Background: an optimization exercise with open tools, aiming at small area. Do not read the settings as production practice.
In this exercise RTL edits were held to simulation tests only and were not proved equivalent to the original.
Not every run is shown, and edits may drop behaviour that the tests do not exercise.
Power figures rest on the tool's default switching activity, not on a simulated workload.

### Sizing map, run 1

The bar under the picture is 50 um long.
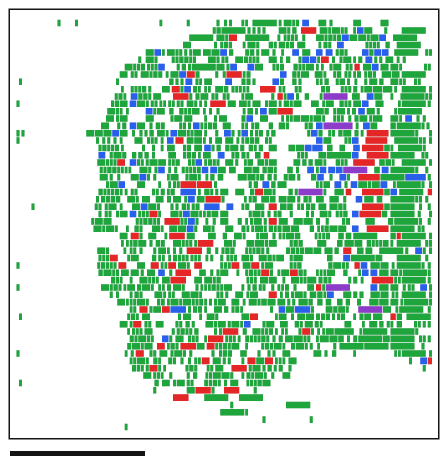
### Supply voltage drop heat map, run 1

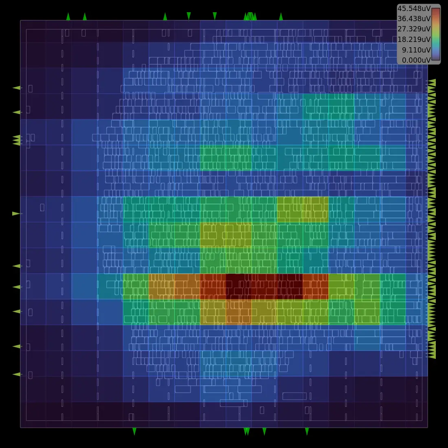
### Signal wires on met3, run 1

The bar under the picture is 50 um long.
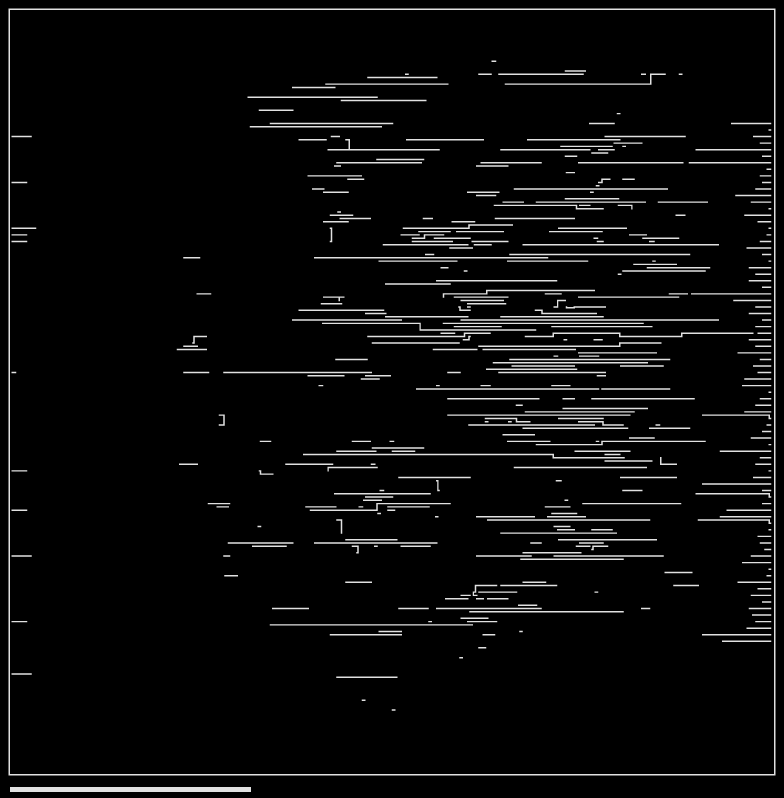
--- flow/design.v: outline only ---
// module decoder: 13 lines
// module hm_nand2: 3 lines
// module hm_nor2: 3 lines
// module hm_xor2: 3 lines
// module hm_xnor2: 3 lines
// module hm_a21oi: 3 lines
// module hm_o21ai: 3 lines
// module hm_inv: 3 lines
// module hm_mux2i: 3 lines
// module ARITHMATIC_UNIT: 35 lines
// module ARITH_ARRAY: 2357 lines
// module Logic_Unit: 20 lines
// module CMP_Unit: 24 lines
// module Shift_Unit: 21 lines
// module ALU_TOP: 23 lines
module ALU_TOP #(parameter width = 16)(
    input [width - 1:0] A,
    input [width - 1:0] B,
    input [3:0] ALU_FUN,
    input clk,rst,
    output  [width - 1:0] Arith_OUT,
    output  Carry_OUT,
    output  Arith_Flag,
    output  [width - 1:0] Logic_OUT,
    output  Logic_Flag,
    output  [width - 1:0] CMP_OUT,
    output  CMP_Flag,
    output  [width - 1:0] Shift_OUT,
    output  Shift_Flag
    );
  // ...
==> flow/flow/run.sh <==
#!/bin/bash
# Own layout flow: the standard flow (standard.sh) with two changes:
#  - synthesis uses flow/my_synth.tcl, which is synth_recipe.tcl plus one step that
#    maps the hm_* gate modules of ARITH_ARRAY onto the matching sky130 cells
#    (flow/hm_map.v) before Yosys's synth, so ABC keeps the array's carry chains;
#  - BUFFER_PORTS_ARGS (if set below) picks the port buffer cell.
# Each tool's full output goes to the ORFS logs under orfs/logs/, and the make
# output to flow_make.log in this folder.
set -euo pipefail
HERE=$(pwd)
export HM_MAP=$HERE/flow/hm_map.v
sed "s#SYNTH_SCRIPT=[^ ]*#SYNTH_SCRIPT=$HERE/flow/my_synth.tcl#" standard.sh > my_standard.sh
grep -q "SYNTH_SCRIPT=$HERE/flow/my_synth.tcl" my_standard.sh
ARGS=()
if [ -f flow/buffer_ports_args ]; then ARGS+=("BUFFER_PORTS_ARGS=$(cat flow/buffer_ports_args)"); fi
bash my_standard.sh "${ARGS[@]}" finish > flow_make.log 2>&1
==> flow/flow/buffer_ports_args <==
-buffer_cell sky130_fd_sc_hd__buf_1
==> flow/flow/hm_map.v <==
module hm_nand2 (A, B, Y);
  input A, B;
  output Y;
  sky130_fd_sc_hd__nand2_1 _TECHMAP_REPLACE_ (.A(A), .B(B), .Y(Y));
endmodule

module hm_nor2 (A, B, Y);
  input A, B;
  output Y;
  sky130_fd_sc_hd__nor2_1 _TECHMAP_REPLACE_ (.A(A), .B(B), .Y(Y));
endmodule

module hm_xor2 (A, B, X);
  input A, B;
  output X;
  sky130_fd_sc_hd__xor2_1 _TECHMAP_REPLACE_ (.A(A), .B(B), .X(X));
endmodule

module hm_xnor2 (A, B, Y);
  input A, B;
  output Y;
  sky130_fd_sc_hd__xnor2_1 _TECHMAP_REPLACE_ (.A(A), .B(B), .Y(Y));
endmodule

module hm_a21oi (A1, A2, B1, Y);
  input A1, A2, B1;
  output Y;
  sky130_fd_sc_hd__a21oi_1 _TECHMAP_REPLACE_ (.A1(A1), .A2(A2), .B1(B1), .Y(Y));
endmodule

module hm_o21ai (A1, A2, B1, Y);
  input A1, A2, B1;
  output Y;
  sky130_fd_sc_hd__o21ai_1 _TECHMAP_REPLACE_ (.A1(A1), .A2(A2), .B1(B1), .Y(Y));
endmodule

module hm_inv (A, Y);
  input A;
  output Y;
  sky130_fd_sc_hd__inv_1 _TECHMAP_REPLACE_ (.A(A), .Y(Y));
endmodule

module hm_mux2i (A0, A1, S, Y);
  input A0, A1, S;
  output Y;
  sky130_fd_sc_hd__mux2i_1 _TECHMAP_REPLACE_ (.A0(A0), .A1(A1), .S(S), .Y(Y));
endmodule
==> flow/flow/my_synth.tcl <==
# Standard synthesis (synth_recipe.tcl) with one extra step: before Yosys's synth
# command, the small gate modules hm_* of ARITH_ARRAY are replaced by the
# matching sky130 cells (flow/hm_map.v), so that ABC keeps the array's structure.
set ::hm_done 0
proc synth {args} {
  if {!$::hm_done} {
    set ::hm_done 1
    yosys techmap -map $::env(HM_MAP)
  }
  yosys synth -nofsm -noshare {*}$args
}
source $::env(SCRIPTS_DIR)/synth.tcl
# left out here: clear keep_hierarchy, flatten, clean up, hide names made inside functions, write 1_2_yosys.v
==> flow/standard.sh <==
#!/bin/bash
# synth_recipe.tcl (not shown) runs the flow's synth.tcl, then flattens the netlist and writes it again
# the make line also repeats each setting of config.mk as NAME=value (left out here)
make -C /OpenROAD-flow-scripts/flow DESIGN_CONFIG=/design/flow/config.mk WORK_HOME=/design/flow/orfs CLKGATE_MAP_FILE= SYNTH_SCRIPT=/design/flow/synth_recipe.tcl "${@:-finish}"
==> flow/config.mk <==
export PLATFORM = sky130hd
export DESIGN_NAME = ALU_TOP
export DESIGN_NICKNAME = ALU_TOP
export VERILOG_FILES = /design/flow/design.v
export SDC_FILE = /design/flow/constraint.sdc
export NUM_CORES = 4
export LEC_CHECK = 0
export CAP_MARGIN = 20
export CORE_MARGIN = 2
export CORE_UTILIZATION = 40
export PLACE_DENSITY = 0.75
export SETUP_SLACK_MARGIN = -0.8
export SLEW_MARGIN = 20
==> flow/constraint.sdc <==
create_clock -name core_clock -period 33.0 [get_ports {clk}]
set_input_delay 6.6000 -clock core_clock [delete_from_list [all_inputs] [get_ports {clk}]]
set_output_delay 6.6000 -clock core_clock [all_outputs]
set_load 0.01 [all_outputs]
==> out/qor.csv, run 1 <==
stage,metric,value,unit
pwr,Power Sequential,0.0000763,W
layout,non-clock buffer count,187,
pwr,Static Leak,5.17,nW
job,maxcap violations,0,
global_route,GRT Overall Usage,0.248,
route,Routed met2 length,14300,um
worst_setup_path,CP Class,primary input to flop,
floorplan,core box area,23500,um^2
worst_setup_path,crit path max-delay cell type,or3_1,
pwr,peak supply drop,0.0526,mV
cts,clock-pin transition on the worst setup and hold timing paths,70,ps
global_route,initial antenna violation count,0,
timing,period utilization,0.954,
layout,invs w/o clock,101,
floorplan,Well Taps,319,
synth,post-synth top area cell,dfrtp_1,
pwr,switching part of the total power,0.532,
layout,Seq cells,55,
synth,post-synthesis mux area share,0.0459,
route,average wire per standard cell,15.9,um
route,Total Routed Length,32000,um
pwr,Comb group,0.000607,W
pwr,part of the power in combinational logic,0.816,
layout,ant diodes,0,
synth,Post-Syn Instances,1545,
worst_setup_path,crit end category,flop,
layout,Clock buffer cells,5,
synth,largest cells by area after synthesis,"dfrtp_1 14%, xor2_1 14%, xnor2_1 14%, nand2_1 13%, nor2_1 12%",
global_route,GR Overflow Total,0,
synth,Post-Synth XOR/XNOR Area,0.276,
timing,Final Hold Violating Endpoints,0,
placed_design,Inst Count DP,2004,
floorplan,Die H,159,um
global_route,first-pass GRT wire length,49100,um
run_status,status,finished clean,
route,wl on met1,12800,um
timing,slew margin rel.,0.315,
route,Top Layer Used,met4,
synth,Yosys reg bits,55,
cts,# clock sinks,55,
timing,fin crit period,31490,ps
layout,share of post-route cells with drive strength above 1,0.109,
synth,sequential area share after synthesis,0.144,
synth,Syn Area/Cell,6.18,um^2
layout,"leading cell type in the layout, fill and taps excluded",nand2_1,
layout,nets,1736,
synth,top-count cell post-synth,nand2_1,
floorplan,die footprint,25100,um^2
placed_design,input/output buffers,92,
global_route,GR Layer Usage met3,0.0362,
placed_design,area post-placement,10800,um^2
layout,Layout Area Growth over Synthesis,18.2,%
synth,main combinational cell family by area after synthesis,simple AND/OR/NAND/NOR gates,
timing,FMAX,31.8,MHz
worst_setup_path,"Largest delay share family, worst path",compound AO/OA/AOI/OAI gates,
route,Remaining DRCs,0,
layout,most frequent cells in the layout,"329 x nand2_1, 315 x nor2_1, 144 x xor2_1",
layout,multi-input logic portion of the cell area,0.701,
cts,cts bufs inserted,5,
timing,Fin Hold WS,6420,ps
worst_setup_path,Worst setup SP type,primary input,
cts,TritonCTS clock tree,done,
pwr,Clock Power,0.0000607,W
cts,H-tree Lvls,2,
worst_setup_path,most frequent CP cell,o21ai_1,
worst_setup_path,CP max stage delay,540,ps
synth,Adder-Cell Fraction of Synth Area,0.0136,
worst_setup_path,stages on the worst setup path,149,
worst_setup_path,"critical path fanouts, max",11,
floorplan,Chip Width,159,um
cts,Root Driver,clkbuf_16,
timing,setup ws final,1510,ps
placed_design,dpl hpwl,24700,um
global_route,GRT met1 Usage,0.316,
route,total iterations of the first detailed-routing run,8,
route,Initial DRC Count,983,
synth,Synth Warn #,5,
pwr,Clock power frac,0.082,
synth,top post-synthesis cells by count,"330 x nand2_1, 316 x nor2_1, 153 x xor2_1",
min_path,Hold WC Path Type,primary input to async pin,
cts,setup bufs post-CTS,0,
global_route,vias in the first global route,9599,
placed_design,Place WS,-1210,ps
synth,Synth top area share,0.144,
layout,Multi-input comb cells,1347,
worst_setup_path,"Data arrival, critical path",31690,ps
cts,CTS Buffer Depth,2,
layout,Signal buf overhead,0.0941,
layout,fill cell count,2320,
synth,post-synthesis compound-gate area fraction,0.157,
timing,Setup TNS,0,ps
Notes on 'Sizing map' above:
- _6 and larger: purple (cells 6)
- _3 and _4 cells: blue (cells 102)
- _0 and _1 cells: green (cells 1,512)
- _2 cells: red (cells 77)

Notes on 'Supply voltage drop heat map' above:
total power: 0.000744 W
internal power: 0.000348 W
Psw: 0.000396 W
Pwr Density: 65.9 nW/um^2

Notes on 'Signal wires on met3' above:
- nets with wire on the layer: 256
- share of all routed wire: 10%
- wire length on this layer: 3,290 um
- main direction: horizontal
- longest straight run: 53.4 um

## Run 2: what changed since run 1
--- a/flow/design.v
+++ b/flow/design.v
@@ -36,6 +36,12 @@
 module hm_mux2i (input A0, A1, S, output Y);
   assign Y = ~(S ? A1 : A0);
 endmodule
+module hm_a22o (input A1, A2, B1, B2, output X);
+  assign X = (A1 & A2) | (B1 & B2);
+endmodule
+module hm_a2bb2o (input A1_N, A2_N, B1, B2, output X);
+  assign X = (~A1_N & ~A2_N) | (B1 & B2);
+endmodule
 `timescale 1ns / 1ps
 module ARITHMATIC_UNIT #(parameter width = 16)(
     input [width - 1:0] A,
@@ -54,9 +60,12 @@
     wire as0 = ~ALU_FUN[1] | ALU_FUN[3];
     wire mul0 = mul & ~ALU_FUN[3];
     wire sub = ALU_FUN[0] | ALU_FUN[3];
-    wire [15:0] Q;
+    wire [15:0] AD;    
     wire [16:0] P;
-    ARITH_ARRAY arr (.A(A), .B(B), .div(div), .mul(mul), .as0(as0), .mul0(mul0), .sub(sub), .Q(Q), .P(P));
+    wire ena_div = Arith_Enable & div;
+    wire ena_nd = Arith_Enable & ~div;
+    ARITH_ARRAY arr (.A(A), .B(B), .div(div), .mul(mul), .as0(as0), .mul0(mul0), .sub(sub),
+                     .ena_div(ena_div), .ena_div_n(~ena_div), .ena_nd(ena_nd), .AD(AD), .P(P));
     assign A_lt_B = P[16];
     assign A_eq_B = ~|P[15:0];
     always@(posedge clk or negedge rst) begin
@@ -67,15 +76,17 @@
         end
         else begin
             Arith_Flag <= Arith_Enable;
-            Arith_OUT <= {width{Arith_Enable}} & (div ? Q : P[15:0]);
-            Carry_OUT <= Arith_Enable & ~div & P[16];
+            Arith_OUT <= AD;
+            Carry_OUT <= ena_nd & P[16];
         end
     end
 endmodule
 module ARITH_ARRAY (
     input [15:0] A, input [15:0] B, input div, input mul, input as0, input mul0, input sub,
-    output [15:0] Q, output [16:0] P);
+    input ena_div, input ena_div_n, input ena_nd,
+    output [15:0] AD, output [16:0] P);
   wire muln = ~mul;
+  wire v0 = div & ~B[0];
   wire [15:0] An = ~A;
   wire x0_0 = A[0] & ~mul0;
   wire y0_0 = mul0 ? (A[0] & B[0]) : (B[0] ^ sub);
@@ -1307,21 +1318,35 @@
   wire r0_R14;
   wire r0_t15;
   wire r0_R15;
-  wire r15_c1 = div & (A[15] | ~B[0]);
+  wire ad_0;
+  wire ad_1;
+  wire ad_2;
+  wire ad_3;
+  wire ad_4;
+  wire ad_5;
+  wire ad_6;
+  wire ad_7;
+  wire ad_8;
+  wire ad_9;
+  wire ad_10;
+  wire ad_11;
+  wire ad_12;
+  wire ad_13;
+  wire ad_14;
+  wire ad_15;
+  wire r15_c1 = xa_15 | v0;
   hm_a21oi u1 (.A1(hz_15), .A2(r15_c1), .B1(mul), .Y(r15_seln));
-  wire q15 = ~r15_seln;
   hm_nand2 u2 (.A(en_0), .B(nn_15), .Y(r15_t0));
   hm_nor2 u3 (.A(r15_seln), .B(r15_t0), .Y(r15_u0));
   hm_xnor2 u4 (.A(xa_15), .B(r15_u0), .Y(r15_R0));
   hm_nand2 u5 (.A(A[1]), .B(B[15]), .Y(r15_yb1));
   hm_xnor2 u6 (.A(r15_yb1), .B(r15_c1), .Y(r15_R1));
-  wire r14_c1 = div & (A[14] | ~B[0]);
+  wire r14_c1 = xa_14 | v0;
   hm_nand2 u7 (.A(en_1), .B(nn_14), .Y(r14_yb1));
   hm_nor2 u8 (.A(r15_R0), .B(r14_yb1), .Y(r14_g1));
   hm_nand2 u9 (.A(r15_R0), .B(r14_yb1), .Y(r14_p1));
   hm_a21oi u10 (.A1(r14_p1), .A2(r14_c1), .B1(r14_g1), .Y(r14_c2));
   hm_o21ai u11 (.A1(hzn_14), .A2(r14_c2), .B1(muln), .Y(r14_sel));
-  wire q14 = r14_sel;
   hm_nor2 u12 (.A(e_0), .B(n_14), .Y(r14_t0));
   hm_nand2 u13 (.A(r14_sel), .B(r14_t0), .Y(r14_u0));
   hm_xor2 u14 (.A(xa_14), .B(r14_u0), .X(r14_R0));
@@ -1331,7 +1356,7 @@
   hm_nand2 u18 (.A(A[2]), .B(B[14]), .Y(r14_yb2));
   hm_xnor2 u19 (.A(r15_R1), .B(r14_yb2), .Y(r14_h2));
   hm_xnor2 u20 (.A(r14_h2), .B(r14_c2), .Y(r14_R2));
-  wire r13_c1 = div & (A[13] | ~B[0]);
+  wire r13_c1 = xa_13 | v0;
   hm_nand2 u21 (.A(en_1), .B(nn_13), .Y(r13_yb1));
   hm_nor2 u22 (.A(r14_R0), .B(r13_yb1), .Y(r13_g1));
   hm_nand2 u23 (.A(r14_R0), .B(r13_yb1), .Y(r13_p1));
@@ -1341,7 +1366,6 @@
   hm_nor2 u27 (.A(r14_R1), .B(r13_y2), .Y(r13_p2));
   hm_o21ai u28 (.A1(r13_p2), .A2(r13_c2), .B1(r13_g2), .Y(r13_c3));
   hm_a21oi u29 (.A1(hz_13), .A2(r13_c3), .B1(mul), .Y(r13_seln));
-  wire q13 = ~r13_seln;
   hm_nand2 u30 (.A(en_0), .B(nn_13), .Y(r13_t0));
   hm_nor2 u31 (.A(r13_seln), .B(r13_t0), .Y(r13_u0));
   hm_xnor2 u32 (.A(xa_13), .B(r13_u0), .Y(r13_R0));
@@ -1354,7 +1378,7 @@
   hm_nand2 u39 (.A(A[3]), .B(B[13]), .Y(r13_yb3));
   hm_xnor2 u40 (.A(r14_R2), .B(r13_yb3), .Y(r13_h3));
   hm_xor2 u41 (.A(r13_h3), .B(r13_c3), .X(r13_R3));
-  wire r12_c1 = div & (A[12] | ~B[0]);
+  wire r12_c1 = xa_12 | v0;
   hm_nand2 u42 (.A(en_1), .B(nn_12), .Y(r12_yb1));
   hm_nor2 u43 (.A(r13_R0), .B(r12_yb1), .Y(r12_g1));
   hm_nand2 u44 (.A(r13_R0), .B(r12_yb1), .Y(r12_p1));
@@ -1368,7 +1392,6 @@
   hm_nand2 u52 (.A(r13_R2), .B(r12_yb3), .Y(r12_p3));
   hm_a21oi u53 (.A1(r12_p3), .A2(r12_c3), .B1(r12_g3), .Y(r12_c4));
   hm_o21ai u54 (.A1(hzn_12), .A2(r12_c4), .B1(muln), .Y(r12_sel));
-  wire q12 = r12_sel;
   hm_nor2 u55 (.A(e_0), .B(n_12), .Y(r12_t0));
   hm_nand2 u56 (.A(r12_sel), .B(r12_t0), .Y(r12_u0));
   hm_xor2 u57 (.A(xa_12), .B(r12_u0), .X(r12_R0));
@@ -1384,7 +1407,7 @@
   hm_nand2 u67 (.A(A[4]), .B(B[12]), .Y(r12_yb4));
   hm_xnor2 u68 (.A(r13_R3), .B(r12_yb4), .Y(r12_h4));
   hm_xnor2 u69 (.A(r12_h4), .B(r12_c4), .Y(r12_R4));
-  wire r11_c1 = div & (A[11] | ~B[0]);
+  wire r11_c1 = xa_11 | v0;
   hm_nand2 u70 (.A(en_1), .B(nn_11), .Y(r11_yb1));
   hm_nor2 u71 (.A(r12_R0), .B(r11_yb1), .Y(r11_g1));
   hm_nand2 u72 (.A(r12_R0), .B(r11_yb1), .Y(r11_p1));
@@ -1402,7 +1425,6 @@
   hm_nor2 u84 (.A(r12_R3), .B(r11_y4), .Y(r11_p4));
   hm_o21ai u85 (.A1(r11_p4), .A2(r11_c4), .B1(r11_g4), .Y(r11_c5));
   hm_a21oi u86 (.A1(hz_11), .A2(r11_c5), .B1(mul), .Y(r11_seln));
-  wire q11 = ~r11_seln;
   hm_nand2 u87 (.A(en_0), .B(nn_11), .Y(r11_t0));
   hm_nor2 u88 (.A(r11_seln), .B(r11_t0), .Y(r11_u0));
   hm_xor2 u89 (.A(xa_11), .B(r11_u0), .X(r11_R0));
@@ -1421,7 +1443,7 @@
   hm_nand2 u102 (.A(A[5]), .B(B[11]), .Y(r11_yb5));
   hm_xnor2 u103 (.A(r12_R4), .B(r11_yb5), .Y(r11_h5));
   hm_xor2 u104 (.A(r11_h5), .B(r11_c5), .X(r11_R5));
-  wire r10_c1 = div & (A[10] | ~B[0]);
+  wire r10_c1 = xa_10 | v0;
   hm_nor2 u105 (.A(e_1), .B(n_10), .Y(r10_y1));
   hm_nand2 u106 (.A(r11_R0), .B(r10_y1), .Y(r10_g1));
   hm_nor2 u107 (.A(r11_R0), .B(r10_y1), .Y(r10_p1));
@@ -1449,7 +1471,6 @@
   hm_nand2 u129 (.A(r11_R4), .B(r10_yb5), .Y(r10_p5));
   hm_a21oi u130 (.A1(r10_p5), .A2(r10_c5), .B1(r10_g5), .Y(r10_c6));
   hm_o21ai u131 (.A1(hzn_10), .A2(r10_c6), .B1(muln), .Y(r10_sel));
-  wire q10 = r10_sel;
   hm_nor2 u132 (.A(e_0), .B(n_10), .Y(r10_t0));
   hm_nand2 u133 (.A(r10_sel), .B(r10_t0), .Y(r10_u0));
   hm_xnor2 u134 (.A(xa_10), .B(r10_u0), .Y(r10_R0));
@@ -1471,7 +1492,7 @@
   hm_nand2 u150 (.A(A[6]), .B(B[10]), .Y(r10_yb6));
   hm_xnor2 u151 (.A(r11_R5), .B(r10_yb6), .Y(r10_h6));
   hm_xnor2 u152 (.A(r10_h6), .B(r10_c6), .Y(r10_R6));
-  wire r9_c1 = div & (A[9] | ~B[0]);
+  wire r9_c1 = xa_9 | v0;
   hm_nor2 u153 (.A(e_1), .B(n_9), .Y(r9_y1));
   hm_nand2 u154 (.A(r10_R0), .B(r9_y1), .Y(r9_g1));
   hm_nor2 u155 (.A(r10_R0), .B(r9_y1), .Y(r9_p1));
@@ -1506,7 +1527,6 @@
   hm_inv u184 (.A(r9_c5), .Y(r9_ci5));
   hm_o21ai u185 (.A1(r9_p5), .A2(r9_ci5), .B1(r9_g5), .Y(r9_c6));
   hm_o21ai u186 (.A1(hzn_9), .A2(r9_c7), .B1(muln), .Y(r9_sel));
-  wire q9 = r9_sel;
   hm_nor2 u187 (.A(e_0), .B(n_9), .Y(r9_t0));
   hm_nand2 u188 (.A(r9_sel), .B(r9_t0), .Y(r9_u0));
   hm_xnor2 u189 (.A(xa_9), .B(r9_u0), .Y(r9_R0));
@@ -1531,7 +1551,7 @@
   hm_nand2 u208 (.A(A[7]), .B(B[9]), .Y(r9_yb7));
   hm_xnor2 u209 (.A(r10_R6), .B(r9_yb7), .Y(r9_h7));
   hm_xnor2 u210 (.A(r9_h7), .B(r9_c7), .Y(r9_R7));
-  wire r8_c1 = div & (A[8] | ~B[0]);
+  wire r8_c1 = xa_8 | v0;
   hm_nor2 u211 (.A(e_1), .B(n_8), .Y(r8_y1));
   hm_nand2 u212 (.A(r9_R0), .B(r8_y1), .Y(r8_g1));
   hm_nor2 u213 (.A(r9_R0), .B(r8_y1), .Y(r8_p1));
@@ -1570,7 +1590,6 @@
   hm_nor2 u246 (.A(r9_R6), .B(r8_y7), .Y(r8_p7));
   hm_o21ai u247 (.A1(r8_p7), .A2(r8_c7), .B1(r8_g7), .Y(r8_c8));
   hm_a21oi u248 (.A1(hz_8), .A2(r8_c8), .B1(mul), .Y(r8_seln));
-  wire q8 = ~r8_seln;
   hm_nand2 u249 (.A(en_0), .B(nn_8), .Y(r8_t0));
   hm_nor2 u250 (.A(r8_seln), .B(r8_t0), .Y(r8_u0));
   hm_xor2 u251 (.A(xa_8), .B(r8_u0), .X(r8_R0));
@@ -1598,7 +1617,7 @@
   hm_nand2 u273 (.A(A[8]), .B(B[8]), .Y(r8_yb8));
   hm_xnor2 u274 (.A(r9_R7), .B(r8_yb8), .Y(r8_h8));
   hm_xor2 u275 (.A(r8_h8), .B(r8_c8), .X(r8_R8));
-  wire r7_c1 = div & (A[7] | ~B[0]);
+  wire r7_c1 = xa_7 | v0;
   hm_nor2 u276 (.A(e_1), .B(n_7), .Y(r7_y1));
   hm_nand2 u277 (.A(r8_R0), .B(r7_y1), .Y(r7_g1));
   hm_nor2 u278 (.A(r8_R0), .B(r7_y1), .Y(r7_p1));
@@ -1644,7 +1663,6 @@
   hm_inv u318 (.A(r7_c7), .Y(r7_ci7));
   hm_a21oi u319 (.A1(r7_p7), .A2(r7_ci7), .B1(r7_g7), .Y(r7_c8));
   hm_a21oi u320 (.A1(hz_7), .A2(r7_c9), .B1(mul), .Y(r7_seln));
-  wire q7 = ~r7_seln;
   hm_nand2 u321 (.A(en_0), .B(nn_7), .Y(r7_t0));
   hm_nor2 u322 (.A(r7_seln), .B(r7_t0), .Y(r7_u0));
   hm_xor2 u323 (.A(xa_7), .B(r7_u0), .X(r7_R0));
@@ -1675,7 +1693,7 @@
   hm_nand2 u348 (.A(A[9]), .B(B[7]), .Y(r7_yb9));
   hm_xnor2 u349 (.A(r8_R8), .B(r7_yb9), .Y(r7_h9));
   hm_xor2 u350 (.A(r7_h9), .B(r7_c9), .X(r7_R9));
-  wire r6_c1 = div & (A[6] | ~B[0]);
+  wire r6_c1 = xa_6 | v0;
   hm_nor2 u351 (.A(e_1), .B(n_6), .Y(r6_y1));
   hm_nand2 u352 (.A(r7_R0), .B(r6_y1), .Y(r6_g1));
   hm_nor2 u353 (.A(r7_R0), .B(r6_y1), .Y(r6_p1));
@@ -1725,7 +1743,6 @@
   hm_nand2 u397 (.A(r7_R8), .B(r6_yb9), .Y(r6_p9));
   hm_a21oi u398 (.A1(r6_p9), .A2(r6_c9), .B1(r6_g9), .Y(r6_c10));
   hm_o21ai u399 (.A1(hzn_6), .A2(r6_c10), .B1(muln), .Y(r6_sel));
-  wire q6 = r6_sel;
   hm_nor2 u400 (.A(e_0), .B(n_6), .Y(r6_t0));
   hm_nand2 u401 (.A(r6_sel), .B(r6_t0), .Y(r6_u0));
   hm_xnor2 u402 (.A(xa_6), .B(r6_u0), .Y(r6_R0));
@@ -1759,7 +1776,7 @@
   hm_nand2 u430 (.A(A[10]), .B(B[6]), .Y(r6_yb10));
   hm_xnor2 u431 (.A(r7_R9), .B(r6_yb10), .Y(r6_h10));
   hm_xnor2 u432 (.A(r6_h10), .B(r6_c10), .Y(r6_R10));
-  wire r5_c1 = div & (A[5] | ~B[0]);
+  wire r5_c1 = xa_5 | v0;
   hm_nor2 u433 (.A(e_1), .B(n_5), .Y(r5_y1));
   hm_nand2 u434 (.A(r6_R0), .B(r5_y1), .Y(r5_g1));
   hm_nor2 u435 (.A(r6_R0), .B(r5_y1), .Y(r5_p1));
@@ -1816,7 +1833,6 @@
   hm_inv u486 (.A(r5_c9), .Y(r5_ci9));
   hm_o21ai u487 (.A1(r5_p9), .A2(r5_ci9), .B1(r5_g9), .Y(r5_c10));
   hm_o21ai u488 (.A1(hzn_5), .A2(r5_c11), .B1(muln), .Y(r5_sel));
-  wire q5 = r5_sel;
   hm_nor2 u489 (.A(e_0), .B(n_5), .Y(r5_t0));
   hm_nand2 u490 (.A(r5_sel), .B(r5_t0), .Y(r5_u0));
   hm_xnor2 u491 (.A(xa_5), .B(r5_u0), .Y(r5_R0));
@@ -1853,7 +1869,7 @@
   hm_nand2 u522 (.A(A[11]), .B(B[5]), .Y(r5_yb11));
   hm_xnor2 u523 (.A(r6_R10), .B(r5_yb11), .Y(r5_h11));
   hm_xnor2 u524 (.A(r5_h11), .B(r5_c11), .Y(r5_R11));
-  wire r4_c1 = div & (A[4] | ~B[0]);
+  wire r4_c1 = xa_4 | v0;
   hm_nor2 u525 (.A(e_1), .B(n_4), .Y(r4_y1));
   hm_nand2 u526 (.A(r5_R0), .B(r4_y1), .Y(r4_g1));
   hm_nor2 u527 (.A(r5_R0), .B(r4_y1), .Y(r4_p1));
@@ -1914,7 +1930,6 @@
   hm_nor2 u582 (.A(r5_R10), .B(r4_y11), .Y(r4_p11));
   hm_o21ai u583 (.A1(r4_p11), .A2(r4_c11), .B1(r4_g11), .Y(r4_c12));
   hm_a21oi u584 (.A1(hz_4), .A2(r4_c12), .B1(mul), .Y(r4_seln));
-  wire q4 = ~r4_seln;
   hm_nand2 u585 (.A(en_0), .B(nn_4), .Y(r4_t0));
   hm_nor2 u586 (.A(r4_seln), .B(r4_t0), .Y(r4_u0));
   hm_xor2 u587 (.A(xa_4), .B(r4_u0), .X(r4_R0));
@@ -1954,7 +1969,7 @@
   hm_nand2 u621 (.A(A[12]), .B(B[4]), .Y(r4_yb12));
   hm_xnor2 u622 (.A(r5_R11), .B(r4_yb12), .Y(r4_h12));
   hm_xor2 u623 (.A(r4_h12), .B(r4_c12), .X(r4_R12));
-  wire r3_c1 = div & (A[3] | ~B[0]);
+  wire r3_c1 = xa_3 | v0;
   hm_nor2 u624 (.A(e_1), .B(n_3), .Y(r3_y1));
   hm_nand2 u625 (.A(r4_R0), .B(r3_y1), .Y(r3_g1));
   hm_nor2 u626 (.A(r4_R0), .B(r3_y1), .Y(r3_p1));
@@ -2022,7 +2037,6 @@
   hm_inv u688 (.A(r3_c11), .Y(r3_ci11));
   hm_a21oi u689 (.A1(r3_p11), .A2(r3_ci11), .B1(r3_g11), .Y(r3_c12));
   hm_a21oi u690 (.A1(hz_3), .A2(r3_c13), .B1(mul), .Y(r3_seln));
-  wire q3 = ~r3_seln;
   hm_nand2 u691 (.A(en_0), .B(nn_3), .Y(r3_t0));
   hm_nor2 u692 (.A(r3_seln), .B(r3_t0), .Y(r3_u0));
   hm_xor2 u693 (.A(xa_3), .B(r3_u0), .X(r3_R0));
@@ -2065,7 +2079,7 @@
   hm_nand2 u730 (.A(A[13]), .B(B[3]), .Y(r3_yb13));
   hm_xnor2 u731 (.A(r4_R12), .B(r3_yb13), .Y(r3_h13));
   hm_xor2 u732 (.A(r3_h13), .B(r3_c13), .X(r3_R13));
-  wire r2_c1 = div & (A[2] | ~B[0]);
+  wire r2_c1 = xa_2 | v0;
   hm_nor2 u733 (.A(e_1), .B(n_2), .Y(r2_y1));
   hm_nand2 u734 (.A(r3_R0), .B(r2_y1), .Y(r2_g1));
   hm_nor2 u735 (.A(r3_R0), .B(r2_y1), .Y(r2_p1));
@@ -2137,7 +2151,6 @@
   hm_nand2 u801 (.A(r3_R12), .B(r2_yb13), .Y(r2_p13));
   hm_a21oi u802 (.A1(r2_p13), .A2(r2_c13), .B1(r2_g13), .Y(r2_c14));
   hm_o21ai u803 (.A1(hzn_2), .A2(r2_c14), .B1(muln), .Y(r2_sel));
-  wire q2 = r2_sel;
   hm_nor2 u804 (.A(e_0), .B(n_2), .Y(r2_t0));
   hm_nand2 u805 (.A(r2_sel), .B(r2_t0), .Y(r2_u0));
   hm_xnor2 u806 (.A(xa_2), .B(r2_u0), .Y(r2_R0));
@@ -2183,7 +2196,7 @@
   hm_nand2 u846 (.A(A[14]), .B(B[2]), .Y(r2_yb14));
   hm_xnor2 u847 (.A(r3_R13), .B(r2_yb14), .Y(r2_h14));
   hm_xnor2 u848 (.A(r2_h14), .B(r2_c14), .Y(r2_R14));
-  wire r1_c1 = div & (A[1] | ~B[0]);
+  wire r1_c1 = xa_1 | v0;
   hm_nor2 u849 (.A(e_1), .B(n_1), .Y(r1_y1));
   hm_nand2 u850 (.A(r2_R0), .B(r1_y1), .Y(r1_g1));
   hm_nor2 u851 (.A(r2_R0), .B(r1_y1), .Y(r1_p1));
@@ -2262,7 +2275,6 @@
   hm_inv u924 (.A(r1_c13), .Y(r1_ci13));
   hm_o21ai u925 (.A1(r1_p13), .A2(r1_ci13), .B1(r1_g13), .Y(r1_c14));
   hm_o21ai u926 (.A1(hzn_1), .A2(r1_c15), .B1(muln), .Y(r1_sel));
-  wire q1 = r1_sel;
   hm_nor2 u927 (.A(e_0), .B(n_1), .Y(r1_t0));
   hm_nand2 u928 (.A(r1_sel), .B(r1_t0), .Y(r1_u0));
   hm_xor2 u929 (.A(xa_1), .B(r1_u0), .X(r1_R0));
@@ -2393,7 +2405,6 @@
   hm_nand2 u1053 (.A(r0_x15), .B(y0_15), .Y(r0_g15));
   hm_nor2 u1054 (.A(r0_x15), .B(y0_15), .Y(r0_p15));
   hm_o21ai u1055 (.A1(r0_p15), .A2(r0_c15), .B1(r0_g15), .Y(r0_c16));
-  wire q0 = r0_c16;
   wire r0_R0 = x0_0 ^ y0_0 ^ sub;
   hm_xor2 u1056 (.A(y0_1), .B(r0_c1), .X(r0_t1));
   hm_xor2 u1057 (.A(r0_x1), .B(r0_t1), .X(r0_R1));
@@ -2426,7 +2437,23 @@
   hm_xnor2 u1084 (.A(y0_15), .B(r0_c15), .Y(r0_t15));
   hm_xor2 u1085 (.A(r0_x15), .B(r0_t15), .X(r0_R15));
   wire r0_R16 = (as0 ? sub : r1_R15) ^ r0_c16;
-  assign Q = {q15, q14, q13, q12, q11, q10, q9, q8, q7, q6, q5, q4, q3, q2, q1, q0};
+  hm_a22o u1086 (.A1(ena_div), .A2(r0_c16), .B1(ena_nd), .B2(r0_R0), .X(ad_0));
+  hm_a22o u1087 (.A1(ena_div), .A2(r1_sel), .B1(ena_nd), .B2(r0_R1), .X(ad_1));
+  hm_a22o u1088 (.A1(ena_div), .A2(r2_sel), .B1(ena_nd), .B2(r0_R2), .X(ad_2));
+  hm_a2bb2o u1089 (.A1_N(r3_seln), .A2_N(ena_div_n), .B1(ena_nd), .B2(r0_R3), .X(ad_3));
+  hm_a2bb2o u1090 (.A1_N(r4_seln), .A2_N(ena_div_n), .B1(ena_nd), .B2(r0_R4), .X(ad_4));
+  hm_a22o u1091 (.A1(ena_div), .A2(r5_sel), .B1(ena_nd), .B2(r0_R5), .X(ad_5));
+  hm_a22o u1092 (.A1(ena_div), .A2(r6_sel), .B1(ena_nd), .B2(r0_R6), .X(ad_6));
+  hm_a2bb2o u1093 (.A1_N(r7_seln), .A2_N(ena_div_n), .B1(ena_nd), .B2(r0_R7), .X(ad_7));
+  hm_a2bb2o u1094 (.A1_N(r8_seln), .A2_N(ena_div_n), .B1(ena_nd), .B2(r0_R8), .X(ad_8));
+  hm_a22o u1095 (.A1(ena_div), .A2(r9_sel), .B1(ena_nd), .B2(r0_R9), .X(ad_9));
+  hm_a22o u1096 (.A1(ena_div), .A2(r10_sel), .B1(ena_nd), .B2(r0_R10), .X(ad_10));
+  hm_a2bb2o u1097 (.A1_N(r11_seln), .A2_N(ena_div_n), .B1(ena_nd), .B2(r0_R11), .X(ad_11));
+  hm_a22o u1098 (.A1(ena_div), .A2(r12_sel), .B1(ena_nd), .B2(r0_R12), .X(ad_12));
+  hm_a2bb2o u1099 (.A1_N(r13_seln), .A2_N(ena_div_n), .B1(ena_nd), .B2(r0_R13), .X(ad_13));
+  hm_a22o u1100 (.A1(ena_div), .A2(r14_sel), .B1(ena_nd), .B2(r0_R14), .X(ad_14));
+  hm_a2bb2o u1101 (.A1_N(r15_seln), .A2_N(ena_div_n), .B1(ena_nd), .B2(r0_R15), .X(ad_15));
+  assign AD = {ad_15, ad_14, ad_13, ad_12, ad_11, ad_10, ad_9, ad_8, ad_7, ad_6, ad_5, ad_4, ad_3, ad_2, ad_1, ad_0};
   assign P = {r0_R16, r0_R15, r0_R14, r0_R13, r0_R12, r0_R11, r0_R10, r0_R9, r0_R8, r0_R7, r0_R6, r0_R5, r0_R4, r0_R3, r0_R2, r0_R1, r0_R0};
 endmodule
 `timescale 1ns / 1ps
--- a/flow/flow/hm_map.v
+++ b/flow/flow/hm_map.v
@@ -45,3 +45,15 @@
   output Y;
   sky130_fd_sc_hd__mux2i_1 _TECHMAP_REPLACE_ (.A0(A0), .A1(A1), .S(S), .Y(Y));
 endmodule
+
+module hm_a22o (A1, A2, B1, B2, X);
+  input A1, A2, B1, B2;
+  output X;
+  sky130_fd_sc_hd__a22o_1 _TECHMAP_REPLACE_ (.A1(A1), .A2(A2), .B1(B1), .B2(B2), .X(X));
+endmodule
+
+module hm_a2bb2o (A1_N, A2_N, B1, B2, X);
+  input A1_N, A2_N, B1, B2;
+  output X;
+  sky130_fd_sc_hd__a2bb2o_1 _TECHMAP_REPLACE_ (.A1_N(A1_N), .A2_N(A2_N), .B1(B1), .B2(B2), .X(X));
+endmodule
--- a/flow/config.mk
+++ b/flow/config.mk
@@ -9,5 +9,5 @@
 export CORE_MARGIN = 2
 export CORE_UTILIZATION = 40
 export PLACE_DENSITY = 0.75
-export SETUP_SLACK_MARGIN = -0.8
+export SETUP_SLACK_MARGIN = -0.5
 export SLEW_MARGIN = 20
==> out/qor.csv, run 2 <==
stage,metric,value,unit,change
layout,nets,1689,,-2.7%
synth,main combinational cell family by area after synthesis,simple AND/OR/NAND/NOR gates,,
cts,cts bufs inserted,5,,unchanged
route,vias after detailed routing,10600,,
worst_setup_path,"Largest delay share family, worst path",compound AO/OA/AOI/OAI gates,,
cts,# clock sinks,55,,unchanged
global_route,GR Overflow Total,0,,unchanged
global_route,GRT met1 Usage,0.313,,-0.00236
layout,Multi-input comb cells,1324,,-1.7%
cts,CTS resizes,0,,
synth,Synth Warn #,5,,unchanged
layout,share of post-route cells with drive strength above 1,0.113,,+0.00425
synth,largest cells by area after synthesis,"dfrtp_1 14%, xor2_1 14%, xnor2_1 14%, nand2_1 12%, nor2_1 12%",,
synth,top-count cell post-synth,nand2_1,,
timing,Final Max Tran Viols,0,,
global_route,maximum number of pins on one net before global-route repair,58,,
floorplan,Well Taps,319,,unchanged
floorplan,Chip Width,159,um,about the same
timing,Setup TNS,0,ps,unchanged
timing,Final Hold Violating Endpoints,0,,unchanged
pwr,Clock power frac,0.076,,-0.006
layout,clock network area share,0.0138,,
layout,Signal buf overhead,0.0830,,-0.0111
cts,H-tree Lvls,2,,unchanged
synth,top post-synthesis cells by count,"312 x nand2_1, 308 x nor2_1, 153 x xor2_1",,
global_route,initial antenna violation count,0,,unchanged
pwr,Top Consumer,combinational logic,,
global_route,first-pass GRT wire length,49500,um,+0.88%
pwr,total power,0.000732,W,-1.6%
pwr,Comb group,0.000601,W,-1%
worst_setup_path,crit end category,flop,,
synth,Mapped Area,9550,um^2,
synth,Synth top area share,0.144,,about the same
placed_design,input/output buffers,92,,unchanged
pwr,Clock Power,0.0000555,W,-8.6%
layout,ant diodes,0,,unchanged
placed_design,dpl hpwl,24600,um,-0.15%
layout,Non-Filler Instances,1970,,
layout,Reg area,1380,um^2,
route,total iterations of the first detailed-routing run,7,,-1
synth,Adder-Cell Fraction of Synth Area,0.0189,,+0.00524
layout,multi-input logic portion of the cell area,0.714,,+0.0135
layout,Seq cells,55,,unchanged
route,Routed met2 length,14300,um,+0.27%
synth,post-synthesis mux area share,0.0468,,+0.000905
min_path,Hold WC Path Type,primary input to async pin,,
pwr,Psw,0.000396,W,about the same
worst_setup_path,"critical path fanouts, max",14,,+3
timing,Setup Viol. Count Final,0,,
timing,slew margin rel.,0.316,,+0.00185
worst_setup_path,most frequent CP cell,a21oi_1,,
worst_setup_path,CP Class,primary input to flop,,
worst_setup_path,CP max stage delay,570,ps,+30 ps
layout,invs w/o clock,94,,-6.9%
pwr,Static Leak,5.12,nW,-0.91%
pwr,Power Sequential,0.0000760,W,about the same
synth,Yosys reg bits,55,,unchanged
pwr,internal power,0.000337,W,-3.3%
pwr,switching part of the total power,0.540,,+0.00823
synth,post-synth top area cell,dfrtp_1,,
worst_setup_path,stages on the worst setup path,148,,-0.67%
worst_setup_path,"Data arrival, critical path",31040,ps,-650 ps
cts,CTS Buffer Depth,2,,unchanged
route,Remaining DRCs,0,,unchanged
layout,Clock buffer cells,6,,+1
worst_setup_path,CP Data Required Time,33180,ps,
layout,most frequent cells in the layout,"311 x nand2_1, 308 x nor2_1, 137 x xor2_1",,
route,wl on met1,12600,um,-2.3%
synth,Post-Syn Instances,1512,,-2.1%
cts,Root Driver,clkbuf_16,,
run_status,status,finished clean,,
cts,clock-pin transition on the worst setup and hold timing paths,70,ps,about the same
global_route,vias in the first global route,9619,,+0.21%
pwr,Pwr Density,65.1,nW/um^2,-1.3%
layout,"leading cell type in the layout, fill and taps excluded",nand2_1,,
cts,TritonCTS clock tree,done,,
route,routed vias/inst,5.36,,
placed_design,Place WS,-290,ps,+922 ps
worst_setup_path,crit path max-delay cell type,or4_1,,
pwr,part of the power in combinational logic,0.820,,+0.004
cts,setup bufs post-CTS,0,,unchanged
placed_design,area post-placement,10600,um^2,-1.2%
timing,period utilization,0.935,,-0.0190
timing,fin crit period,30860,ps,-628 ps
synth,Syn Area/Cell,6.32,um^2,+2.2%
route,Top Layer Used,met4,,
pwr,share of power burned in registers,0.104,,
placed_design,Inst Count DP,1957,,-2.3%
synth,Async SR Flop Fraction,1.00,,
synth,post-synthesis compound-gate area fraction,0.162,,+0.00507
synth,sequential area share after synthesis,0.144,,about the same
floorplan,Die H,159,um,about the same
pwr,peak supply drop,0.0575,mV,+9.3%
worst_setup_path,Worst setup SP type,primary input,,
layout,Biggest Area Class,multi-input gates,,
layout,fill cell count,2279,,-1.8%
timing,Fin Hold WS,6430,ps,+10.7 ps
route,Total Routed Length,32100,um,+0.33%
route,Initial DRC Count,951,,-3.3%
job,maxcap violations,0,,unchanged
floorplan,die footprint,25100,um^2,about the same
timing,FMAX,32.4,MHz,+2.0%
synth,Post-Synth XOR/XNOR Area,0.276,,about the same
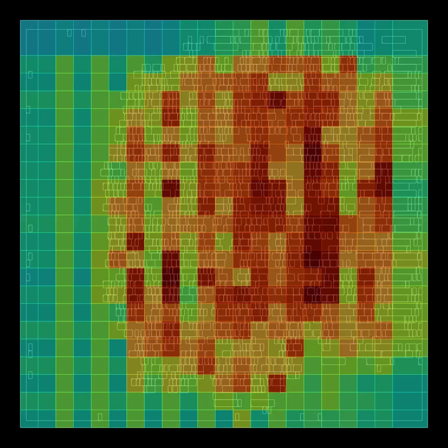
*Congestion heat map, run 2*
grt peak-use layer: met2
average wire per standard cell: 16.3 um
Final Util: 0.480
GRT Overall Usage: 0.249
GR Layer Usage met3: 0.0261

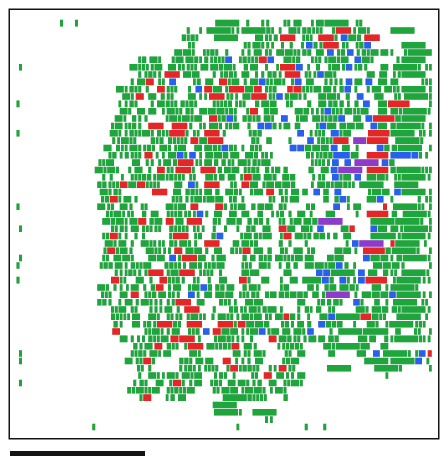
*Sizing map, run 2*
The bar under the picture is 50 um long.
- _0 and _1 cells: green (cells 1,464)
- _6 and larger: purple (cells 6)
- _2 cells: red (cells 99)
- _3 and _4 cells: blue (cells 82)
Layout Area Growth over Synthesis: 17.8%
non-clock buffer count: 170
Finished Cell Area: 11,300 um^2
setup ws final: 2140 ps

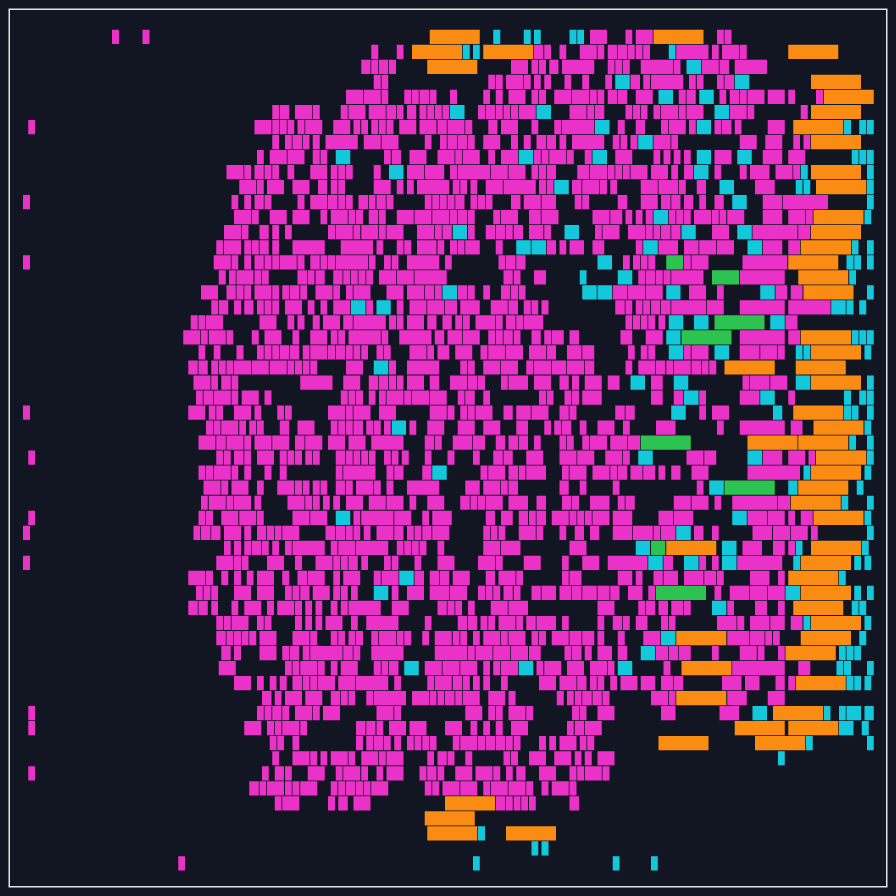
*Placement by cell class, run 2*
- combinational and other logic: magenta (cells 1,418)
- remaining buffers and delay cells: cyan (cells 170)
- sequential cells: orange (cells 55)
- clock drivers and dummy loads: green (cells 8)
fraction of area in registers: 0.122
core box area: 23,500 um^2
Placement Rows: 56

## Run 3: what changed since run 2
--- a/flow/config.mk
+++ b/flow/config.mk
@@ -8,6 +8,7 @@
 export CAP_MARGIN = 20
 export CORE_MARGIN = 2
 export CORE_UTILIZATION = 40
-export PLACE_DENSITY = 0.75
+export CTS_BUF_LIST = sky130_fd_sc_hd__clkbuf_4 sky130_fd_sc_hd__clkbuf_8
+export PLACE_DENSITY = 0.85
 export SETUP_SLACK_MARGIN = -0.5
 export SLEW_MARGIN = 20
==> out/qor.csv, run 3 <==
stage,metric,value,unit,change
layout,Non-Filler Instances,1959,,-0.56%
worst_setup_path,CP max stage delay,640,ps,+70 ps
route,Routed met2 length,14700,um,+2.1%
worst_setup_path,Worst setup SP type,primary input,,
synth,Synth Warn #,5,,unchanged
pwr,Clock power frac,0.063,,-0.013
route,Top Layer Used,met4,,
global_route,first-pass GRT wire length,48400,um,-2.2%
job,maxcap violations,0,,unchanged
worst_setup_path,stages on the worst setup path,147,,-0.68%
floorplan,Chip Width,159,um,unchanged
layout,ant diodes,0,,unchanged
synth,largest cells by area after synthesis,"dfrtp_1 14%, xor2_1 14%, xnor2_1 14%, nand2_1 12%, nor2_1 12%",,
layout,Multi-input comb cells,1324,,unchanged
cts,cts bufs inserted,5,,unchanged
cts,H-tree Lvls,2,,unchanged
synth,Post-Synth XOR/XNOR Area,0.276,,unchanged
timing,Final Hold Violating Endpoints,0,,unchanged
worst_setup_path,crit end category,flop,,
layout,multi-input logic portion of the cell area,0.722,,+0.00794
synth,top post-synthesis cells by count,"312 x nand2_1, 308 x nor2_1, 153 x xor2_1",,
global_route,GR Overflow Total,0,,unchanged
worst_setup_path,"Largest delay share family, worst path",compound AO/OA/AOI/OAI gates,,
layout,"leading cell type in the layout, fill and taps excluded",nand2_1,,
synth,post-synthesis mux area share,0.0468,,unchanged
layout,nets,1679,,-0.59%
route,Initial DRC Count,1223,,+29%
layout,Signal buf overhead,0.0772,,-0.00582
cts,CTS Buffer Depth,2,,unchanged
timing,slew margin rel.,0.322,,+0.00565
run_status,status,finished clean,,
layout,share of post-route cells with drive strength above 1,0.105,,-0.00778
synth,simple-gate share of the synthesized area,0.286,,
cts,Root Driver,clkbuf_8,,
pwr,share of power burned in registers,0.105,,about the same
synth,post-synth top area cell,dfrtp_1,,
layout,Multi-input gate area,8040,um^2,
synth,Async SR Flop Fraction,1.00,,unchanged
pwr,Comb group,0.000604,W,about the same
layout,Biggest Area Class,multi-input gates,,
floorplan,core box area,23500,um^2,unchanged
route,wl on met1,11900,um,-5.2%
layout,Seq cells,55,,unchanged
synth,top-count cell post-synth,nand2_1,,
global_route,initial antenna violation count,0,,unchanged
layout,most frequent cells in the layout,"311 x nand2_1, 308 x nor2_1, 138 x xor2_1",,
layout,clock network area share,0.00955,,-0.00423
layout,Reg area,1380,um^2,unchanged
timing,period utilization,0.972,,+0.0370
timing,FMAX,31.2,MHz,-3.8%
layout,fill cell count,2203,,-3.3%
pwr,Clock Power,0.0000457,W,-18%
cts,TritonCTS clock tree,done,,
synth,sequential area share after synthesis,0.144,,unchanged
worst_setup_path,CP Class,primary input to flop,,
floorplan,die footprint,25100,um^2,unchanged
layout,Final Util,0.474,,-0.00528
global_route,maximum number of pins on one net before global-route repair,58,,unchanged
synth,Synth top area share,0.144,,unchanged
route,Total Routed Length,32200,um,+0.52%
floorplan,Die H,159,um,unchanged
pwr,switching part of the total power,0.548,,+0.00752
global_route,grt peak-use layer,met2,,
placed_design,input/output buffers,92,,unchanged
global_route,vias in the first global route,9846,,+2.4%
floorplan,Well Taps,319,,unchanged
layout,fraction of area in registers,0.124,,+0.00136
pwr,Psw,0.000398,W,+0.58%
synth,main combinational cell family by area after synthesis,simple AND/OR/NAND/NOR gates,,
worst_setup_path,"Data arrival, critical path",32310,ps,+1270 ps
floorplan,Placement Rows,56,,unchanged
timing,Setup Viol. Count Final,0,,unchanged
placed_design,area post-placement,10500,um^2,-0.99%
route,total iterations of the first detailed-routing run,6,,-1
cts,setup bufs post-CTS,3,,+3
cts,clock-pin transition on the worst setup and hold timing paths,110,ps,+40 ps
layout,invs w/o clock,94,,unchanged
global_route,GRT met1 Usage,0.294,,-0.0194
timing,Final Max Tran Viols,0,,unchanged
cts,CTS resizes,8,,+8
placed_design,Inst Count DP,1943,,-0.72%
pwr,part of the power in combinational logic,0.832,,+0.012
layout,Clock buffer cells,5,,-1
timing,Fin Hold WS,6390,ps,-39.4 ps
worst_setup_path,CP Data Required Time,33230,ps,+50 ps
worst_setup_path,crit path max-delay cell type,or4_1,,
worst_setup_path,"critical path fanouts, max",13,,-1
route,Remaining DRCs,0,,unchanged
placed_design,Place WS,-1750,ps,-1460 ps
pwr,Static Leak,5.03,nW,-1.7%
layout,Layout Area Growth over Synthesis,16.5,%,
route,vias after detailed routing,10900,,+3.6%
synth,Mapped Area,9550,um^2,unchanged
pwr,peak supply drop,0.0551,mV,-4.3%
min_path,Hold WC Path Type,primary input to async pin,,
pwr,Power Sequential,0.0000763,W,about the same
pwr,Top Consumer,combinational logic,,
synth,post-synthesis compound-gate area fraction,0.162,,unchanged
synth,Post-Syn Instances,1512,,unchanged
route,routed vias/inst,5.59,,+4.2%
synth,Yosys reg bits,55,,unchanged
synth,Syn Area/Cell,6.32,um^2,unchanged
timing,Setup TNS,0,ps,unchanged
worst_setup_path,most frequent CP cell,o21ai_1,,
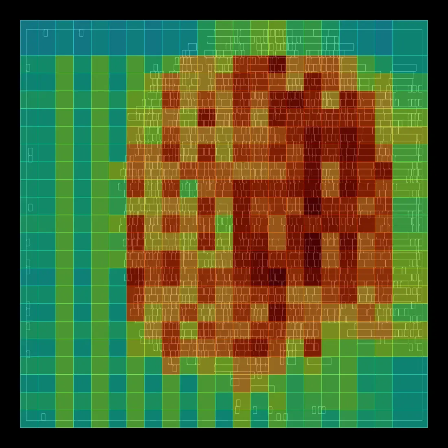
*Congestion heat map, run 3*
GRT Overall Usage: 0.242
GR Layer Usage met3: 0.0441
average wire per standard cell: 16.5 um

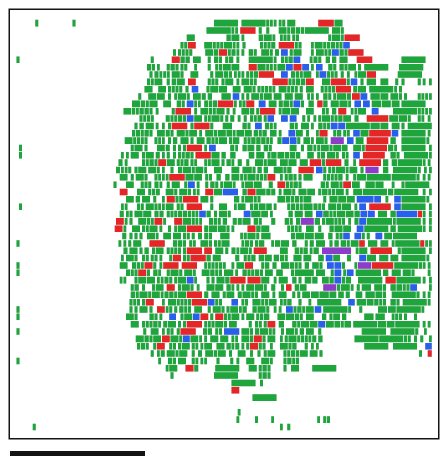
*Sizing map, run 3*
The bar under the picture is 50 um long.
- _0 and _1 cells: green (cells 1,467)
- _2 cells: red (cells 94)
- _3 and _4 cells: blue (cells 73)
- _6 and larger: purple (cells 6)
non-clock buffer count: 160
setup ws final: 920 ps
Finished Cell Area: 11,100 um^2

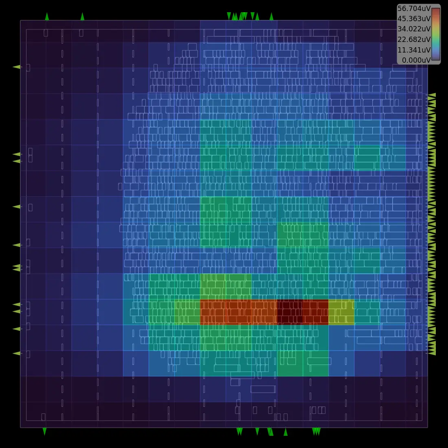
*Supply voltage drop heat map, run 3*
internal power: 0.000329 W
total power: 0.000726 W
Pwr Density: 65.2 nW/um^2

## Run 4: what changed since run 3
--- a/flow/config.mk
+++ b/flow/config.mk
@@ -7,7 +7,7 @@
 export LEC_CHECK = 0
 export CAP_MARGIN = 20
 export CORE_MARGIN = 2
-export CORE_UTILIZATION = 40
+export CORE_UTILIZATION = 55
 export CTS_BUF_LIST = sky130_fd_sc_hd__clkbuf_4 sky130_fd_sc_hd__clkbuf_8
 export PLACE_DENSITY = 0.85
 export SETUP_SLACK_MARGIN = -0.5
==> out/qor.csv, run 4 <==
stage,metric,value,unit,change
layout,Final Util,0.648,,+0.174
synth,main combinational cell family by area after synthesis,simple AND/OR/NAND/NOR gates,,
layout,Finished Cell Area,11100,um^2,-0.41%
layout,Clock buffer cells,6,,+1
route,wl on met1,12000,um,+0.98%
synth,top-count cell post-synth,nand2_1,,
synth,top post-synthesis cells by count,"312 x nand2_1, 308 x nor2_1, 153 x xor2_1",,
layout,clock network area share,0.00891,,-0.000638
synth,Yosys reg bits,55,,unchanged
floorplan,Chip Width,136,um,-14%
global_route,maximum number of pins on one net before global-route repair,58,,unchanged
layout,Multi-input gate area,8010,um^2,-0.40%
placed_design,input/output buffers,92,,unchanged
worst_setup_path,stages on the worst setup path,146,,-0.68%
pwr,Comb group,0.000614,W,+2%
global_route,GR Overflow Total,0,,unchanged
route,Top Layer Used,met4,,
layout,Biggest Area Class,multi-input gates,,
synth,Synth Warn #,5,,unchanged
floorplan,Die H,136,um,-14%
pwr,Static Leak,5.10,nW,+1.5%
synth,Mapped Area,9550,um^2,unchanged
worst_setup_path,crit path max-delay cell type,or4_1,,
job,maxcap violations,0,,unchanged
layout,most frequent cells in the layout,"311 x nand2_1, 307 x nor2_1, 139 x xor2_1",,
pwr,peak supply drop,0.0571,mV,+3.7%
synth,sequential area share after synthesis,0.144,,unchanged
route,total iterations of the first detailed-routing run,8,,+2
pwr,Power Sequential,0.0000762,W,about the same
route,vias after detailed routing,11100,,+1.7%
route,routed vias/inst,5.91,,+5.8%
worst_setup_path,CP max stage delay,610,ps,-30 ps
global_route,GRT met1 Usage,0.427,,+0.133
timing,Setup TNS,0,ps,unchanged
synth,largest cells by area after synthesis,"dfrtp_1 14%, xor2_1 14%, xnor2_1 14%, nand2_1 12%, nor2_1 12%",,
synth,Async SR Flop Fraction,1.00,,unchanged
global_route,GR Layer Usage met3,0.0546,,+0.0105
cts,H-tree Lvls,2,,unchanged
layout,Non-Filler Instances,1882,,-3.9%
pwr,Clock power frac,0.058,,-0.005
floorplan,core box area,17100,um^2,-27%
cts,cts bufs inserted,5,,unchanged
placed_design,Inst Count DP,1866,,-4.0%
pwr,Clock Power,0.0000428,W,-6.3%
route,average wire per standard cell,17.7,um,+7.7%
synth,post-synth top area cell,dfrtp_1,,
global_route,vias in the first global route,9933,,+0.88%
layout,Layout Area Growth over Synthesis,16.1,%,
route,Initial DRC Count,1512,,+24%
global_route,initial antenna violation count,0,,unchanged
run_status,status,finished clean,,
global_route,first-pass GRT wire length,50200,um,+3.7%
worst_setup_path,"Largest delay share family, worst path",compound AO/OA/AOI/OAI gates,,
timing,Setup Viol. Count Final,0,,unchanged
pwr,part of the power in combinational logic,0.838,,+0.006
layout,ant diodes,0,,unchanged
worst_setup_path,CP Data Required Time,33230,ps,about the same
cts,CTS resizes,1,,-7
floorplan,die footprint,18400,um^2,-27%
timing,Fin Hold WS,6390,ps,-4.60 ps
layout,multi-input logic portion of the cell area,0.722,,about the same
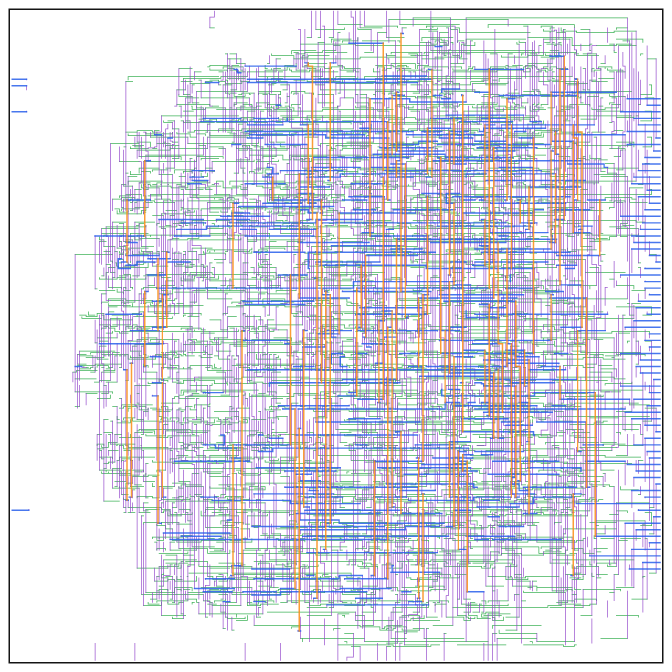
*Routed metal, one color a layer, run 4*
- metal 4: orange (wire length 2,540 um)
- metal 3: blue (wire length 3,880 um)
- metal 1: green (wire length 12,000 um)
- metal 2: purple (wire length 14,900 um)

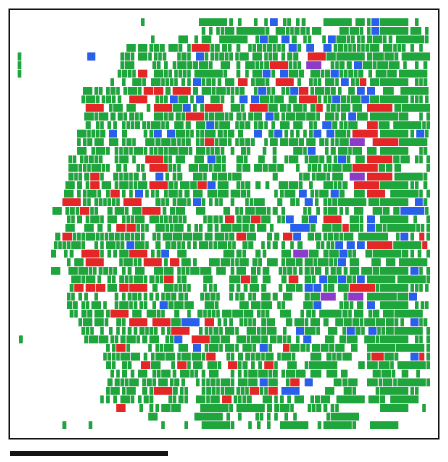
*Sizing map, run 4*
The bar under the picture is 50 um long.
- _2 cells: red (cells 87)
- _6 and larger: purple (cells 6)
- _3 and _4 cells: blue (cells 89)
- _0 and _1 cells: green (cells 1,475)

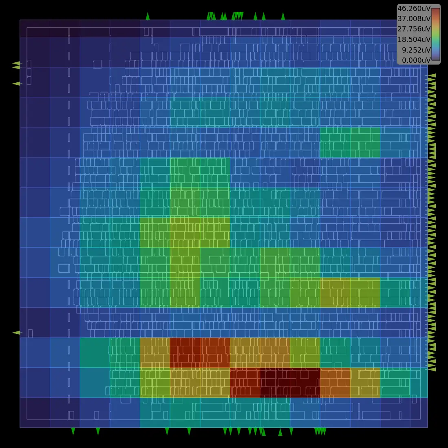
*Supply voltage drop heat map, run 4*
internal power: 0.000329 W
total power: 0.000733 W
Pwr Density: 66.1 nW/um^2
Psw: 0.000404 W

## Run 5: what changed since run 4
--- a/flow/design.v
+++ b/flow/design.v
@@ -39,6 +39,9 @@
 module hm_a22o (input A1, A2, B1, B2, output X);
   assign X = (A1 & A2) | (B1 & B2);
 endmodule
+module hm_nor2b (input A, B_N, output Y);
+  assign Y = ~A & B_N;
+endmodule
 module hm_a2bb2o (input A1_N, A2_N, B1, B2, output X);
   assign X = (~A1_N & ~A2_N) | (B1 & B2);
 endmodule
@@ -65,9 +68,8 @@
     wire ena_div = Arith_Enable & div;
     wire ena_nd = Arith_Enable & ~div;
     ARITH_ARRAY arr (.A(A), .B(B), .div(div), .mul(mul), .as0(as0), .mul0(mul0), .sub(sub),
-                     .ena_div(ena_div), .ena_div_n(~ena_div), .ena_nd(ena_nd), .AD(AD), .P(P));
-    assign A_lt_B = P[16];
-    assign A_eq_B = ~|P[15:0];
+                     .ena_div(ena_div), .ena_div_n(~ena_div), .ena_nd(ena_nd), .AD(AD), .P(P),
+                     .eqo(A_eq_B), .lto(A_lt_B));
     always@(posedge clk or negedge rst) begin
         if (!rst) begin
             Arith_OUT <= 0;
@@ -84,7 +86,7 @@
 module ARITH_ARRAY (
     input [15:0] A, input [15:0] B, input div, input mul, input as0, input mul0, input sub,
     input ena_div, input ena_div_n, input ena_nd,
-    output [15:0] AD, output [16:0] P);
+    output [15:0] AD, output [16:0] P, output eqo, output lto);
   wire muln = ~mul;
   wire v0 = div & ~B[0];
   wire [15:0] An = ~A;
@@ -1288,6 +1290,21 @@
   wire r0_g15;
   wire r0_p15;
   wire r0_c16;
+  wire h0_1;
+  wire h0_2;
+  wire h0_3;
+  wire h0_4;
+  wire h0_5;
+  wire h0_6;
+  wire h0_7;
+  wire h0_8;
+  wire h0_9;
+  wire h0_10;
+  wire h0_11;
+  wire h0_12;
+  wire h0_13;
+  wire h0_14;
+  wire h0_15;
   wire r0_t1;
   wire r0_R1;
   wire r0_t2;
@@ -2405,54 +2422,71 @@
   hm_nand2 u1053 (.A(r0_x15), .B(y0_15), .Y(r0_g15));
   hm_nor2 u1054 (.A(r0_x15), .B(y0_15), .Y(r0_p15));
   hm_o21ai u1055 (.A1(r0_p15), .A2(r0_c15), .B1(r0_g15), .Y(r0_c16));
+  hm_nor2b u1056 (.A(r0_p1), .B_N(r0_g1), .Y(h0_1));
+  hm_nor2b u1057 (.A(r0_p2), .B_N(r0_g2), .Y(h0_2));
+  hm_nor2b u1058 (.A(r0_g3), .B_N(r0_p3), .Y(h0_3));
+  hm_nor2b u1059 (.A(r0_g4), .B_N(r0_p4), .Y(h0_4));
+  hm_nor2b u1060 (.A(r0_p5), .B_N(r0_g5), .Y(h0_5));
+  hm_nor2b u1061 (.A(r0_p6), .B_N(r0_g6), .Y(h0_6));
+  hm_nor2b u1062 (.A(r0_g7), .B_N(r0_p7), .Y(h0_7));
+  hm_nor2b u1063 (.A(r0_g8), .B_N(r0_p8), .Y(h0_8));
+  hm_nor2b u1064 (.A(r0_p9), .B_N(r0_g9), .Y(h0_9));
+  hm_nor2b u1065 (.A(r0_p10), .B_N(r0_g10), .Y(h0_10));
+  hm_nor2b u1066 (.A(r0_g11), .B_N(r0_p11), .Y(h0_11));
+  hm_nor2b u1067 (.A(r0_g12), .B_N(r0_p12), .Y(h0_12));
+  hm_nor2b u1068 (.A(r0_p13), .B_N(r0_g13), .Y(h0_13));
+  hm_nor2b u1069 (.A(r0_p14), .B_N(r0_g14), .Y(h0_14));
+  hm_nor2b u1070 (.A(r0_p15), .B_N(r0_g15), .Y(h0_15));
   wire r0_R0 = x0_0 ^ y0_0 ^ sub;
-  hm_xor2 u1056 (.A(y0_1), .B(r0_c1), .X(r0_t1));
-  hm_xor2 u1057 (.A(r0_x1), .B(r0_t1), .X(r0_R1));
-  hm_xor2 u1058 (.A(y0_2), .B(r0_c2), .X(r0_t2));
-  hm_xor2 u1059 (.A(r0_x2), .B(r0_t2), .X(r0_R2));
-  hm_xor2 u1060 (.A(y0n_3), .B(r0_c3), .X(r0_t3));
-  hm_xnor2 u1061 (.A(r0_x3), .B(r0_t3), .Y(r0_R3));
-  hm_xor2 u1062 (.A(y0n_4), .B(r0_c4), .X(r0_t4));
-  hm_xnor2 u1063 (.A(r0_x4), .B(r0_t4), .Y(r0_R4));
-  hm_xor2 u1064 (.A(y0_5), .B(r0_c5), .X(r0_t5));
-  hm_xor2 u1065 (.A(r0_x5), .B(r0_t5), .X(r0_R5));
-  hm_xor2 u1066 (.A(y0_6), .B(r0_c6), .X(r0_t6));
-  hm_xor2 u1067 (.A(r0_x6), .B(r0_t6), .X(r0_R6));
-  hm_xor2 u1068 (.A(y0n_7), .B(r0_c7), .X(r0_t7));
-  hm_xnor2 u1069 (.A(r0_x7), .B(r0_t7), .Y(r0_R7));
-  hm_xor2 u1070 (.A(y0n_8), .B(r0_c8), .X(r0_t8));
-  hm_xnor2 u1071 (.A(r0_x8), .B(r0_t8), .Y(r0_R8));
-  hm_xor2 u1072 (.A(y0_9), .B(r0_c9), .X(r0_t9));
-  hm_xor2 u1073 (.A(r0_x9), .B(r0_t9), .X(r0_R9));
-  hm_xor2 u1074 (.A(y0_10), .B(r0_c10), .X(r0_t10));
-  hm_xor2 u1075 (.A(r0_x10), .B(r0_t10), .X(r0_R10));
-  hm_xor2 u1076 (.A(y0n_11), .B(r0_c11), .X(r0_t11));
-  hm_xnor2 u1077 (.A(r0_x11), .B(r0_t11), .Y(r0_R11));
-  hm_xor2 u1078 (.A(y0n_12), .B(r0_c12), .X(r0_t12));
-  hm_xnor2 u1079 (.A(r0_x12), .B(r0_t12), .Y(r0_R12));
-  hm_xor2 u1080 (.A(y0_13), .B(r0_c13), .X(r0_t13));
-  hm_xor2 u1081 (.A(r0_x13), .B(r0_t13), .X(r0_R13));
-  hm_xor2 u1082 (.A(y0_14), .B(r0_c14), .X(r0_t14));
-  hm_xor2 u1083 (.A(r0_x14), .B(r0_t14), .X(r0_R14));
-  hm_xnor2 u1084 (.A(y0_15), .B(r0_c15), .Y(r0_t15));
-  hm_xor2 u1085 (.A(r0_x15), .B(r0_t15), .X(r0_R15));
+  hm_xor2 u1071 (.A(y0_1), .B(r0_c1), .X(r0_t1));
+  hm_xor2 u1072 (.A(r0_x1), .B(r0_t1), .X(r0_R1));
+  hm_xor2 u1073 (.A(y0_2), .B(r0_c2), .X(r0_t2));
+  hm_xor2 u1074 (.A(r0_x2), .B(r0_t2), .X(r0_R2));
+  hm_xor2 u1075 (.A(y0n_3), .B(r0_c3), .X(r0_t3));
+  hm_xnor2 u1076 (.A(r0_x3), .B(r0_t3), .Y(r0_R3));
+  hm_xor2 u1077 (.A(y0n_4), .B(r0_c4), .X(r0_t4));
+  hm_xnor2 u1078 (.A(r0_x4), .B(r0_t4), .Y(r0_R4));
+  hm_xor2 u1079 (.A(y0_5), .B(r0_c5), .X(r0_t5));
+  hm_xor2 u1080 (.A(r0_x5), .B(r0_t5), .X(r0_R5));
+  hm_xor2 u1081 (.A(y0_6), .B(r0_c6), .X(r0_t6));
+  hm_xor2 u1082 (.A(r0_x6), .B(r0_t6), .X(r0_R6));
+  hm_xor2 u1083 (.A(y0n_7), .B(r0_c7), .X(r0_t7));
+  hm_xnor2 u1084 (.A(r0_x7), .B(r0_t7), .Y(r0_R7));
+  hm_xor2 u1085 (.A(y0n_8), .B(r0_c8), .X(r0_t8));
+  hm_xnor2 u1086 (.A(r0_x8), .B(r0_t8), .Y(r0_R8));
+  hm_xor2 u1087 (.A(y0_9), .B(r0_c9), .X(r0_t9));
+  hm_xor2 u1088 (.A(r0_x9), .B(r0_t9), .X(r0_R9));
+  hm_xor2 u1089 (.A(y0_10), .B(r0_c10), .X(r0_t10));
+  hm_xor2 u1090 (.A(r0_x10), .B(r0_t10), .X(r0_R10));
+  hm_xor2 u1091 (.A(y0n_11), .B(r0_c11), .X(r0_t11));
+  hm_xnor2 u1092 (.A(r0_x11), .B(r0_t11), .Y(r0_R11));
+  hm_xor2 u1093 (.A(y0n_12), .B(r0_c12), .X(r0_t12));
+  hm_xnor2 u1094 (.A(r0_x12), .B(r0_t12), .Y(r0_R12));
+  hm_xor2 u1095 (.A(y0_13), .B(r0_c13), .X(r0_t13));
+  hm_xor2 u1096 (.A(r0_x13), .B(r0_t13), .X(r0_R13));
+  hm_xor2 u1097 (.A(y0_14), .B(r0_c14), .X(r0_t14));
+  hm_xor2 u1098 (.A(r0_x14), .B(r0_t14), .X(r0_R14));
+  hm_xnor2 u1099 (.A(y0_15), .B(r0_c15), .Y(r0_t15));
+  hm_xor2 u1100 (.A(r0_x15), .B(r0_t15), .X(r0_R15));
   wire r0_R16 = (as0 ? sub : r1_R15) ^ r0_c16;
-  hm_a22o u1086 (.A1(ena_div), .A2(r0_c16), .B1(ena_nd), .B2(r0_R0), .X(ad_0));
-  hm_a22o u1087 (.A1(ena_div), .A2(r1_sel), .B1(ena_nd), .B2(r0_R1), .X(ad_1));
-  hm_a22o u1088 (.A1(ena_div), .A2(r2_sel), .B1(ena_nd), .B2(r0_R2), .X(ad_2));
-  hm_a2bb2o u1089 (.A1_N(r3_seln), .A2_N(ena_div_n), .B1(ena_nd), .B2(r0_R3), .X(ad_3));
-  hm_a2bb2o u1090 (.A1_N(r4_seln), .A2_N(ena_div_n), .B1(ena_nd), .B2(r0_R4), .X(ad_4));
-  hm_a22o u1091 (.A1(ena_div), .A2(r5_sel), .B1(ena_nd), .B2(r0_R5), .X(ad_5));
-  hm_a22o u1092 (.A1(ena_div), .A2(r6_sel), .B1(ena_nd), .B2(r0_R6), .X(ad_6));
-  hm_a2bb2o u1093 (.A1_N(r7_seln), .A2_N(ena_div_n), .B1(ena_nd), .B2(r0_R7), .X(ad_7));
-  hm_a2bb2o u1094 (.A1_N(r8_seln), .A2_N(ena_div_n), .B1(ena_nd), .B2(r0_R8), .X(ad_8));
-  hm_a22o u1095 (.A1(ena_div), .A2(r9_sel), .B1(ena_nd), .B2(r0_R9), .X(ad_9));
-  hm_a22o u1096 (.A1(ena_div), .A2(r10_sel), .B1(ena_nd), .B2(r0_R10), .X(ad_10));
-  hm_a2bb2o u1097 (.A1_N(r11_seln), .A2_N(ena_div_n), .B1(ena_nd), .B2(r0_R11), .X(ad_11));
-  hm_a22o u1098 (.A1(ena_div), .A2(r12_sel), .B1(ena_nd), .B2(r0_R12), .X(ad_12));
-  hm_a2bb2o u1099 (.A1_N(r13_seln), .A2_N(ena_div_n), .B1(ena_nd), .B2(r0_R13), .X(ad_13));
-  hm_a22o u1100 (.A1(ena_div), .A2(r14_sel), .B1(ena_nd), .B2(r0_R14), .X(ad_14));
-  hm_a2bb2o u1101 (.A1_N(r15_seln), .A2_N(ena_div_n), .B1(ena_nd), .B2(r0_R15), .X(ad_15));
+  hm_a22o u1101 (.A1(ena_div), .A2(r0_c16), .B1(ena_nd), .B2(r0_R0), .X(ad_0));
+  hm_a22o u1102 (.A1(ena_div), .A2(r1_sel), .B1(ena_nd), .B2(r0_R1), .X(ad_1));
+  hm_a22o u1103 (.A1(ena_div), .A2(r2_sel), .B1(ena_nd), .B2(r0_R2), .X(ad_2));
+  hm_a2bb2o u1104 (.A1_N(r3_seln), .A2_N(ena_div_n), .B1(ena_nd), .B2(r0_R3), .X(ad_3));
+  hm_a2bb2o u1105 (.A1_N(r4_seln), .A2_N(ena_div_n), .B1(ena_nd), .B2(r0_R4), .X(ad_4));
+  hm_a22o u1106 (.A1(ena_div), .A2(r5_sel), .B1(ena_nd), .B2(r0_R5), .X(ad_5));
+  hm_a22o u1107 (.A1(ena_div), .A2(r6_sel), .B1(ena_nd), .B2(r0_R6), .X(ad_6));
+  hm_a2bb2o u1108 (.A1_N(r7_seln), .A2_N(ena_div_n), .B1(ena_nd), .B2(r0_R7), .X(ad_7));
+  hm_a2bb2o u1109 (.A1_N(r8_seln), .A2_N(ena_div_n), .B1(ena_nd), .B2(r0_R8), .X(ad_8));
+  hm_a22o u1110 (.A1(ena_div), .A2(r9_sel), .B1(ena_nd), .B2(r0_R9), .X(ad_9));
+  hm_a22o u1111 (.A1(ena_div), .A2(r10_sel), .B1(ena_nd), .B2(r0_R10), .X(ad_10));
+  hm_a2bb2o u1112 (.A1_N(r11_seln), .A2_N(ena_div_n), .B1(ena_nd), .B2(r0_R11), .X(ad_11));
+  hm_a22o u1113 (.A1(ena_div), .A2(r12_sel), .B1(ena_nd), .B2(r0_R12), .X(ad_12));
+  hm_a2bb2o u1114 (.A1_N(r13_seln), .A2_N(ena_div_n), .B1(ena_nd), .B2(r0_R13), .X(ad_13));
+  hm_a22o u1115 (.A1(ena_div), .A2(r14_sel), .B1(ena_nd), .B2(r0_R14), .X(ad_14));
+  hm_a2bb2o u1116 (.A1_N(r15_seln), .A2_N(ena_div_n), .B1(ena_nd), .B2(r0_R15), .X(ad_15));
+  assign eqo = (x0_0 ^ y0_0) & h0_1 & h0_2 & h0_3 & h0_4 & h0_5 & h0_6 & h0_7 & h0_8 & h0_9 & h0_10 & h0_11 & h0_12 & h0_13 & h0_14 & h0_15;
+  assign lto = ~r0_c16;
   assign AD = {ad_15, ad_14, ad_13, ad_12, ad_11, ad_10, ad_9, ad_8, ad_7, ad_6, ad_5, ad_4, ad_3, ad_2, ad_1, ad_0};
   assign P = {r0_R16, r0_R15, r0_R14, r0_R13, r0_R12, r0_R11, r0_R10, r0_R9, r0_R8, r0_R7, r0_R6, r0_R5, r0_R4, r0_R3, r0_R2, r0_R1, r0_R0};
 endmodule
--- a/flow/flow/hm_map.v
+++ b/flow/flow/hm_map.v
@@ -52,6 +52,12 @@
   sky130_fd_sc_hd__a22o_1 _TECHMAP_REPLACE_ (.A1(A1), .A2(A2), .B1(B1), .B2(B2), .X(X));
 endmodule
 
+module hm_nor2b (A, B_N, Y);
+  input A, B_N;
+  output Y;
+  sky130_fd_sc_hd__nor2b_1 _TECHMAP_REPLACE_ (.A(A), .B_N(B_N), .Y(Y));
+endmodule
+
 module hm_a2bb2o (A1_N, A2_N, B1, B2, X);
   input A1_N, A2_N, B1, B2;
   output X;
--- a/flow/config.mk
+++ b/flow/config.mk
@@ -7,8 +7,7 @@
 export LEC_CHECK = 0
 export CAP_MARGIN = 20
 export CORE_MARGIN = 2
-export CORE_UTILIZATION = 55
-export CTS_BUF_LIST = sky130_fd_sc_hd__clkbuf_4 sky130_fd_sc_hd__clkbuf_8
-export PLACE_DENSITY = 0.85
+export CORE_UTILIZATION = 40
+export PLACE_DENSITY = 0.75
 export SETUP_SLACK_MARGIN = -0.5
 export SLEW_MARGIN = 20
==> out/qor.csv, run 5 <==
stage,metric,value,unit,change
run_status,status,finished clean,,
synth,number of distinct library cells after synthesis,47,,
placed_design,Place WS,-785,ps,
layout,nets,1715,,
pwr,switching part of the total power,0.538,,
route,wl on met1,12900,um,+7.0%
layout,ant diodes,0,,unchanged
timing,Setup Viol. Count Final,0,,unchanged
synth,post-synthesis compound-gate area fraction,0.161,,
pwr,part of the power in combinational logic,0.823,,-0.015
pwr,Clock Power,0.0000551,W,+29%
synth,sequential area share after synthesis,0.142,,-0.00195
timing,Final Max Tran Viols,0,,
synth,main combinational cell family by area after synthesis,simple AND/OR/NAND/NOR gates,,
global_route,grt met2 use,0.401,,
cts,clock-pin transition on the worst setup and hold timing paths,80,ps,
route,vias after detailed routing,10800,,-3.2%
route,Remaining DRCs,0,,
global_route,grt peak-use layer,met2,,
timing,Final Hold Violating Endpoints,0,,
synth,Yosys reg bits,55,,unchanged
timing,worst-margin pin slew,894,ps,
worst_setup_path,CP Data Required Time,33190,ps,-40 ps
route,met3 routed WL,2970,um,
synth,simple-gate share of the synthesized area,0.291,,
pwr,Clock power frac,0.074,,+0.016
synth,Post-Synth XOR/XNOR Area,0.272,,
worst_setup_path,crit end category,flop,,
job,maxcap violations,0,,unchanged
layout,share of post-route cells with drive strength above 1,0.103,,
floorplan,die footprint,25500,um^2,+38%
layout,most frequent cells in the layout,"311 x nand2_1, 306 x nor2_1, 143 x xor2_1",,
worst_setup_path,most frequent CP cell,o21ai_1,,
placed_design,dpl hpwl,24300,um,
cts,hold buffers post-CTS,0,,
layout,Finished Cell Area,11300,um^2,+2.0%
placed_design,GPL Wtd Cong,0.989,,
synth,Post-Syn Instances,1529,,
synth,post-synth top area cell,dfrtp_1,,
layout,Layout Area Growth over Synthesis,16.8,%,
placed_design,input/output buffers,92,,unchanged
global_route,GR Overflow Total,0,,unchanged
layout,fill cell count,2318,,
floorplan,Initial Util,0.410,,
cts,cts bufs inserted,5,,unchanged
global_route,maximum number of pins on one net before global-route repair,59,,+1.7%
cts,CTS resizes,1,,unchanged
timing,period utilization,0.949,,
layout,Multi-input gate area,8040,um^2,+0.44%
layout,Signal buf overhead,0.0871,,
pwr,Power Sequential,0.0000762,W,about the same
route,Total Routed Length,32400,um,
worst_setup_path,stages on the worst setup path,150,,+2.7%
pwr,Comb group,0.000609,W,-0.8%
pwr,peak supply drop,0.0432,mV,-24%
layout,clock network area share,0.0131,,+0.00414
global_route,initial antenna violation count,0,,unchanged
floorplan,Boundary Pins,107,,
placed_design,Inst Count DP,1981,,+6.2%
worst_setup_path,CP bufs+invs,7,,
pwr,Static Leak,5.18,nW,+1.5%
cts,CTS Buffer Depth,2,,
synth,"EDFF count, synth",0,,
route,Initial DRC Count,1127,,-25%
synth,Synth top area share,0.142,,
layout,invs w/o clock,96,,
global_route,first-pass GRT wire length,50100,um,-0.26%
pwr,Top Consumer,combinational logic,,
timing,slew margin rel.,0.403,,
route,total iterations of the first detailed-routing run,6,,-2
worst_setup_path,CP Class,primary input to flop,,
layout,"leading cell type in the layout, fill and taps excluded",nand2_1,,
synth,top post-synthesis cells by count,"312 x nand2_1, 306 x nor2_1, 153 x xor2_1",,
synth,Mapped Area,9680,um^2,+1.4%
cts,setup bufs post-CTS,0,,
synth,dominant synthesized flop cell,dfrtp_1,,
synth,Adder-Cell Fraction of Synth Area,0.0199,,
floorplan,Chip Width,160,um,+18%
floorplan,Placement Rows,56,,
timing,FMAX,31.9,MHz,
layout,Seq cells,55,,
worst_setup_path,"Largest delay share family, worst path",compound AO/OA/AOI/OAI gates,,
timing,fin crit period,31300,ps,
synth,largest cells by area after synthesis,"dfrtp_1 14%, xor2_1 14%, xnor2_1 13%, nand2_1 12%, nor2_1 12%",,
global_route,vias in the first global route,9870,,-0.63%
synth,Synth Warn #,5,,unchanged
layout,Reg area,1380,um^2,
cts,# clock sinks,55,,
layout,Clock buffer cells,5,,-1
layout,Non-Filler Instances,1995,,+6.0%
floorplan,Well Taps,319,,
cts,TritonCTS clock tree,done,,
route,Routed met2 length,14500,um,
worst_setup_path,Worst setup SP type,primary input,,
floorplan,core box area,23600,um^2,+38%
route,Top Layer Used,met4,,
layout,Biggest Area Class,multi-input gates,,
layout,multi-input logic portion of the cell area,0.711,,-0.0110
cts,H-tree Lvls,2,,unchanged
synth,Async SR Flop Fraction,1.00,,unchanged
min_path,Hold WC Path Type,primary input to async pin,,
cts,Root Driver,clkbuf_16,,
worst_setup_path,crit path max-delay cell type,xnor2_1,,
timing,Fin Hold WS,6430,ps,+41.3 ps
route,routed vias/inst,5.40,,-8.7%
layout,fraction of area in registers,0.122,,
worst_setup_path,"Data arrival, critical path",31500,ps,
layout,Final Util,0.479,,-0.169
placed_design,area post-placement,10800,um^2,
pwr,share of power burned in registers,0.103,,
synth,top-count cell post-synth,nand2_1,,
timing,setup ws final,1700,ps,
timing,Setup TNS,0,ps,unchanged
worst_setup_path,CP max stage delay,320,ps,-290 ps
layout,non-clock buffer count,175,,
synth,Syn Area/Cell,6.33,um^2,
route,Post-DRT Antenna Nets,0,,
worst_setup_path,"critical path fanouts, max",14,,
layout,Multi-input comb cells,1342,,
synth,post-synthesis mux area share,0.0453,,
floorplan,Die H,160,um,+18%
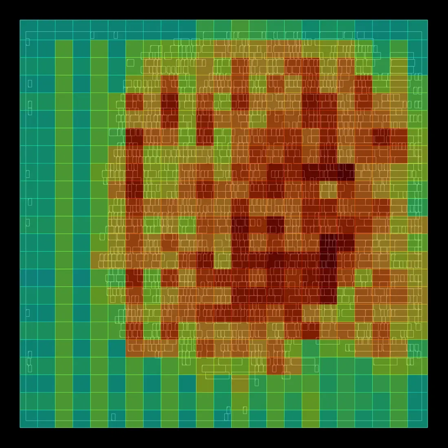
*Congestion heat map, run 5*
average wire per standard cell: 16.2 um
GRT Overall Usage: 0.242
GRT met1 Usage: 0.304
GR Layer Usage met3: 0.0284

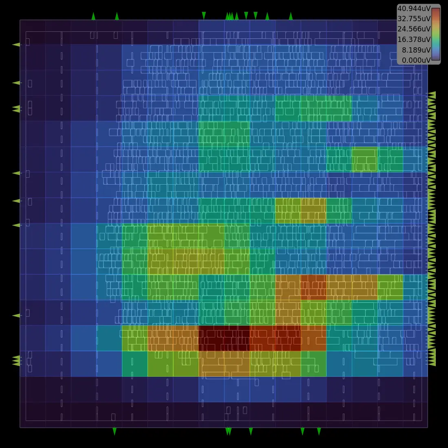
*Supply voltage drop heat map, run 5*
internal power: 0.000342 W
total power: 0.000741 W
Psw: 0.000398 W
Pwr Density: 65.5 nW/um^2

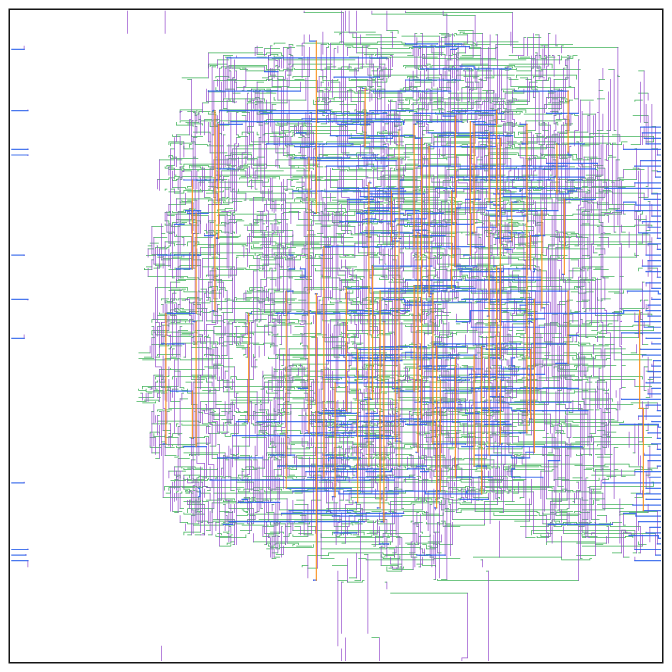
*Routed metal, one color a layer, run 5*
- metal 3: blue (wire length 2,970 um)
- metal 4: orange (wire length 1,990 um)
- metal 1: green (wire length 12,900 um)
- metal 2: purple (wire length 14,500 um)

## Run 6: what changed since run 5
--- a/flow/config.mk
+++ b/flow/config.mk
@@ -8,6 +8,7 @@
 export CAP_MARGIN = 20
 export CORE_MARGIN = 2
 export CORE_UTILIZATION = 40
+export CTS_BUF_LIST = sky130_fd_sc_hd__clkbuf_4 sky130_fd_sc_hd__clkbuf_8
 export PLACE_DENSITY = 0.75
 export SETUP_SLACK_MARGIN = -0.5
 export SLEW_MARGIN = 20
==> out/qor.csv, run 6 <==
stage,metric,value,unit,change
route,wl on met1,12600,um,-1.8%
timing,worst-margin pin slew,908,ps,+14.2 ps
layout,Final Util,0.477,,-0.00239
placed_design,input/output buffers,92,,unchanged
layout,Finished Cell Area,11300,um^2,-0.50%
run_status,status,finished clean,,
global_route,vias in the first global route,9902,,+0.32%
worst_setup_path,CP Data Required Time,33220,ps,+30 ps
worst_setup_path,Worst setup SP type,primary input,,
synth,sequential area share after synthesis,0.142,,unchanged
worst_setup_path,CP bufs+invs,9,,+2
cts,hold buffers post-CTS,0,,unchanged
layout,fraction of area in registers,0.122,,+0.000609
min_path,Hold WC Path Type,primary input to async pin,,
pwr,switching part of the total power,0.546,,+0.00811
floorplan,core box area,23600,um^2,unchanged
route,Post-DRT Antenna Nets,0,,unchanged
worst_setup_path,crit path max-delay cell type,a21oi_1,,
pwr,Static Leak,5.16,nW,-0.48%
cts,CTS Buffer Depth,2,,unchanged
route,met3 routed WL,3060,um,+2.7%
cts,H-tree Lvls,2,,unchanged
layout,Non-Filler Instances,1995,,unchanged
cts,clock-pin transition on the worst setup and hold timing paths,110,ps,+30 ps
pwr,Power Sequential,0.0000762,W,about the same
synth,post-synthesis compound-gate area fraction,0.161,,unchanged
synth,Synth top area share,0.142,,unchanged
placed_design,Place WS,-785,ps,unchanged
cts,setup bufs post-CTS,0,,unchanged
timing,period utilization,0.948,,about the same
timing,fin crit period,31280,ps,-24.4 ps
global_route,first-pass GRT wire length,50000,um,-0.17%
layout,clock network area share,0.00812,,-0.00494
global_route,GR Layer Usage met3,0.0274,,-0.00104
worst_setup_path,"Largest delay share family, worst path",compound AO/OA/AOI/OAI gates,,
job,maxcap violations,0,,unchanged
global_route,GR Overflow Total,0,,unchanged
layout,nets,1715,,unchanged
synth,top post-synthesis cells by count,"312 x nand2_1, 306 x nor2_1, 153 x xor2_1",,
floorplan,Initial Util,0.410,,unchanged
worst_setup_path,"Data arrival, critical path",31500,ps,about the same
synth,largest cells by area after synthesis,"dfrtp_1 14%, xor2_1 14%, xnor2_1 13%, nand2_1 12%, nor2_1 12%",,
placed_design,GPL Wtd Cong,0.989,,unchanged
layout,most frequent cells in the layout,"311 x nand2_1, 306 x nor2_1, 143 x xor2_1",,
timing,setup ws final,1720,ps,+24.4 ps
layout,Signal buf overhead,0.0875,,+0.000436
synth,top-count cell post-synth,nand2_1,,
floorplan,Boundary Pins,107,,unchanged
worst_setup_path,crit end category,flop,,
timing,FMAX,32.0,MHz,about the same
pwr,Pwr Density,64.4,nW/um^2,-1.7%
layout,share of post-route cells with drive strength above 1,0.103,,unchanged
global_route,initial antenna violation count,0,,unchanged
synth,main combinational cell family by area after synthesis,simple AND/OR/NAND/NOR gates,,
route,Top Layer Used,met4,,
worst_setup_path,CP Class,primary input to flop,,
timing,Fin Hold WS,6400,ps,-30.8 ps
route,Routed met2 length,14800,um,+1.9%
route,total iterations of the first detailed-routing run,6,,unchanged
cts,# clock sinks,55,,unchanged
worst_setup_path,"critical path fanouts, max",14,,unchanged
pwr,peak supply drop,0.0428,mV,-0.93%
layout,Clock buffer cells,5,,unchanged
worst_setup_path,CP max stage delay,310,ps,about the same
cts,CTS resizes,1,,unchanged
synth,post-synth top area cell,dfrtp_1,,
pwr,part of the power in combinational logic,0.839,,+0.016
layout,non-clock buffer count,175,,unchanged
layout,Biggest Area Class,multi-input gates,,
placed_design,dpl hpwl,24300,um,unchanged
route,Initial DRC Count,1114,,-1.2%
synth,Syn Area/Cell,6.33,um^2,unchanged
synth,Post-Syn Instances,1529,,unchanged
synth,post-synthesis mux area share,0.0453,,unchanged
timing,Final Hold Violating Endpoints,0,,unchanged
floorplan,Chip Width,160,um,unchanged
floorplan,Die H,160,um,unchanged
synth,Async SR Flop Fraction,1.00,,unchanged
synth,number of distinct library cells after synthesis,47,,unchanged
layout,Reg area,1380,um^2,unchanged
layout,Multi-input comb cells,1342,,unchanged
cts,Root Driver,clkbuf_8,,
pwr,share of power burned in registers,0.105,,+0.002
layout,Layout Area Growth over Synthesis,16.2,%,
route,routed vias/inst,5.39,,about the same
pwr,Clock Power,0.0000402,W,-27%
synth,Yosys reg bits,55,,unchanged
pwr,Clock power frac,0.056,,-0.018
timing,Setup TNS,0,ps,unchanged
timing,Final Max Tran Viols,0,,unchanged
timing,slew margin rel.,0.394,,-0.00948
layout,"leading cell type in the layout, fill and taps excluded",nand2_1,,
route,Remaining DRCs,0,,unchanged
layout,fill cell count,2333,,+0.65%
placed_design,Inst Count DP,1981,,unchanged
synth,Mapped Area,9680,um^2,unchanged
pwr,Comb group,0.000608,W,about the same
layout,ant diodes,0,,unchanged
cts,cts bufs inserted,5,,unchanged
global_route,maximum number of pins on one net before global-route repair,59,,unchanged
synth,Adder-Cell Fraction of Synth Area,0.0199,,unchanged
pwr,Top Consumer,combinational logic,,
synth,"EDFF count, synth",0,,unchanged
synth,Post-Synth XOR/XNOR Area,0.272,,unchanged
floorplan,Well Taps,319,,unchanged
layout,invs w/o clock,96,,unchanged
floorplan,die footprint,25500,um^2,unchanged
timing,Setup Viol. Count Final,0,,unchanged
global_route,grt peak-use layer,met2,,
placed_design,area post-placement,10800,um^2,unchanged
layout,multi-input logic portion of the cell area,0.715,,+0.00356
synth,simple-gate share of the synthesized area,0.291,,unchanged
synth,dominant synthesized flop cell,dfrtp_1,,
cts,TritonCTS clock tree,done,,
floorplan,Placement Rows,56,,unchanged
worst_setup_path,stages on the worst setup path,149,,-0.67%
synth,Synth Warn #,5,,unchanged
layout,Seq cells,55,,unchanged
layout,Multi-input gate area,8040,um^2,unchanged
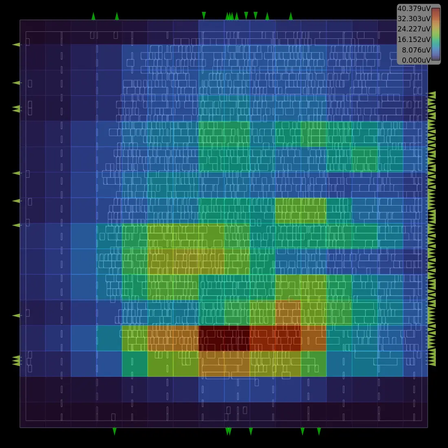
*Supply voltage drop heat map, run 6*
Psw: 0.000395 W
internal power: 0.000329 W
total power: 0.000725 W

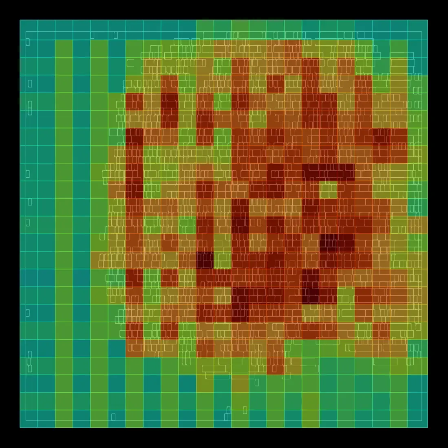
*Congestion heat map, run 6*
grt met2 use: 0.403
average wire per standard cell: 16.2 um
GRT met1 Usage: 0.304
GRT Overall Usage: 0.241

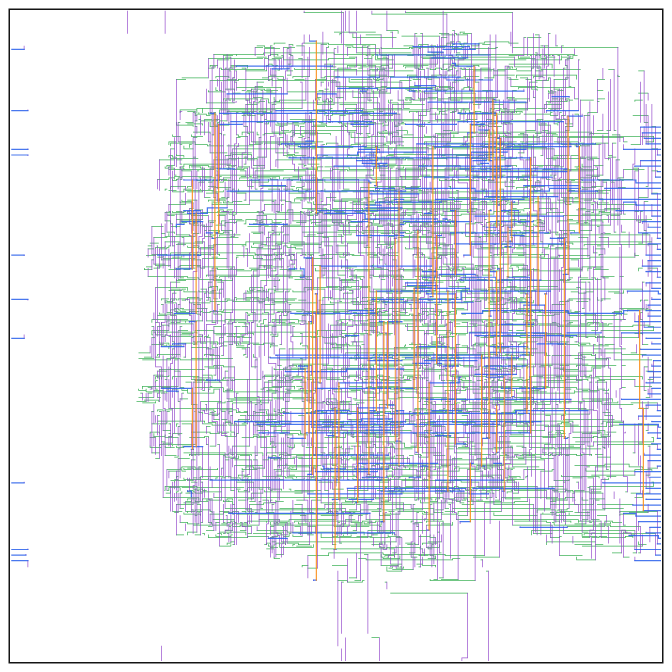
*Routed metal, one color a layer, run 6*
- metal 1: green (wire length 12,600 um)
- metal 3: blue (wire length 3,060 um)
- metal 4: orange (wire length 1,720 um)
- metal 2: purple (wire length 14,800 um)
Total Routed Length: 32,200 um
vias after detailed routing: 10,800

==> run 7: too many edits to list; what changed since run 6 <==
flow/design.v: 2584 -> 2620 lines; modules unchanged: 17
  ARITH_ARRAY: edited, 2407 -> 2443 lines
--- a/flow/config.mk
+++ b/flow/config.mk
@@ -10,5 +10,5 @@
 export CORE_UTILIZATION = 40
 export CTS_BUF_LIST = sky130_fd_sc_hd__clkbuf_4 sky130_fd_sc_hd__clkbuf_8
-export PLACE_DENSITY = 0.75
+export PLACE_DENSITY = 0.85
 export SETUP_SLACK_MARGIN = -0.5
 export SLEW_MARGIN = 20
==> out/qor.csv, run 7 <==
stage,metric,value,unit,change
route,Top Layer Used,met4,,
synth,largest cells by area after synthesis,"xnor2_1 16%, dfrtp_1 14%, nand2_1 12%, nor2_1 12%, xor2_1 11%",,
route,met3 routed WL,3920,um,+28%
synth,top post-synthesis cells by count,"324 x nand2_1, 317 x nor2_1, 181 x xnor2_1",,
layout,multi-input logic portion of the cell area,0.739,,+0.0242
cts,cts bufs inserted,5,,unchanged
cts,H-tree Lvls,2,,unchanged
layout,Non-Filler Instances,1992,,-0.15%
synth,Mapped Area,9910,um^2,+2.3%
layout,Multi-input comb cells,1383,,+3.1%
placed_design,area post-placement,10700,um^2,-0.58%
layout,Final Util,0.456,,-0.0211
route,wl on met1,12700,um,+0.87%
route,Total Routed Length,33500,um,+3.9%
route,Routed met2 length,14900,um,+0.32%
layout,clock network area share,0.00892,,+0.000806
timing,FMAX,32.0,MHz,+0.22%
synth,Synth top area share,0.160,,+0.0179
timing,Setup TNS,0,ps,unchanged
layout,share of post-route cells with drive strength above 1,0.0803,,-0.0229
pwr,part of the power in combinational logic,0.838,,about the same
placed_design,Place WS,83.8,ps,+869 ps
layout,Multi-input gate area,8180,um^2,+1.8%
floorplan,Initial Util,0.407,,-0.00276
timing,setup ws final,1790,ps,+68.2 ps
pwr,share of power burned in registers,0.104,,about the same
synth,post-synthesis compound-gate area fraction,0.170,,+0.00902
layout,Finished Cell Area,11100,um^2,-1.6%
worst_setup_path,CP Data Required Time,33220,ps,about the same
layout,Layout Area Growth over Synthesis,11.8,%,
layout,Signal buf overhead,0.0634,,-0.0241
synth,top-count cell post-synth,nand2_1,,
job,maxcap violations,0,,unchanged
layout,Biggest Area Class,multi-input gates,,
global_route,maximum number of pins on one net before global-route repair,61,,+3.4%
layout,most frequent cells in the layout,"324 x nand2_1, 317 x nor2_1, 164 x xnor2_1",,
run_status,status,finished clean,,
worst_setup_path,"critical path fanouts, max",15,,+1
worst_setup_path,stages on the worst setup path,138,,-7.4%
floorplan,Placement Rows,57,,+1.8%
route,Remaining DRCs,0,,unchanged
synth,main combinational cell family by area after synthesis,simple AND/OR/NAND/NOR gates,,
global_route,grt peak-use layer,met2,,
pwr,peak supply drop,0.0404,mV,-5.7%
synth,post-synth top area cell,xnor2_1,,
timing,Fin Hold WS,6400,ps,-3.10 ps
layout,fraction of area in registers,0.124,,+0.00193
synth,Syn Area/Cell,6.36,um^2,+0.46%
pwr,Comb group,0.000614,W,+1%
cts,# clock sinks,55,,unchanged
layout,Seq cells,55,,unchanged
pwr,Power Sequential,0.0000764,W,about the same
worst_setup_path,CP bufs+invs,8,,-1
pwr,total power,0.000732,W,+1.1%
global_route,GR Overflow Total,0,,unchanged
synth,Async SR Flop Fraction,1.00,,unchanged
worst_setup_path,crit end category,flop,,
pwr,Clock Power,0.0000421,W,+5%
synth,Yosys reg bits,55,,unchanged
timing,period utilization,0.946,,-0.00207
timing,Final Max Tran Viols,0,,unchanged
pwr,Static Leak,4.93,nW,-4.4%
placed_design,Inst Count DP,1983,,+0.10%
cts,clock-pin transition on the worst setup and hold timing paths,110,ps,about the same
synth,sequential area share after synthesis,0.139,,-0.00319
layout,"leading cell type in the layout, fill and taps excluded",nand2_1,,
floorplan,Well Taps,324,,+1.6%
synth,Post-Synth XOR/XNOR Area,0.266,,-0.00612
pwr,Pwr Density,66.1,nW/um^2,+2.7%
synth,Post-Syn Instances,1557,,+1.8%
pwr,Psw,0.000402,W,+1.7%
global_route,first-pass GRT wire length,52200,um,+4.4%
worst_setup_path,CP max stage delay,400,ps,+90 ps
placed_design,dpl hpwl,25200,um,+3.6%
layout,ant diodes,0,,unchanged
floorplan,Die H,161,um,+1.1%
cts,setup bufs post-CTS,0,,unchanged
floorplan,die footprint,26000,um^2,+2.2%
pwr,internal power,0.000330,W,+0.26%
layout,invs w/o clock,83,,-14%
layout,nets,1707,,-0.47%
timing,slew margin rel.,0.318,,-0.0756
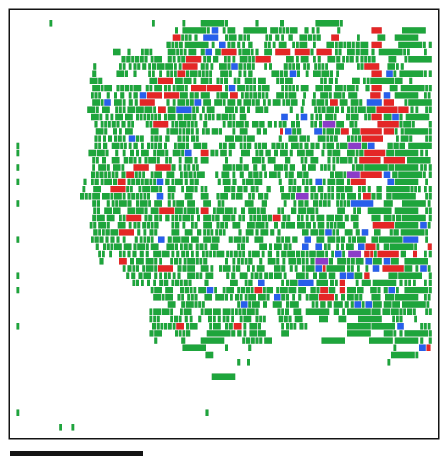
*Sizing map, run 7*
The bar under the picture is 50 um long.
- _2 cells: red (cells 73)
- _3 and _4 cells: blue (cells 55)
- _0 and _1 cells: green (cells 1,534)
- _6 and larger: purple (cells 6)

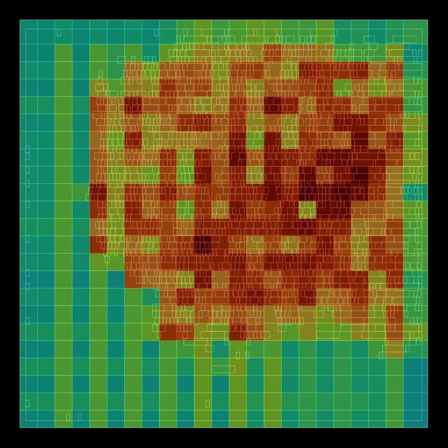
*Congestion heat map, run 7*
GRT Overall Usage: 0.246
GR Layer Usage met3: 0.0465
grt met2 use: 0.404
GRT met1 Usage: 0.303
average wire per standard cell: 16.8 um

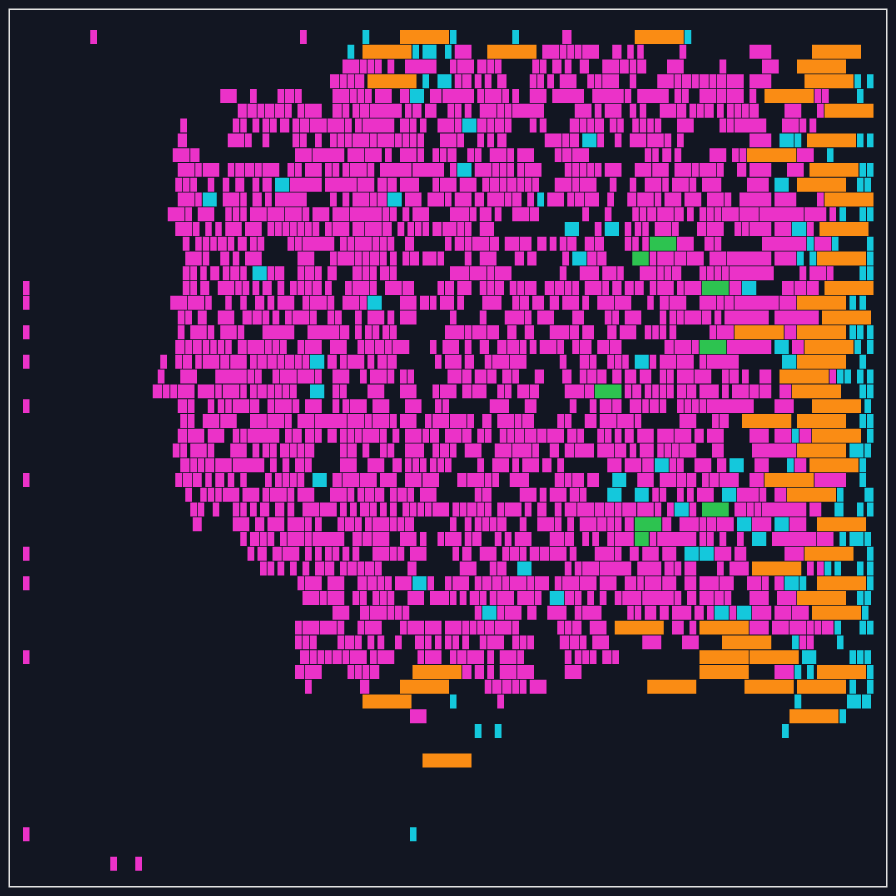
*Placement by cell class, run 7*
- combinational and other logic: magenta (cells 1,466)
- clock drivers and dummy loads: green (cells 8)
- sequential cells: orange (cells 55)
- remaining buffers and delay cells: cyan (cells 139)

## Run 8: large edit since run 7, in outline
flow/design.v: 2620 -> 2626 lines; modules unchanged: 17
  ARITH_ARRAY: edited, 2443 -> 2449 lines
==> out/qor.csv, run 8 <==
stage,metric,value,unit,change
worst_setup_path,CP bufs+invs,7,,-1
floorplan,Chip Width,161,um,
cts,CTS Buffer Depth,2,,
route,wl on met1,12000,um,-5.5%
layout,non-clock buffer count,132,,
global_route,initial antenna violation count,0,,
pwr,part of the power in combinational logic,0.831,,-0.007
placed_design,Inst Count DP,1974,,-0.45%
global_route,GRT Overall Usage,0.242,,-0.00462
synth,Yosys reg bits,55,,unchanged
floorplan,Boundary Pins,107,,
timing,FMAX,32.1,MHz,about the same
pwr,Clock Power,0.0000474,W,+13%
cts,cts bufs inserted,5,,unchanged
job,maxcap violations,0,,unchanged
synth,Async SR Flop Fraction,1.00,,unchanged
timing,period utilization,0.945,,about the same
timing,slew margin rel.,0.268,,-0.0499
synth,Post-Syn Instances,1560,,+0.19%
route,Total Routed Length,32700,um,-2.4%
timing,setup ws final,1810,ps,+23.5 ps
floorplan,Placement Rows,57,,unchanged
worst_setup_path,crit path max-delay cell type,nor3_2,,
timing,worst-margin pin slew,1100,ps,
pwr,Clock power frac,0.065,,
synth,post-synth top area cell,xnor2_1,,
min_path,Hold WC Path Type,primary input to async pin,,
layout,fill cell count,2335,,
synth,"EDFF count, synth",0,,
worst_setup_path,CP Data Required Time,33220,ps,about the same
synth,top-count cell post-synth,nand2_1,,
layout,Layout Area Growth over Synthesis,12.2,%,
synth,main combinational cell family by area after synthesis,simple AND/OR/NAND/NOR gates,,
pwr,Comb group,0.000611,W,about the same
placed_design,area post-placement,10600,um^2,-0.84%
synth,Synth Warn #,5,,
layout,Multi-input gate area,8210,um^2,+0.29%
synth,sequential area share after synthesis,0.140,,+0.000741
synth,top post-synthesis cells by count,"340 x nand2_1, 305 x nor2_1, 169 x xnor2_1",,
layout,nets,1703,,-0.23%
run_status,status,finished clean,,
synth,Adder-Cell Fraction of Synth Area,0.0207,,
floorplan,die footprint,25900,um^2,-0.51%
timing,Setup TNS,0,ps,unchanged
floorplan,core box area,24200,um^2,
global_route,GR Overflow Total,0,,unchanged
route,Post-DRT Antenna Nets,0,,
worst_setup_path,"critical path fanouts, max",11,,-4
route,Remaining DRCs,0,,unchanged
synth,number of distinct library cells after synthesis,52,,
cts,H-tree Lvls,2,,unchanged
cts,clock-pin transition on the worst setup and hold timing paths,110,ps,about the same
synth,post-synthesis mux area share,0.0446,,
layout,clock network area share,0.0104,,+0.00149
cts,setup bufs post-CTS,0,,unchanged
timing,Final Max Tran Viols,0,,unchanged
timing,fin crit period,31190,ps,
route,vias after detailed routing,11200,,
route,Top Layer Used,met4,,
cts,hold buffers post-CTS,0,,
floorplan,Initial Util,0.406,,-0.000969
cts,CTS resizes,0,,
cts,TritonCTS clock tree,done,,
floorplan,Die H,161,um,-0.26%
layout,share of post-route cells with drive strength above 1,0.0841,,+0.00380
timing,Final Hold Violating Endpoints,0,,
route,Routed met2 length,14700,um,-1.2%
synth,dominant synthesized flop cell,dfrtp_1,,
cts,Root Driver,clkbuf_8,,
synth,post-synthesis compound-gate area fraction,0.172,,+0.00230
global_route,grt met2 use,0.400,,-0.00412
placed_design,Place WS,-365,ps,-448 ps
pwr,Power Sequential,0.0000764,W,about the same
layout,Seq cells,55,,unchanged
layout,Clock buffer cells,5,,
layout,Multi-input comb cells,1389,,+0.43%
worst_setup_path,CP max stage delay,360,ps,-40 ps
layout,most frequent cells in the layout,"340 x nand2_1, 305 x nor2_1, 156 x xnor2_1",,
floorplan,Well Taps,324,,unchanged
global_route,maximum number of pins on one net before global-route repair,63,,+3.3%
layout,Finished Cell Area,11100,um^2,-0.21%
pwr,Top Consumer,combinational logic,,
synth,Synth top area share,0.150,,-0.00981
placed_design,input/output buffers,92,,
pwr,switching part of the total power,0.540,,
pwr,internal power,0.000338,W,+2.3%
synth,Mapped Area,9850,um^2,-0.53%
worst_setup_path,Worst setup SP type,primary input,,
synth,Post-Synth XOR/XNOR Area,0.268,,+0.00142
layout,ant diodes,0,,unchanged
placed_design,GPL Wtd Cong,1.00,,
route,total iterations of the first detailed-routing run,6,,
layout,Non-Filler Instances,1988,,-0.20%
global_route,vias in the first global route,10400,,
layout,Reg area,1380,um^2,
layout,fraction of area in registers,0.125,,+0.000266
timing,Setup Viol. Count Final,0,,
placed_design,dpl hpwl,24400,um,-3.3%
worst_setup_path,CP Class,primary input to flop,,
pwr,share of power burned in registers,0.104,,about the same
route,routed vias/inst,5.63,,
synth,largest cells by area after synthesis,"xnor2_1 15%, dfrtp_1 14%, nand2_1 13%, xor2_1 12%, nor2_1 12%",,
global_route,grt peak-use layer,met2,,
route,Initial DRC Count,1214,,
worst_setup_path,"Largest delay share family, worst path",compound AO/OA/AOI/OAI gates,,
synth,simple-gate share of the synthesized area,0.294,,
cts,# clock sinks,55,,unchanged
route,met3 routed WL,3930,um,+0.33%
pwr,Static Leak,4.88,nW,-1.0%
worst_setup_path,crit end category,flop,,
layout,Signal buf overhead,0.0587,,-0.00462
layout,multi-input logic portion of the cell area,0.742,,+0.00373
synth,Syn Area/Cell,6.32,um^2,-0.72%
layout,"leading cell type in the layout, fill and taps excluded",nand2_1,,
timing,Fin Hold WS,6380,ps,-14.4 ps
layout,invs w/o clock,80,,-3.6%
worst_setup_path,"Data arrival, critical path",31410,ps,
pwr,peak supply drop,0.0403,mV,-0.17%
layout,Biggest Area Class,multi-input gates,,
global_route,first-pass GRT wire length,51100,um,-2.0%
worst_setup_path,stages on the worst setup path,139,,+0.72%
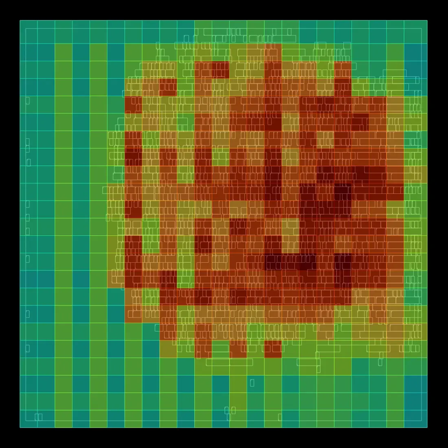
*Congestion heat map, run 8*
Final Util: 0.456
GR Layer Usage met3: 0.0364
GRT met1 Usage: 0.302
average wire per standard cell: 16.4 um

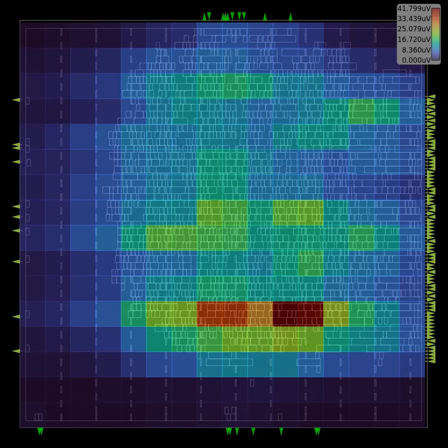
*Supply voltage drop heat map, run 8*
total power: 0.000735 W
Psw: 0.000397 W
Pwr Density: 66.5 nW/um^2

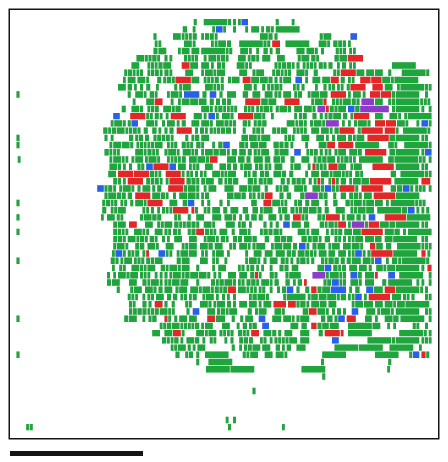
*Sizing map, run 8*
The bar under the picture is 50 um long.
- _0 and _1 cells: green (cells 1,524)
- _6 and larger: purple (cells 7)
- _3 and _4 cells: blue (cells 43)
- _2 cells: red (cells 90)

--- run 9: outline of the changes from run 8 ---
flow/design.v: 2626 -> 2646 lines; modules unchanged: 14
  ARITHMATIC_UNIT: edited, 37 -> 40 lines
  ARITH_ARRAY: edited, 2449 -> 2460 lines
  CMP_Unit: edited, 24 -> 28 lines
  ALU_TOP: edited, 23 -> 25 lines
==> module CMP_Unit as of run 9 <==
module CMP_Unit #(parameter width = 16)(
    input [1:0] ALU_FUN,
    input A_eq_B,
    input cmp0_d, cmp1_d,
    input clk,rst,
    input CMP_Enable,
    output [width - 1:0] CMP_OUT,
    output reg CMP_Flag,
    output cm0_d0, cm0_d1, cm1_d0, cm1_d1
    );
reg [1:0] cmp;
assign CMP_OUT = {{(width-2){1'b0}}, cmp};
assign cm0_d0 = CMP_Enable & ((ALU_FUN == 2'b01 & A_eq_B) | ALU_FUN == 2'b11);
assign cm0_d1 = CMP_Enable & (ALU_FUN == 2'b01 & A_eq_B);
assign cm1_d0 = CMP_Enable & (ALU_FUN == 2'b11);
assign cm1_d1 = CMP_Enable & (ALU_FUN == 2'b10 & ~A_eq_B);
always@(posedge clk or negedge rst) begin
        if (!rst) begin
            cmp <= 0;
            CMP_Flag <= 0;
        end
        else begin
            CMP_Flag <= CMP_Enable;
            cmp[0] <= cmp0_d;
            cmp[1] <= cmp1_d;
        end
    end
endmodule
==> module ALU_TOP as of run 9 <==
module ALU_TOP #(parameter width = 16)(
    input [width - 1:0] A,
    input [width - 1:0] B,
    input [3:0] ALU_FUN,
    input clk,rst,
    output  [width - 1:0] Arith_OUT,
    output  Carry_OUT,
    output  Arith_Flag,
    output  [width - 1:0] Logic_OUT,
    output  Logic_Flag,
    output  [width - 1:0] CMP_OUT,
    output  CMP_Flag,
    output  [width - 1:0] Shift_OUT,
    output  Shift_Flag
    );
wire [3:0] enables;
wire A_eq_B, cmp0_d, cmp1_d, cm0_d0, cm0_d1, cm1_d0, cm1_d1;
decoder d0 (ALU_FUN[3:2],enables);
ARITHMATIC_UNIT #(width) d1 (A,B,ALU_FUN,clk,rst,enables[3],Arith_OUT,Carry_OUT,Arith_Flag,
                             cm0_d0,cm0_d1,cm1_d0,cm1_d1,cmp0_d,cmp1_d,A_eq_B);
Logic_Unit #(width) d2 (A,B,ALU_FUN[1:0],clk,rst,enables[2],Logic_OUT,Logic_Flag);
CMP_Unit #(width) d3 (ALU_FUN[1:0],A_eq_B,cmp0_d,cmp1_d,clk,rst,enables[1],CMP_OUT,CMP_Flag,
                      cm0_d0,cm0_d1,cm1_d0,cm1_d1);
Shift_Unit #(width) d4 (A,B,ALU_FUN[1:0],clk,rst,enables[0],Shift_OUT,Shift_Flag);
endmodule
--- a/flow/config.mk
+++ b/flow/config.mk
@@ -11,4 +11,4 @@
 export CTS_BUF_LIST = sky130_fd_sc_hd__clkbuf_4 sky130_fd_sc_hd__clkbuf_8
 export PLACE_DENSITY = 0.85
-export SETUP_SLACK_MARGIN = -0.5
+export SETUP_SLACK_MARGIN = -0.8
 export SLEW_MARGIN = 20
==> out/qor.csv, run 9 <==
stage,metric,value,unit,change
layout,Multi-input comb cells,1390,,+0.072%
pwr,total power,0.000735,W,about the same
cts,Root Driver,clkbuf_8,,
route,Initial DRC Count,1218,,+0.33%
synth,number of distinct library cells after synthesis,48,,-7.7%
worst_setup_path,CP Data Required Time,33210,ps,about the same
layout,Non-Filler Instances,1991,,+0.15%
synth,sequential area share after synthesis,0.140,,about the same
timing,fin crit period,31390,ps,+205 ps
timing,Setup Viol. Count Final,0,,unchanged
worst_setup_path,crit end category,flop,,
timing,Final Max Tran Viols,0,,unchanged
floorplan,Initial Util,0.406,,about the same
route,wl on met1,12700,um,+5.8%
floorplan,Placement Rows,57,,unchanged
floorplan,Chip Width,161,um,about the same
worst_setup_path,"Data arrival, critical path",31600,ps,+190 ps
worst_setup_path,CP bufs+invs,6,,-1
placed_design,Place WS,-936,ps,-571 ps
pwr,Power Sequential,0.0000762,W,about the same
floorplan,Boundary Pins,107,,unchanged
cts,clock-pin transition on the worst setup and hold timing paths,110,ps,about the same
cts,hold buffers post-CTS,0,,unchanged
synth,Post-Synth XOR/XNOR Area,0.267,,-0.000652
cts,cts bufs inserted,5,,unchanged
cts,TritonCTS clock tree,done,,
floorplan,die footprint,25900,um^2,about the same
synth,Async SR Flop Fraction,1.00,,unchanged
synth,Post-Syn Instances,1558,,-0.13%
floorplan,Well Taps,324,,unchanged
layout,clock network area share,0.00881,,-0.00160
synth,post-synthesis compound-gate area fraction,0.169,,-0.00353
pwr,switching part of the total power,0.551,,+0.0110
floorplan,core box area,24200,um^2,unchanged
placed_design,area post-placement,10600,um^2,-0.18%
synth,top-count cell post-synth,nand2_1,,
global_route,GR Overflow Total,0,,unchanged
layout,Finished Cell Area,10900,um^2,-1.1%
layout,invs w/o clock,78,,-2.5%
route,Post-DRT Antenna Nets,0,,unchanged
worst_setup_path,CP Class,primary input to flop,,
pwr,peak supply drop,0.0501,mV,+24%
global_route,grt peak-use layer,met2,,
synth,"EDFF count, synth",0,,unchanged
synth,post-synthesis mux area share,0.0487,,+0.00411
worst_setup_path,most frequent CP cell,o21ai_1,,
pwr,Comb group,0.000617,W,+1%
synth,Adder-Cell Fraction of Synth Area,0.0196,,-0.00113
synth,Synth Warn #,5,,unchanged
job,maxcap violations,0,,unchanged
floorplan,Die H,161,um,about the same
synth,post-synth top area cell,xnor2_1,,
global_route,initial antenna violation count,0,,unchanged
pwr,share of power burned in registers,0.104,,about the same
layout,non-clock buffer count,136,,+3.0%
layout,Reg area,1380,um^2,unchanged
worst_setup_path,"critical path fanouts, max",14,,+3
layout,fraction of area in registers,0.126,,+0.00141
synth,dominant synthesized flop cell,dfrtp_1,,
synth,Yosys reg bits,55,,unchanged
cts,setup bufs post-CTS,0,,unchanged
layout,Signal buf overhead,0.0622,,+0.00341
layout,multi-input logic portion of the cell area,0.739,,-0.00326
layout,Layout Area Growth over Synthesis,11.0,%,
layout,nets,1706,,+0.18%
timing,slew margin rel.,0.304,,+0.0353
run_status,status,finished clean,,
synth,Mapped Area,9850,um^2,about the same
synth,simple-gate share of the synthesized area,0.295,,+0.000770
layout,Biggest Area Class,multi-input gates,,
layout,most frequent cells in the layout,"343 x nand2_1, 305 x nor2_1, 165 x xnor2_1",,
layout,Clock buffer cells,5,,unchanged
min_path,Hold WC Path Type,primary input to async pin,,
placed_design,Inst Count DP,1973,,-0.051%
route,vias after detailed routing,11100,,-0.54%
synth,top post-synthesis cells by count,"343 x nand2_1, 305 x nor2_1, 169 x xnor2_1",,
timing,setup ws final,1610,ps,-205 ps
worst_setup_path,crit path max-delay cell type,o21ai_2,,
worst_setup_path,"Largest delay share family, worst path",compound AO/OA/AOI/OAI gates,,
pwr,Static Leak,4.78,nW,-2.1%
layout,Multi-input gate area,8080,um^2,-1.6%
synth,Syn Area/Cell,6.32,um^2,about the same
layout,fill cell count,2421,,+3.7%
route,routed vias/inst,5.59,,-0.69%
route,Remaining DRCs,0,,unchanged
cts,CTS resizes,1,,+1
layout,"leading cell type in the layout, fill and taps excluded",nand2_1,,
timing,Fin Hold WS,6380,ps,-0.0600 ps
pwr,Pwr Density,67.2,nW/um^2,+1.1%
layout,ant diodes,0,,unchanged
route,total iterations of the first detailed-routing run,6,,unchanged
pwr,internal power,0.000330,W,-2.4%
global_route,vias in the first global route,10100,,-2.4%
timing,period utilization,0.951,,+0.00622
timing,Final Hold Violating Endpoints,0,,unchanged
synth,Synth top area share,0.150,,about the same
cts,CTS Buffer Depth,2,,unchanged
layout,Seq cells,55,,unchanged
global_route,first-pass GRT wire length,50500,um,-1.2%
cts,# clock sinks,55,,unchanged
pwr,Top Consumer,combinational logic,,
placed_design,GPL Wtd Cong,1.00,,-0.52%
synth,main combinational cell family by area after synthesis,simple AND/OR/NAND/NOR gates,,
layout,share of post-route cells with drive strength above 1,0.0678,,-0.0163
worst_setup_path,CP max stage delay,470,ps,+110 ps
route,met3 routed WL,3360,um,-15%
pwr,Psw,0.000405,W,+2.0%
worst_setup_path,stages on the worst setup path,137,,-1.4%
timing,FMAX,31.9,MHz,-0.65%
timing,worst-margin pin slew,1040,ps,-52.9 ps
route,Routed met2 length,14400,um,-1.8%
synth,largest cells by area after synthesis,"xnor2_1 15%, dfrtp_1 14%, nand2_1 13%, xor2_1 12%, nor2_1 12%",,
timing,Setup TNS,0,ps,unchanged
placed_design,input/output buffers,92,,unchanged
pwr,part of the power in combinational logic,0.839,,+0.008
global_route,maximum number of pins on one net before global-route repair,63,,unchanged
worst_setup_path,Worst setup SP type,primary input,,
cts,H-tree Lvls,2,,unchanged
pwr,Clock power frac,0.057,,-0.008
route,Top Layer Used,met4,,
placed_design,dpl hpwl,24800,um,+1.6%
pwr,Clock Power,0.0000419,W,-12%
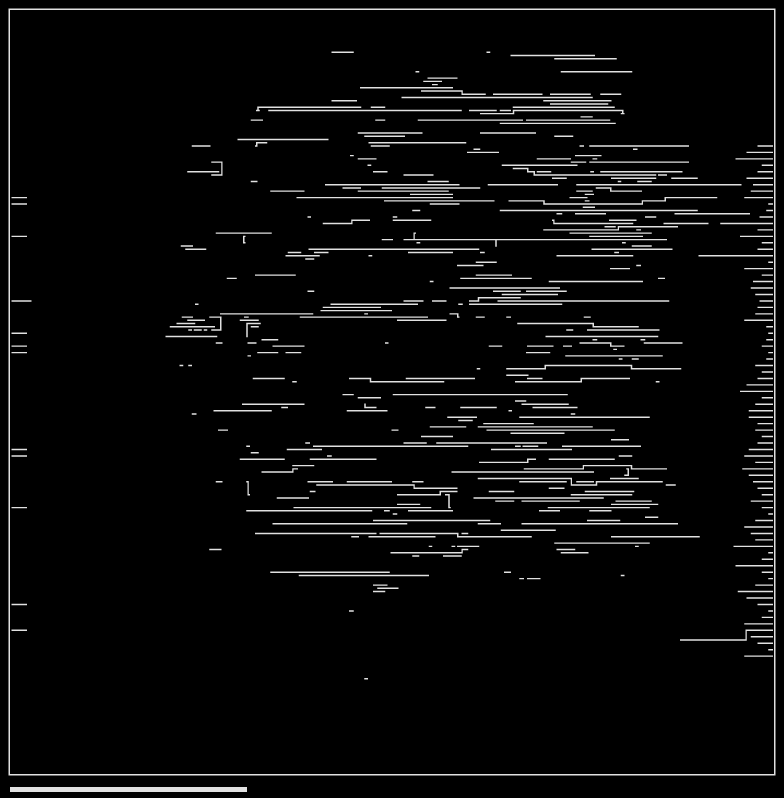
*Signal wires on met3, run 9*
The bar under the picture is 50 um long.
- wire length on this layer: 3,360 um
- main direction: horizontal
GR Layer Usage met3: 0.0274
Total Routed Length: 32,700 um

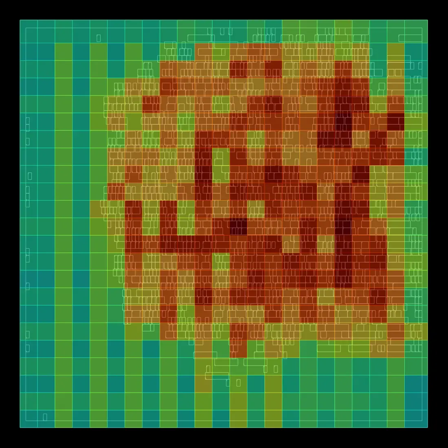
*Congestion heat map, run 9*
average wire per standard cell: 16.4 um
GRT met1 Usage: 0.309
GRT Overall Usage: 0.242
Final Util: 0.451
grt met2 use: 0.390

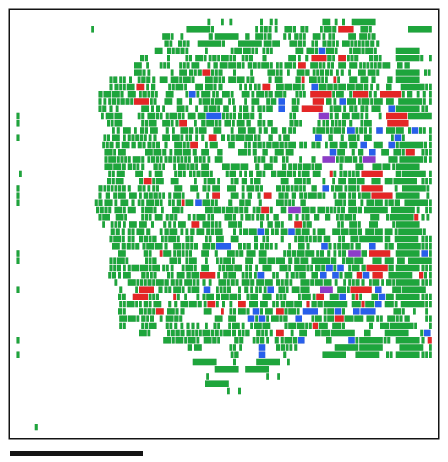
*Sizing map, run 9*
The bar under the picture is 50 um long.
- _0 and _1 cells: green (cells 1,554)
- _6 and larger: purple (cells 6)
- _3 and _4 cells: blue (cells 50)
- _2 cells: red (cells 57)


==> screenshots <==
Placement by cell class.
shot_01.png
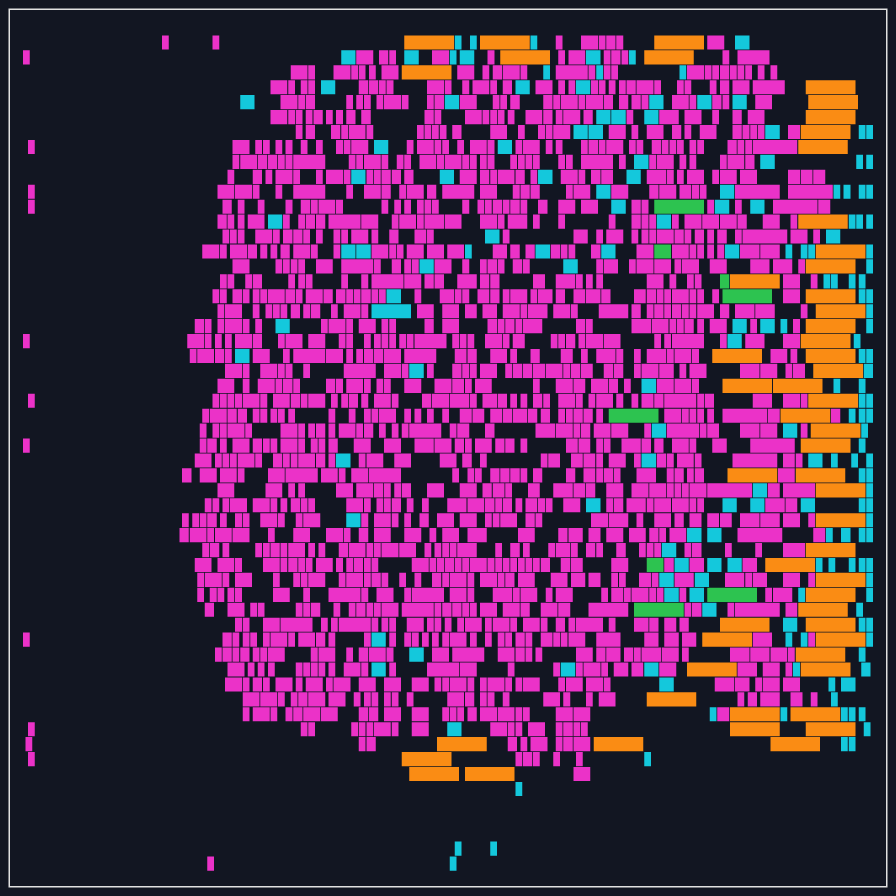
shot_02.png
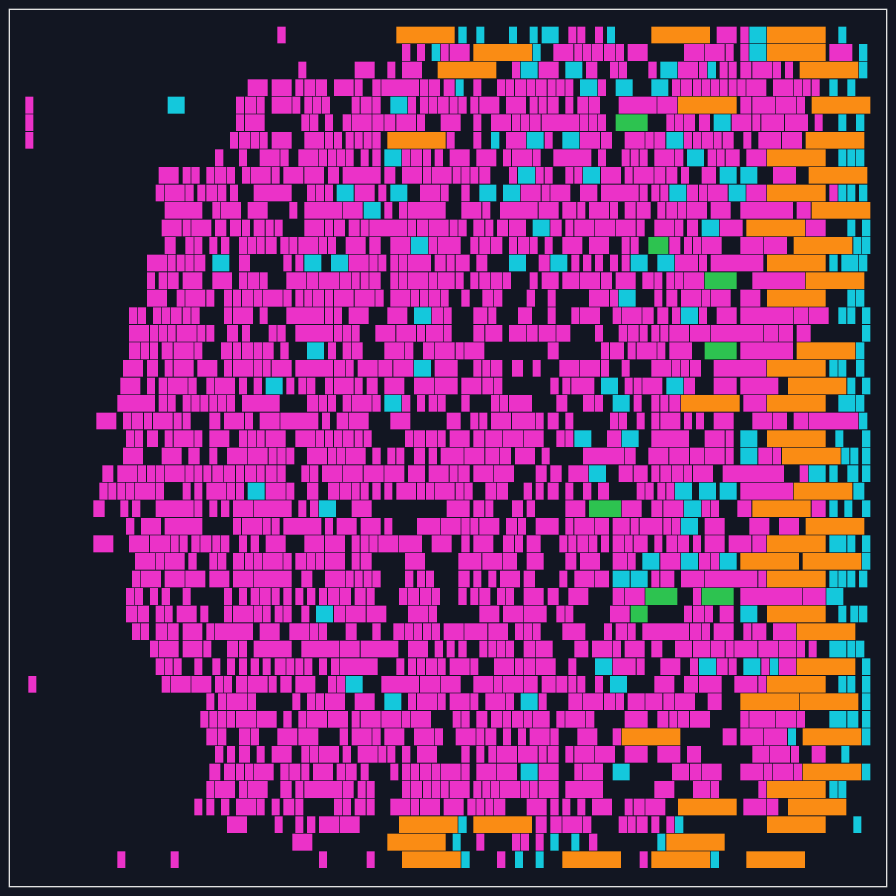
Of these, highest utilization: shot_02.png
shot_01.png -> run 5
shot_02.png -> run 4

Key to shot_02.png:
- remaining buffers and delay cells: cyan (cells 175)
- clock drivers and dummy loads: green (cells 8)
- sequential cells: orange (cells 55)
- combinational and other logic: magenta (cells 1,419)


==> gallery <==
Routed metal, one color a layer.
picture 1
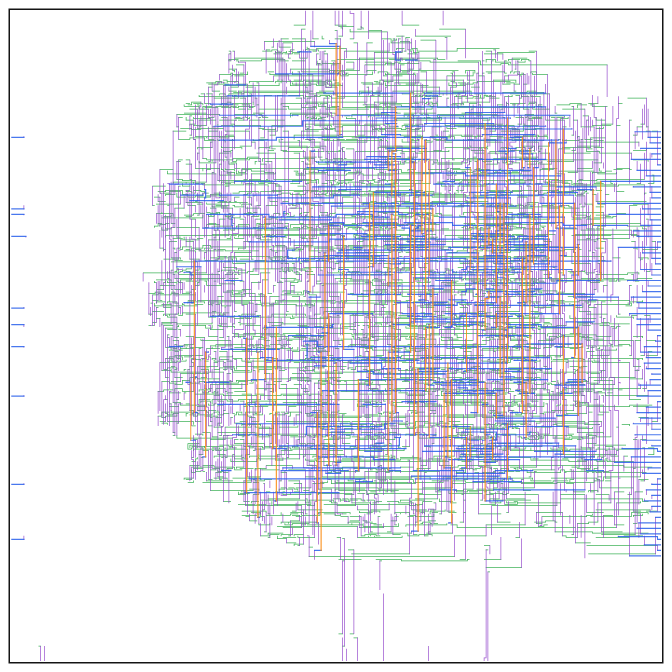
picture 2
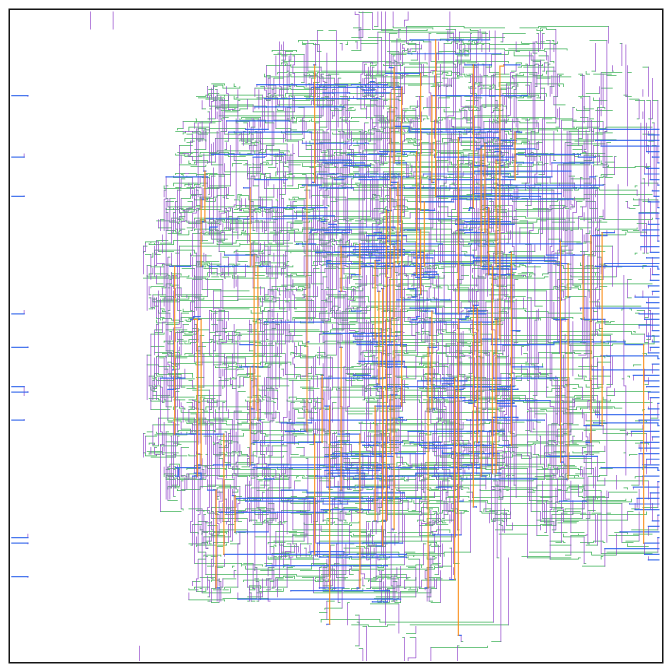
| picture | from |
|---|---|
| picture 2 | run 2 |
| picture 1 | run 8 |

Key to picture 1:
- metal 4: orange (wire length 2,020 um)
- metal 3: blue (wire length 3,930 um)
- metal 2: purple (wire length 14,700 um)
- metal 1: green (wire length 12,000 um)

[static timing again, ports no longer ideal]
The results above use ideal ports. As a check the final layouts listed here were re-extracted and re-timed, cells and wires unchanged. Step 1 assumes that a clkbuf_16 drives the clock port and a buf_2 every other input. Step 2 moves the port delays by t, midway between the first and last clock arrival at a register: inputs arrive t later, outputs are due t later. That takes back most of the time a late clock gives input paths. Three values: ideal ports, drivers, drivers and shift; two values: the first two.
run	t, ns	setup WS [ns]	hold WS [ns]	slew at the worst register clock pin (ns)	worst slew at a driven data input, ns
run 1	0.340	1.514 / 1.539 / 1.199	6.423 / 6.409 / 6.749	0.08 / 0.08	0.04
run 2	0.330	2.141 / 2.151 / 1.822	6.434 / 6.417 / 6.747	0.08 / 0.08	0.07
run 3	0.355	0.920 / 0.927 / 0.572	6.395 / 6.387 / 6.742	0.11 / 0.11	0.04
run 4	0.358	1.482 / 1.483 / 1.124	6.390 / 6.383 / 6.741	0.11 / 0.11	0.04
run 5	0.340	1.698 / 1.706 / 1.366	6.431 / 6.412 / 6.752	0.08 / 0.08	0.06
run 6	0.355	1.723 / 1.730 / 1.375	6.401 / 6.387 / 6.742	0.11 / 0.11	0.06
run 7	0.354	1.791 / 1.807 / 1.453	6.398 / 6.385 / 6.739	0.11 / 0.11	0.06
run 8	0.352	1.814 / 1.826 / 1.474	6.383 / 6.378 / 6.730	0.11 / 0.11	0.04
run 9	0.367	1.609 / 1.630 / 1.263	6.383 / 6.363 / 6.730	0.12 / 0.12	0.04
After both steps setup and hold are still met in every run listed. For run 4, which loses most, drivers alone change the setup slack by +0.001 ns; drivers and shift together by -0.358 ns.
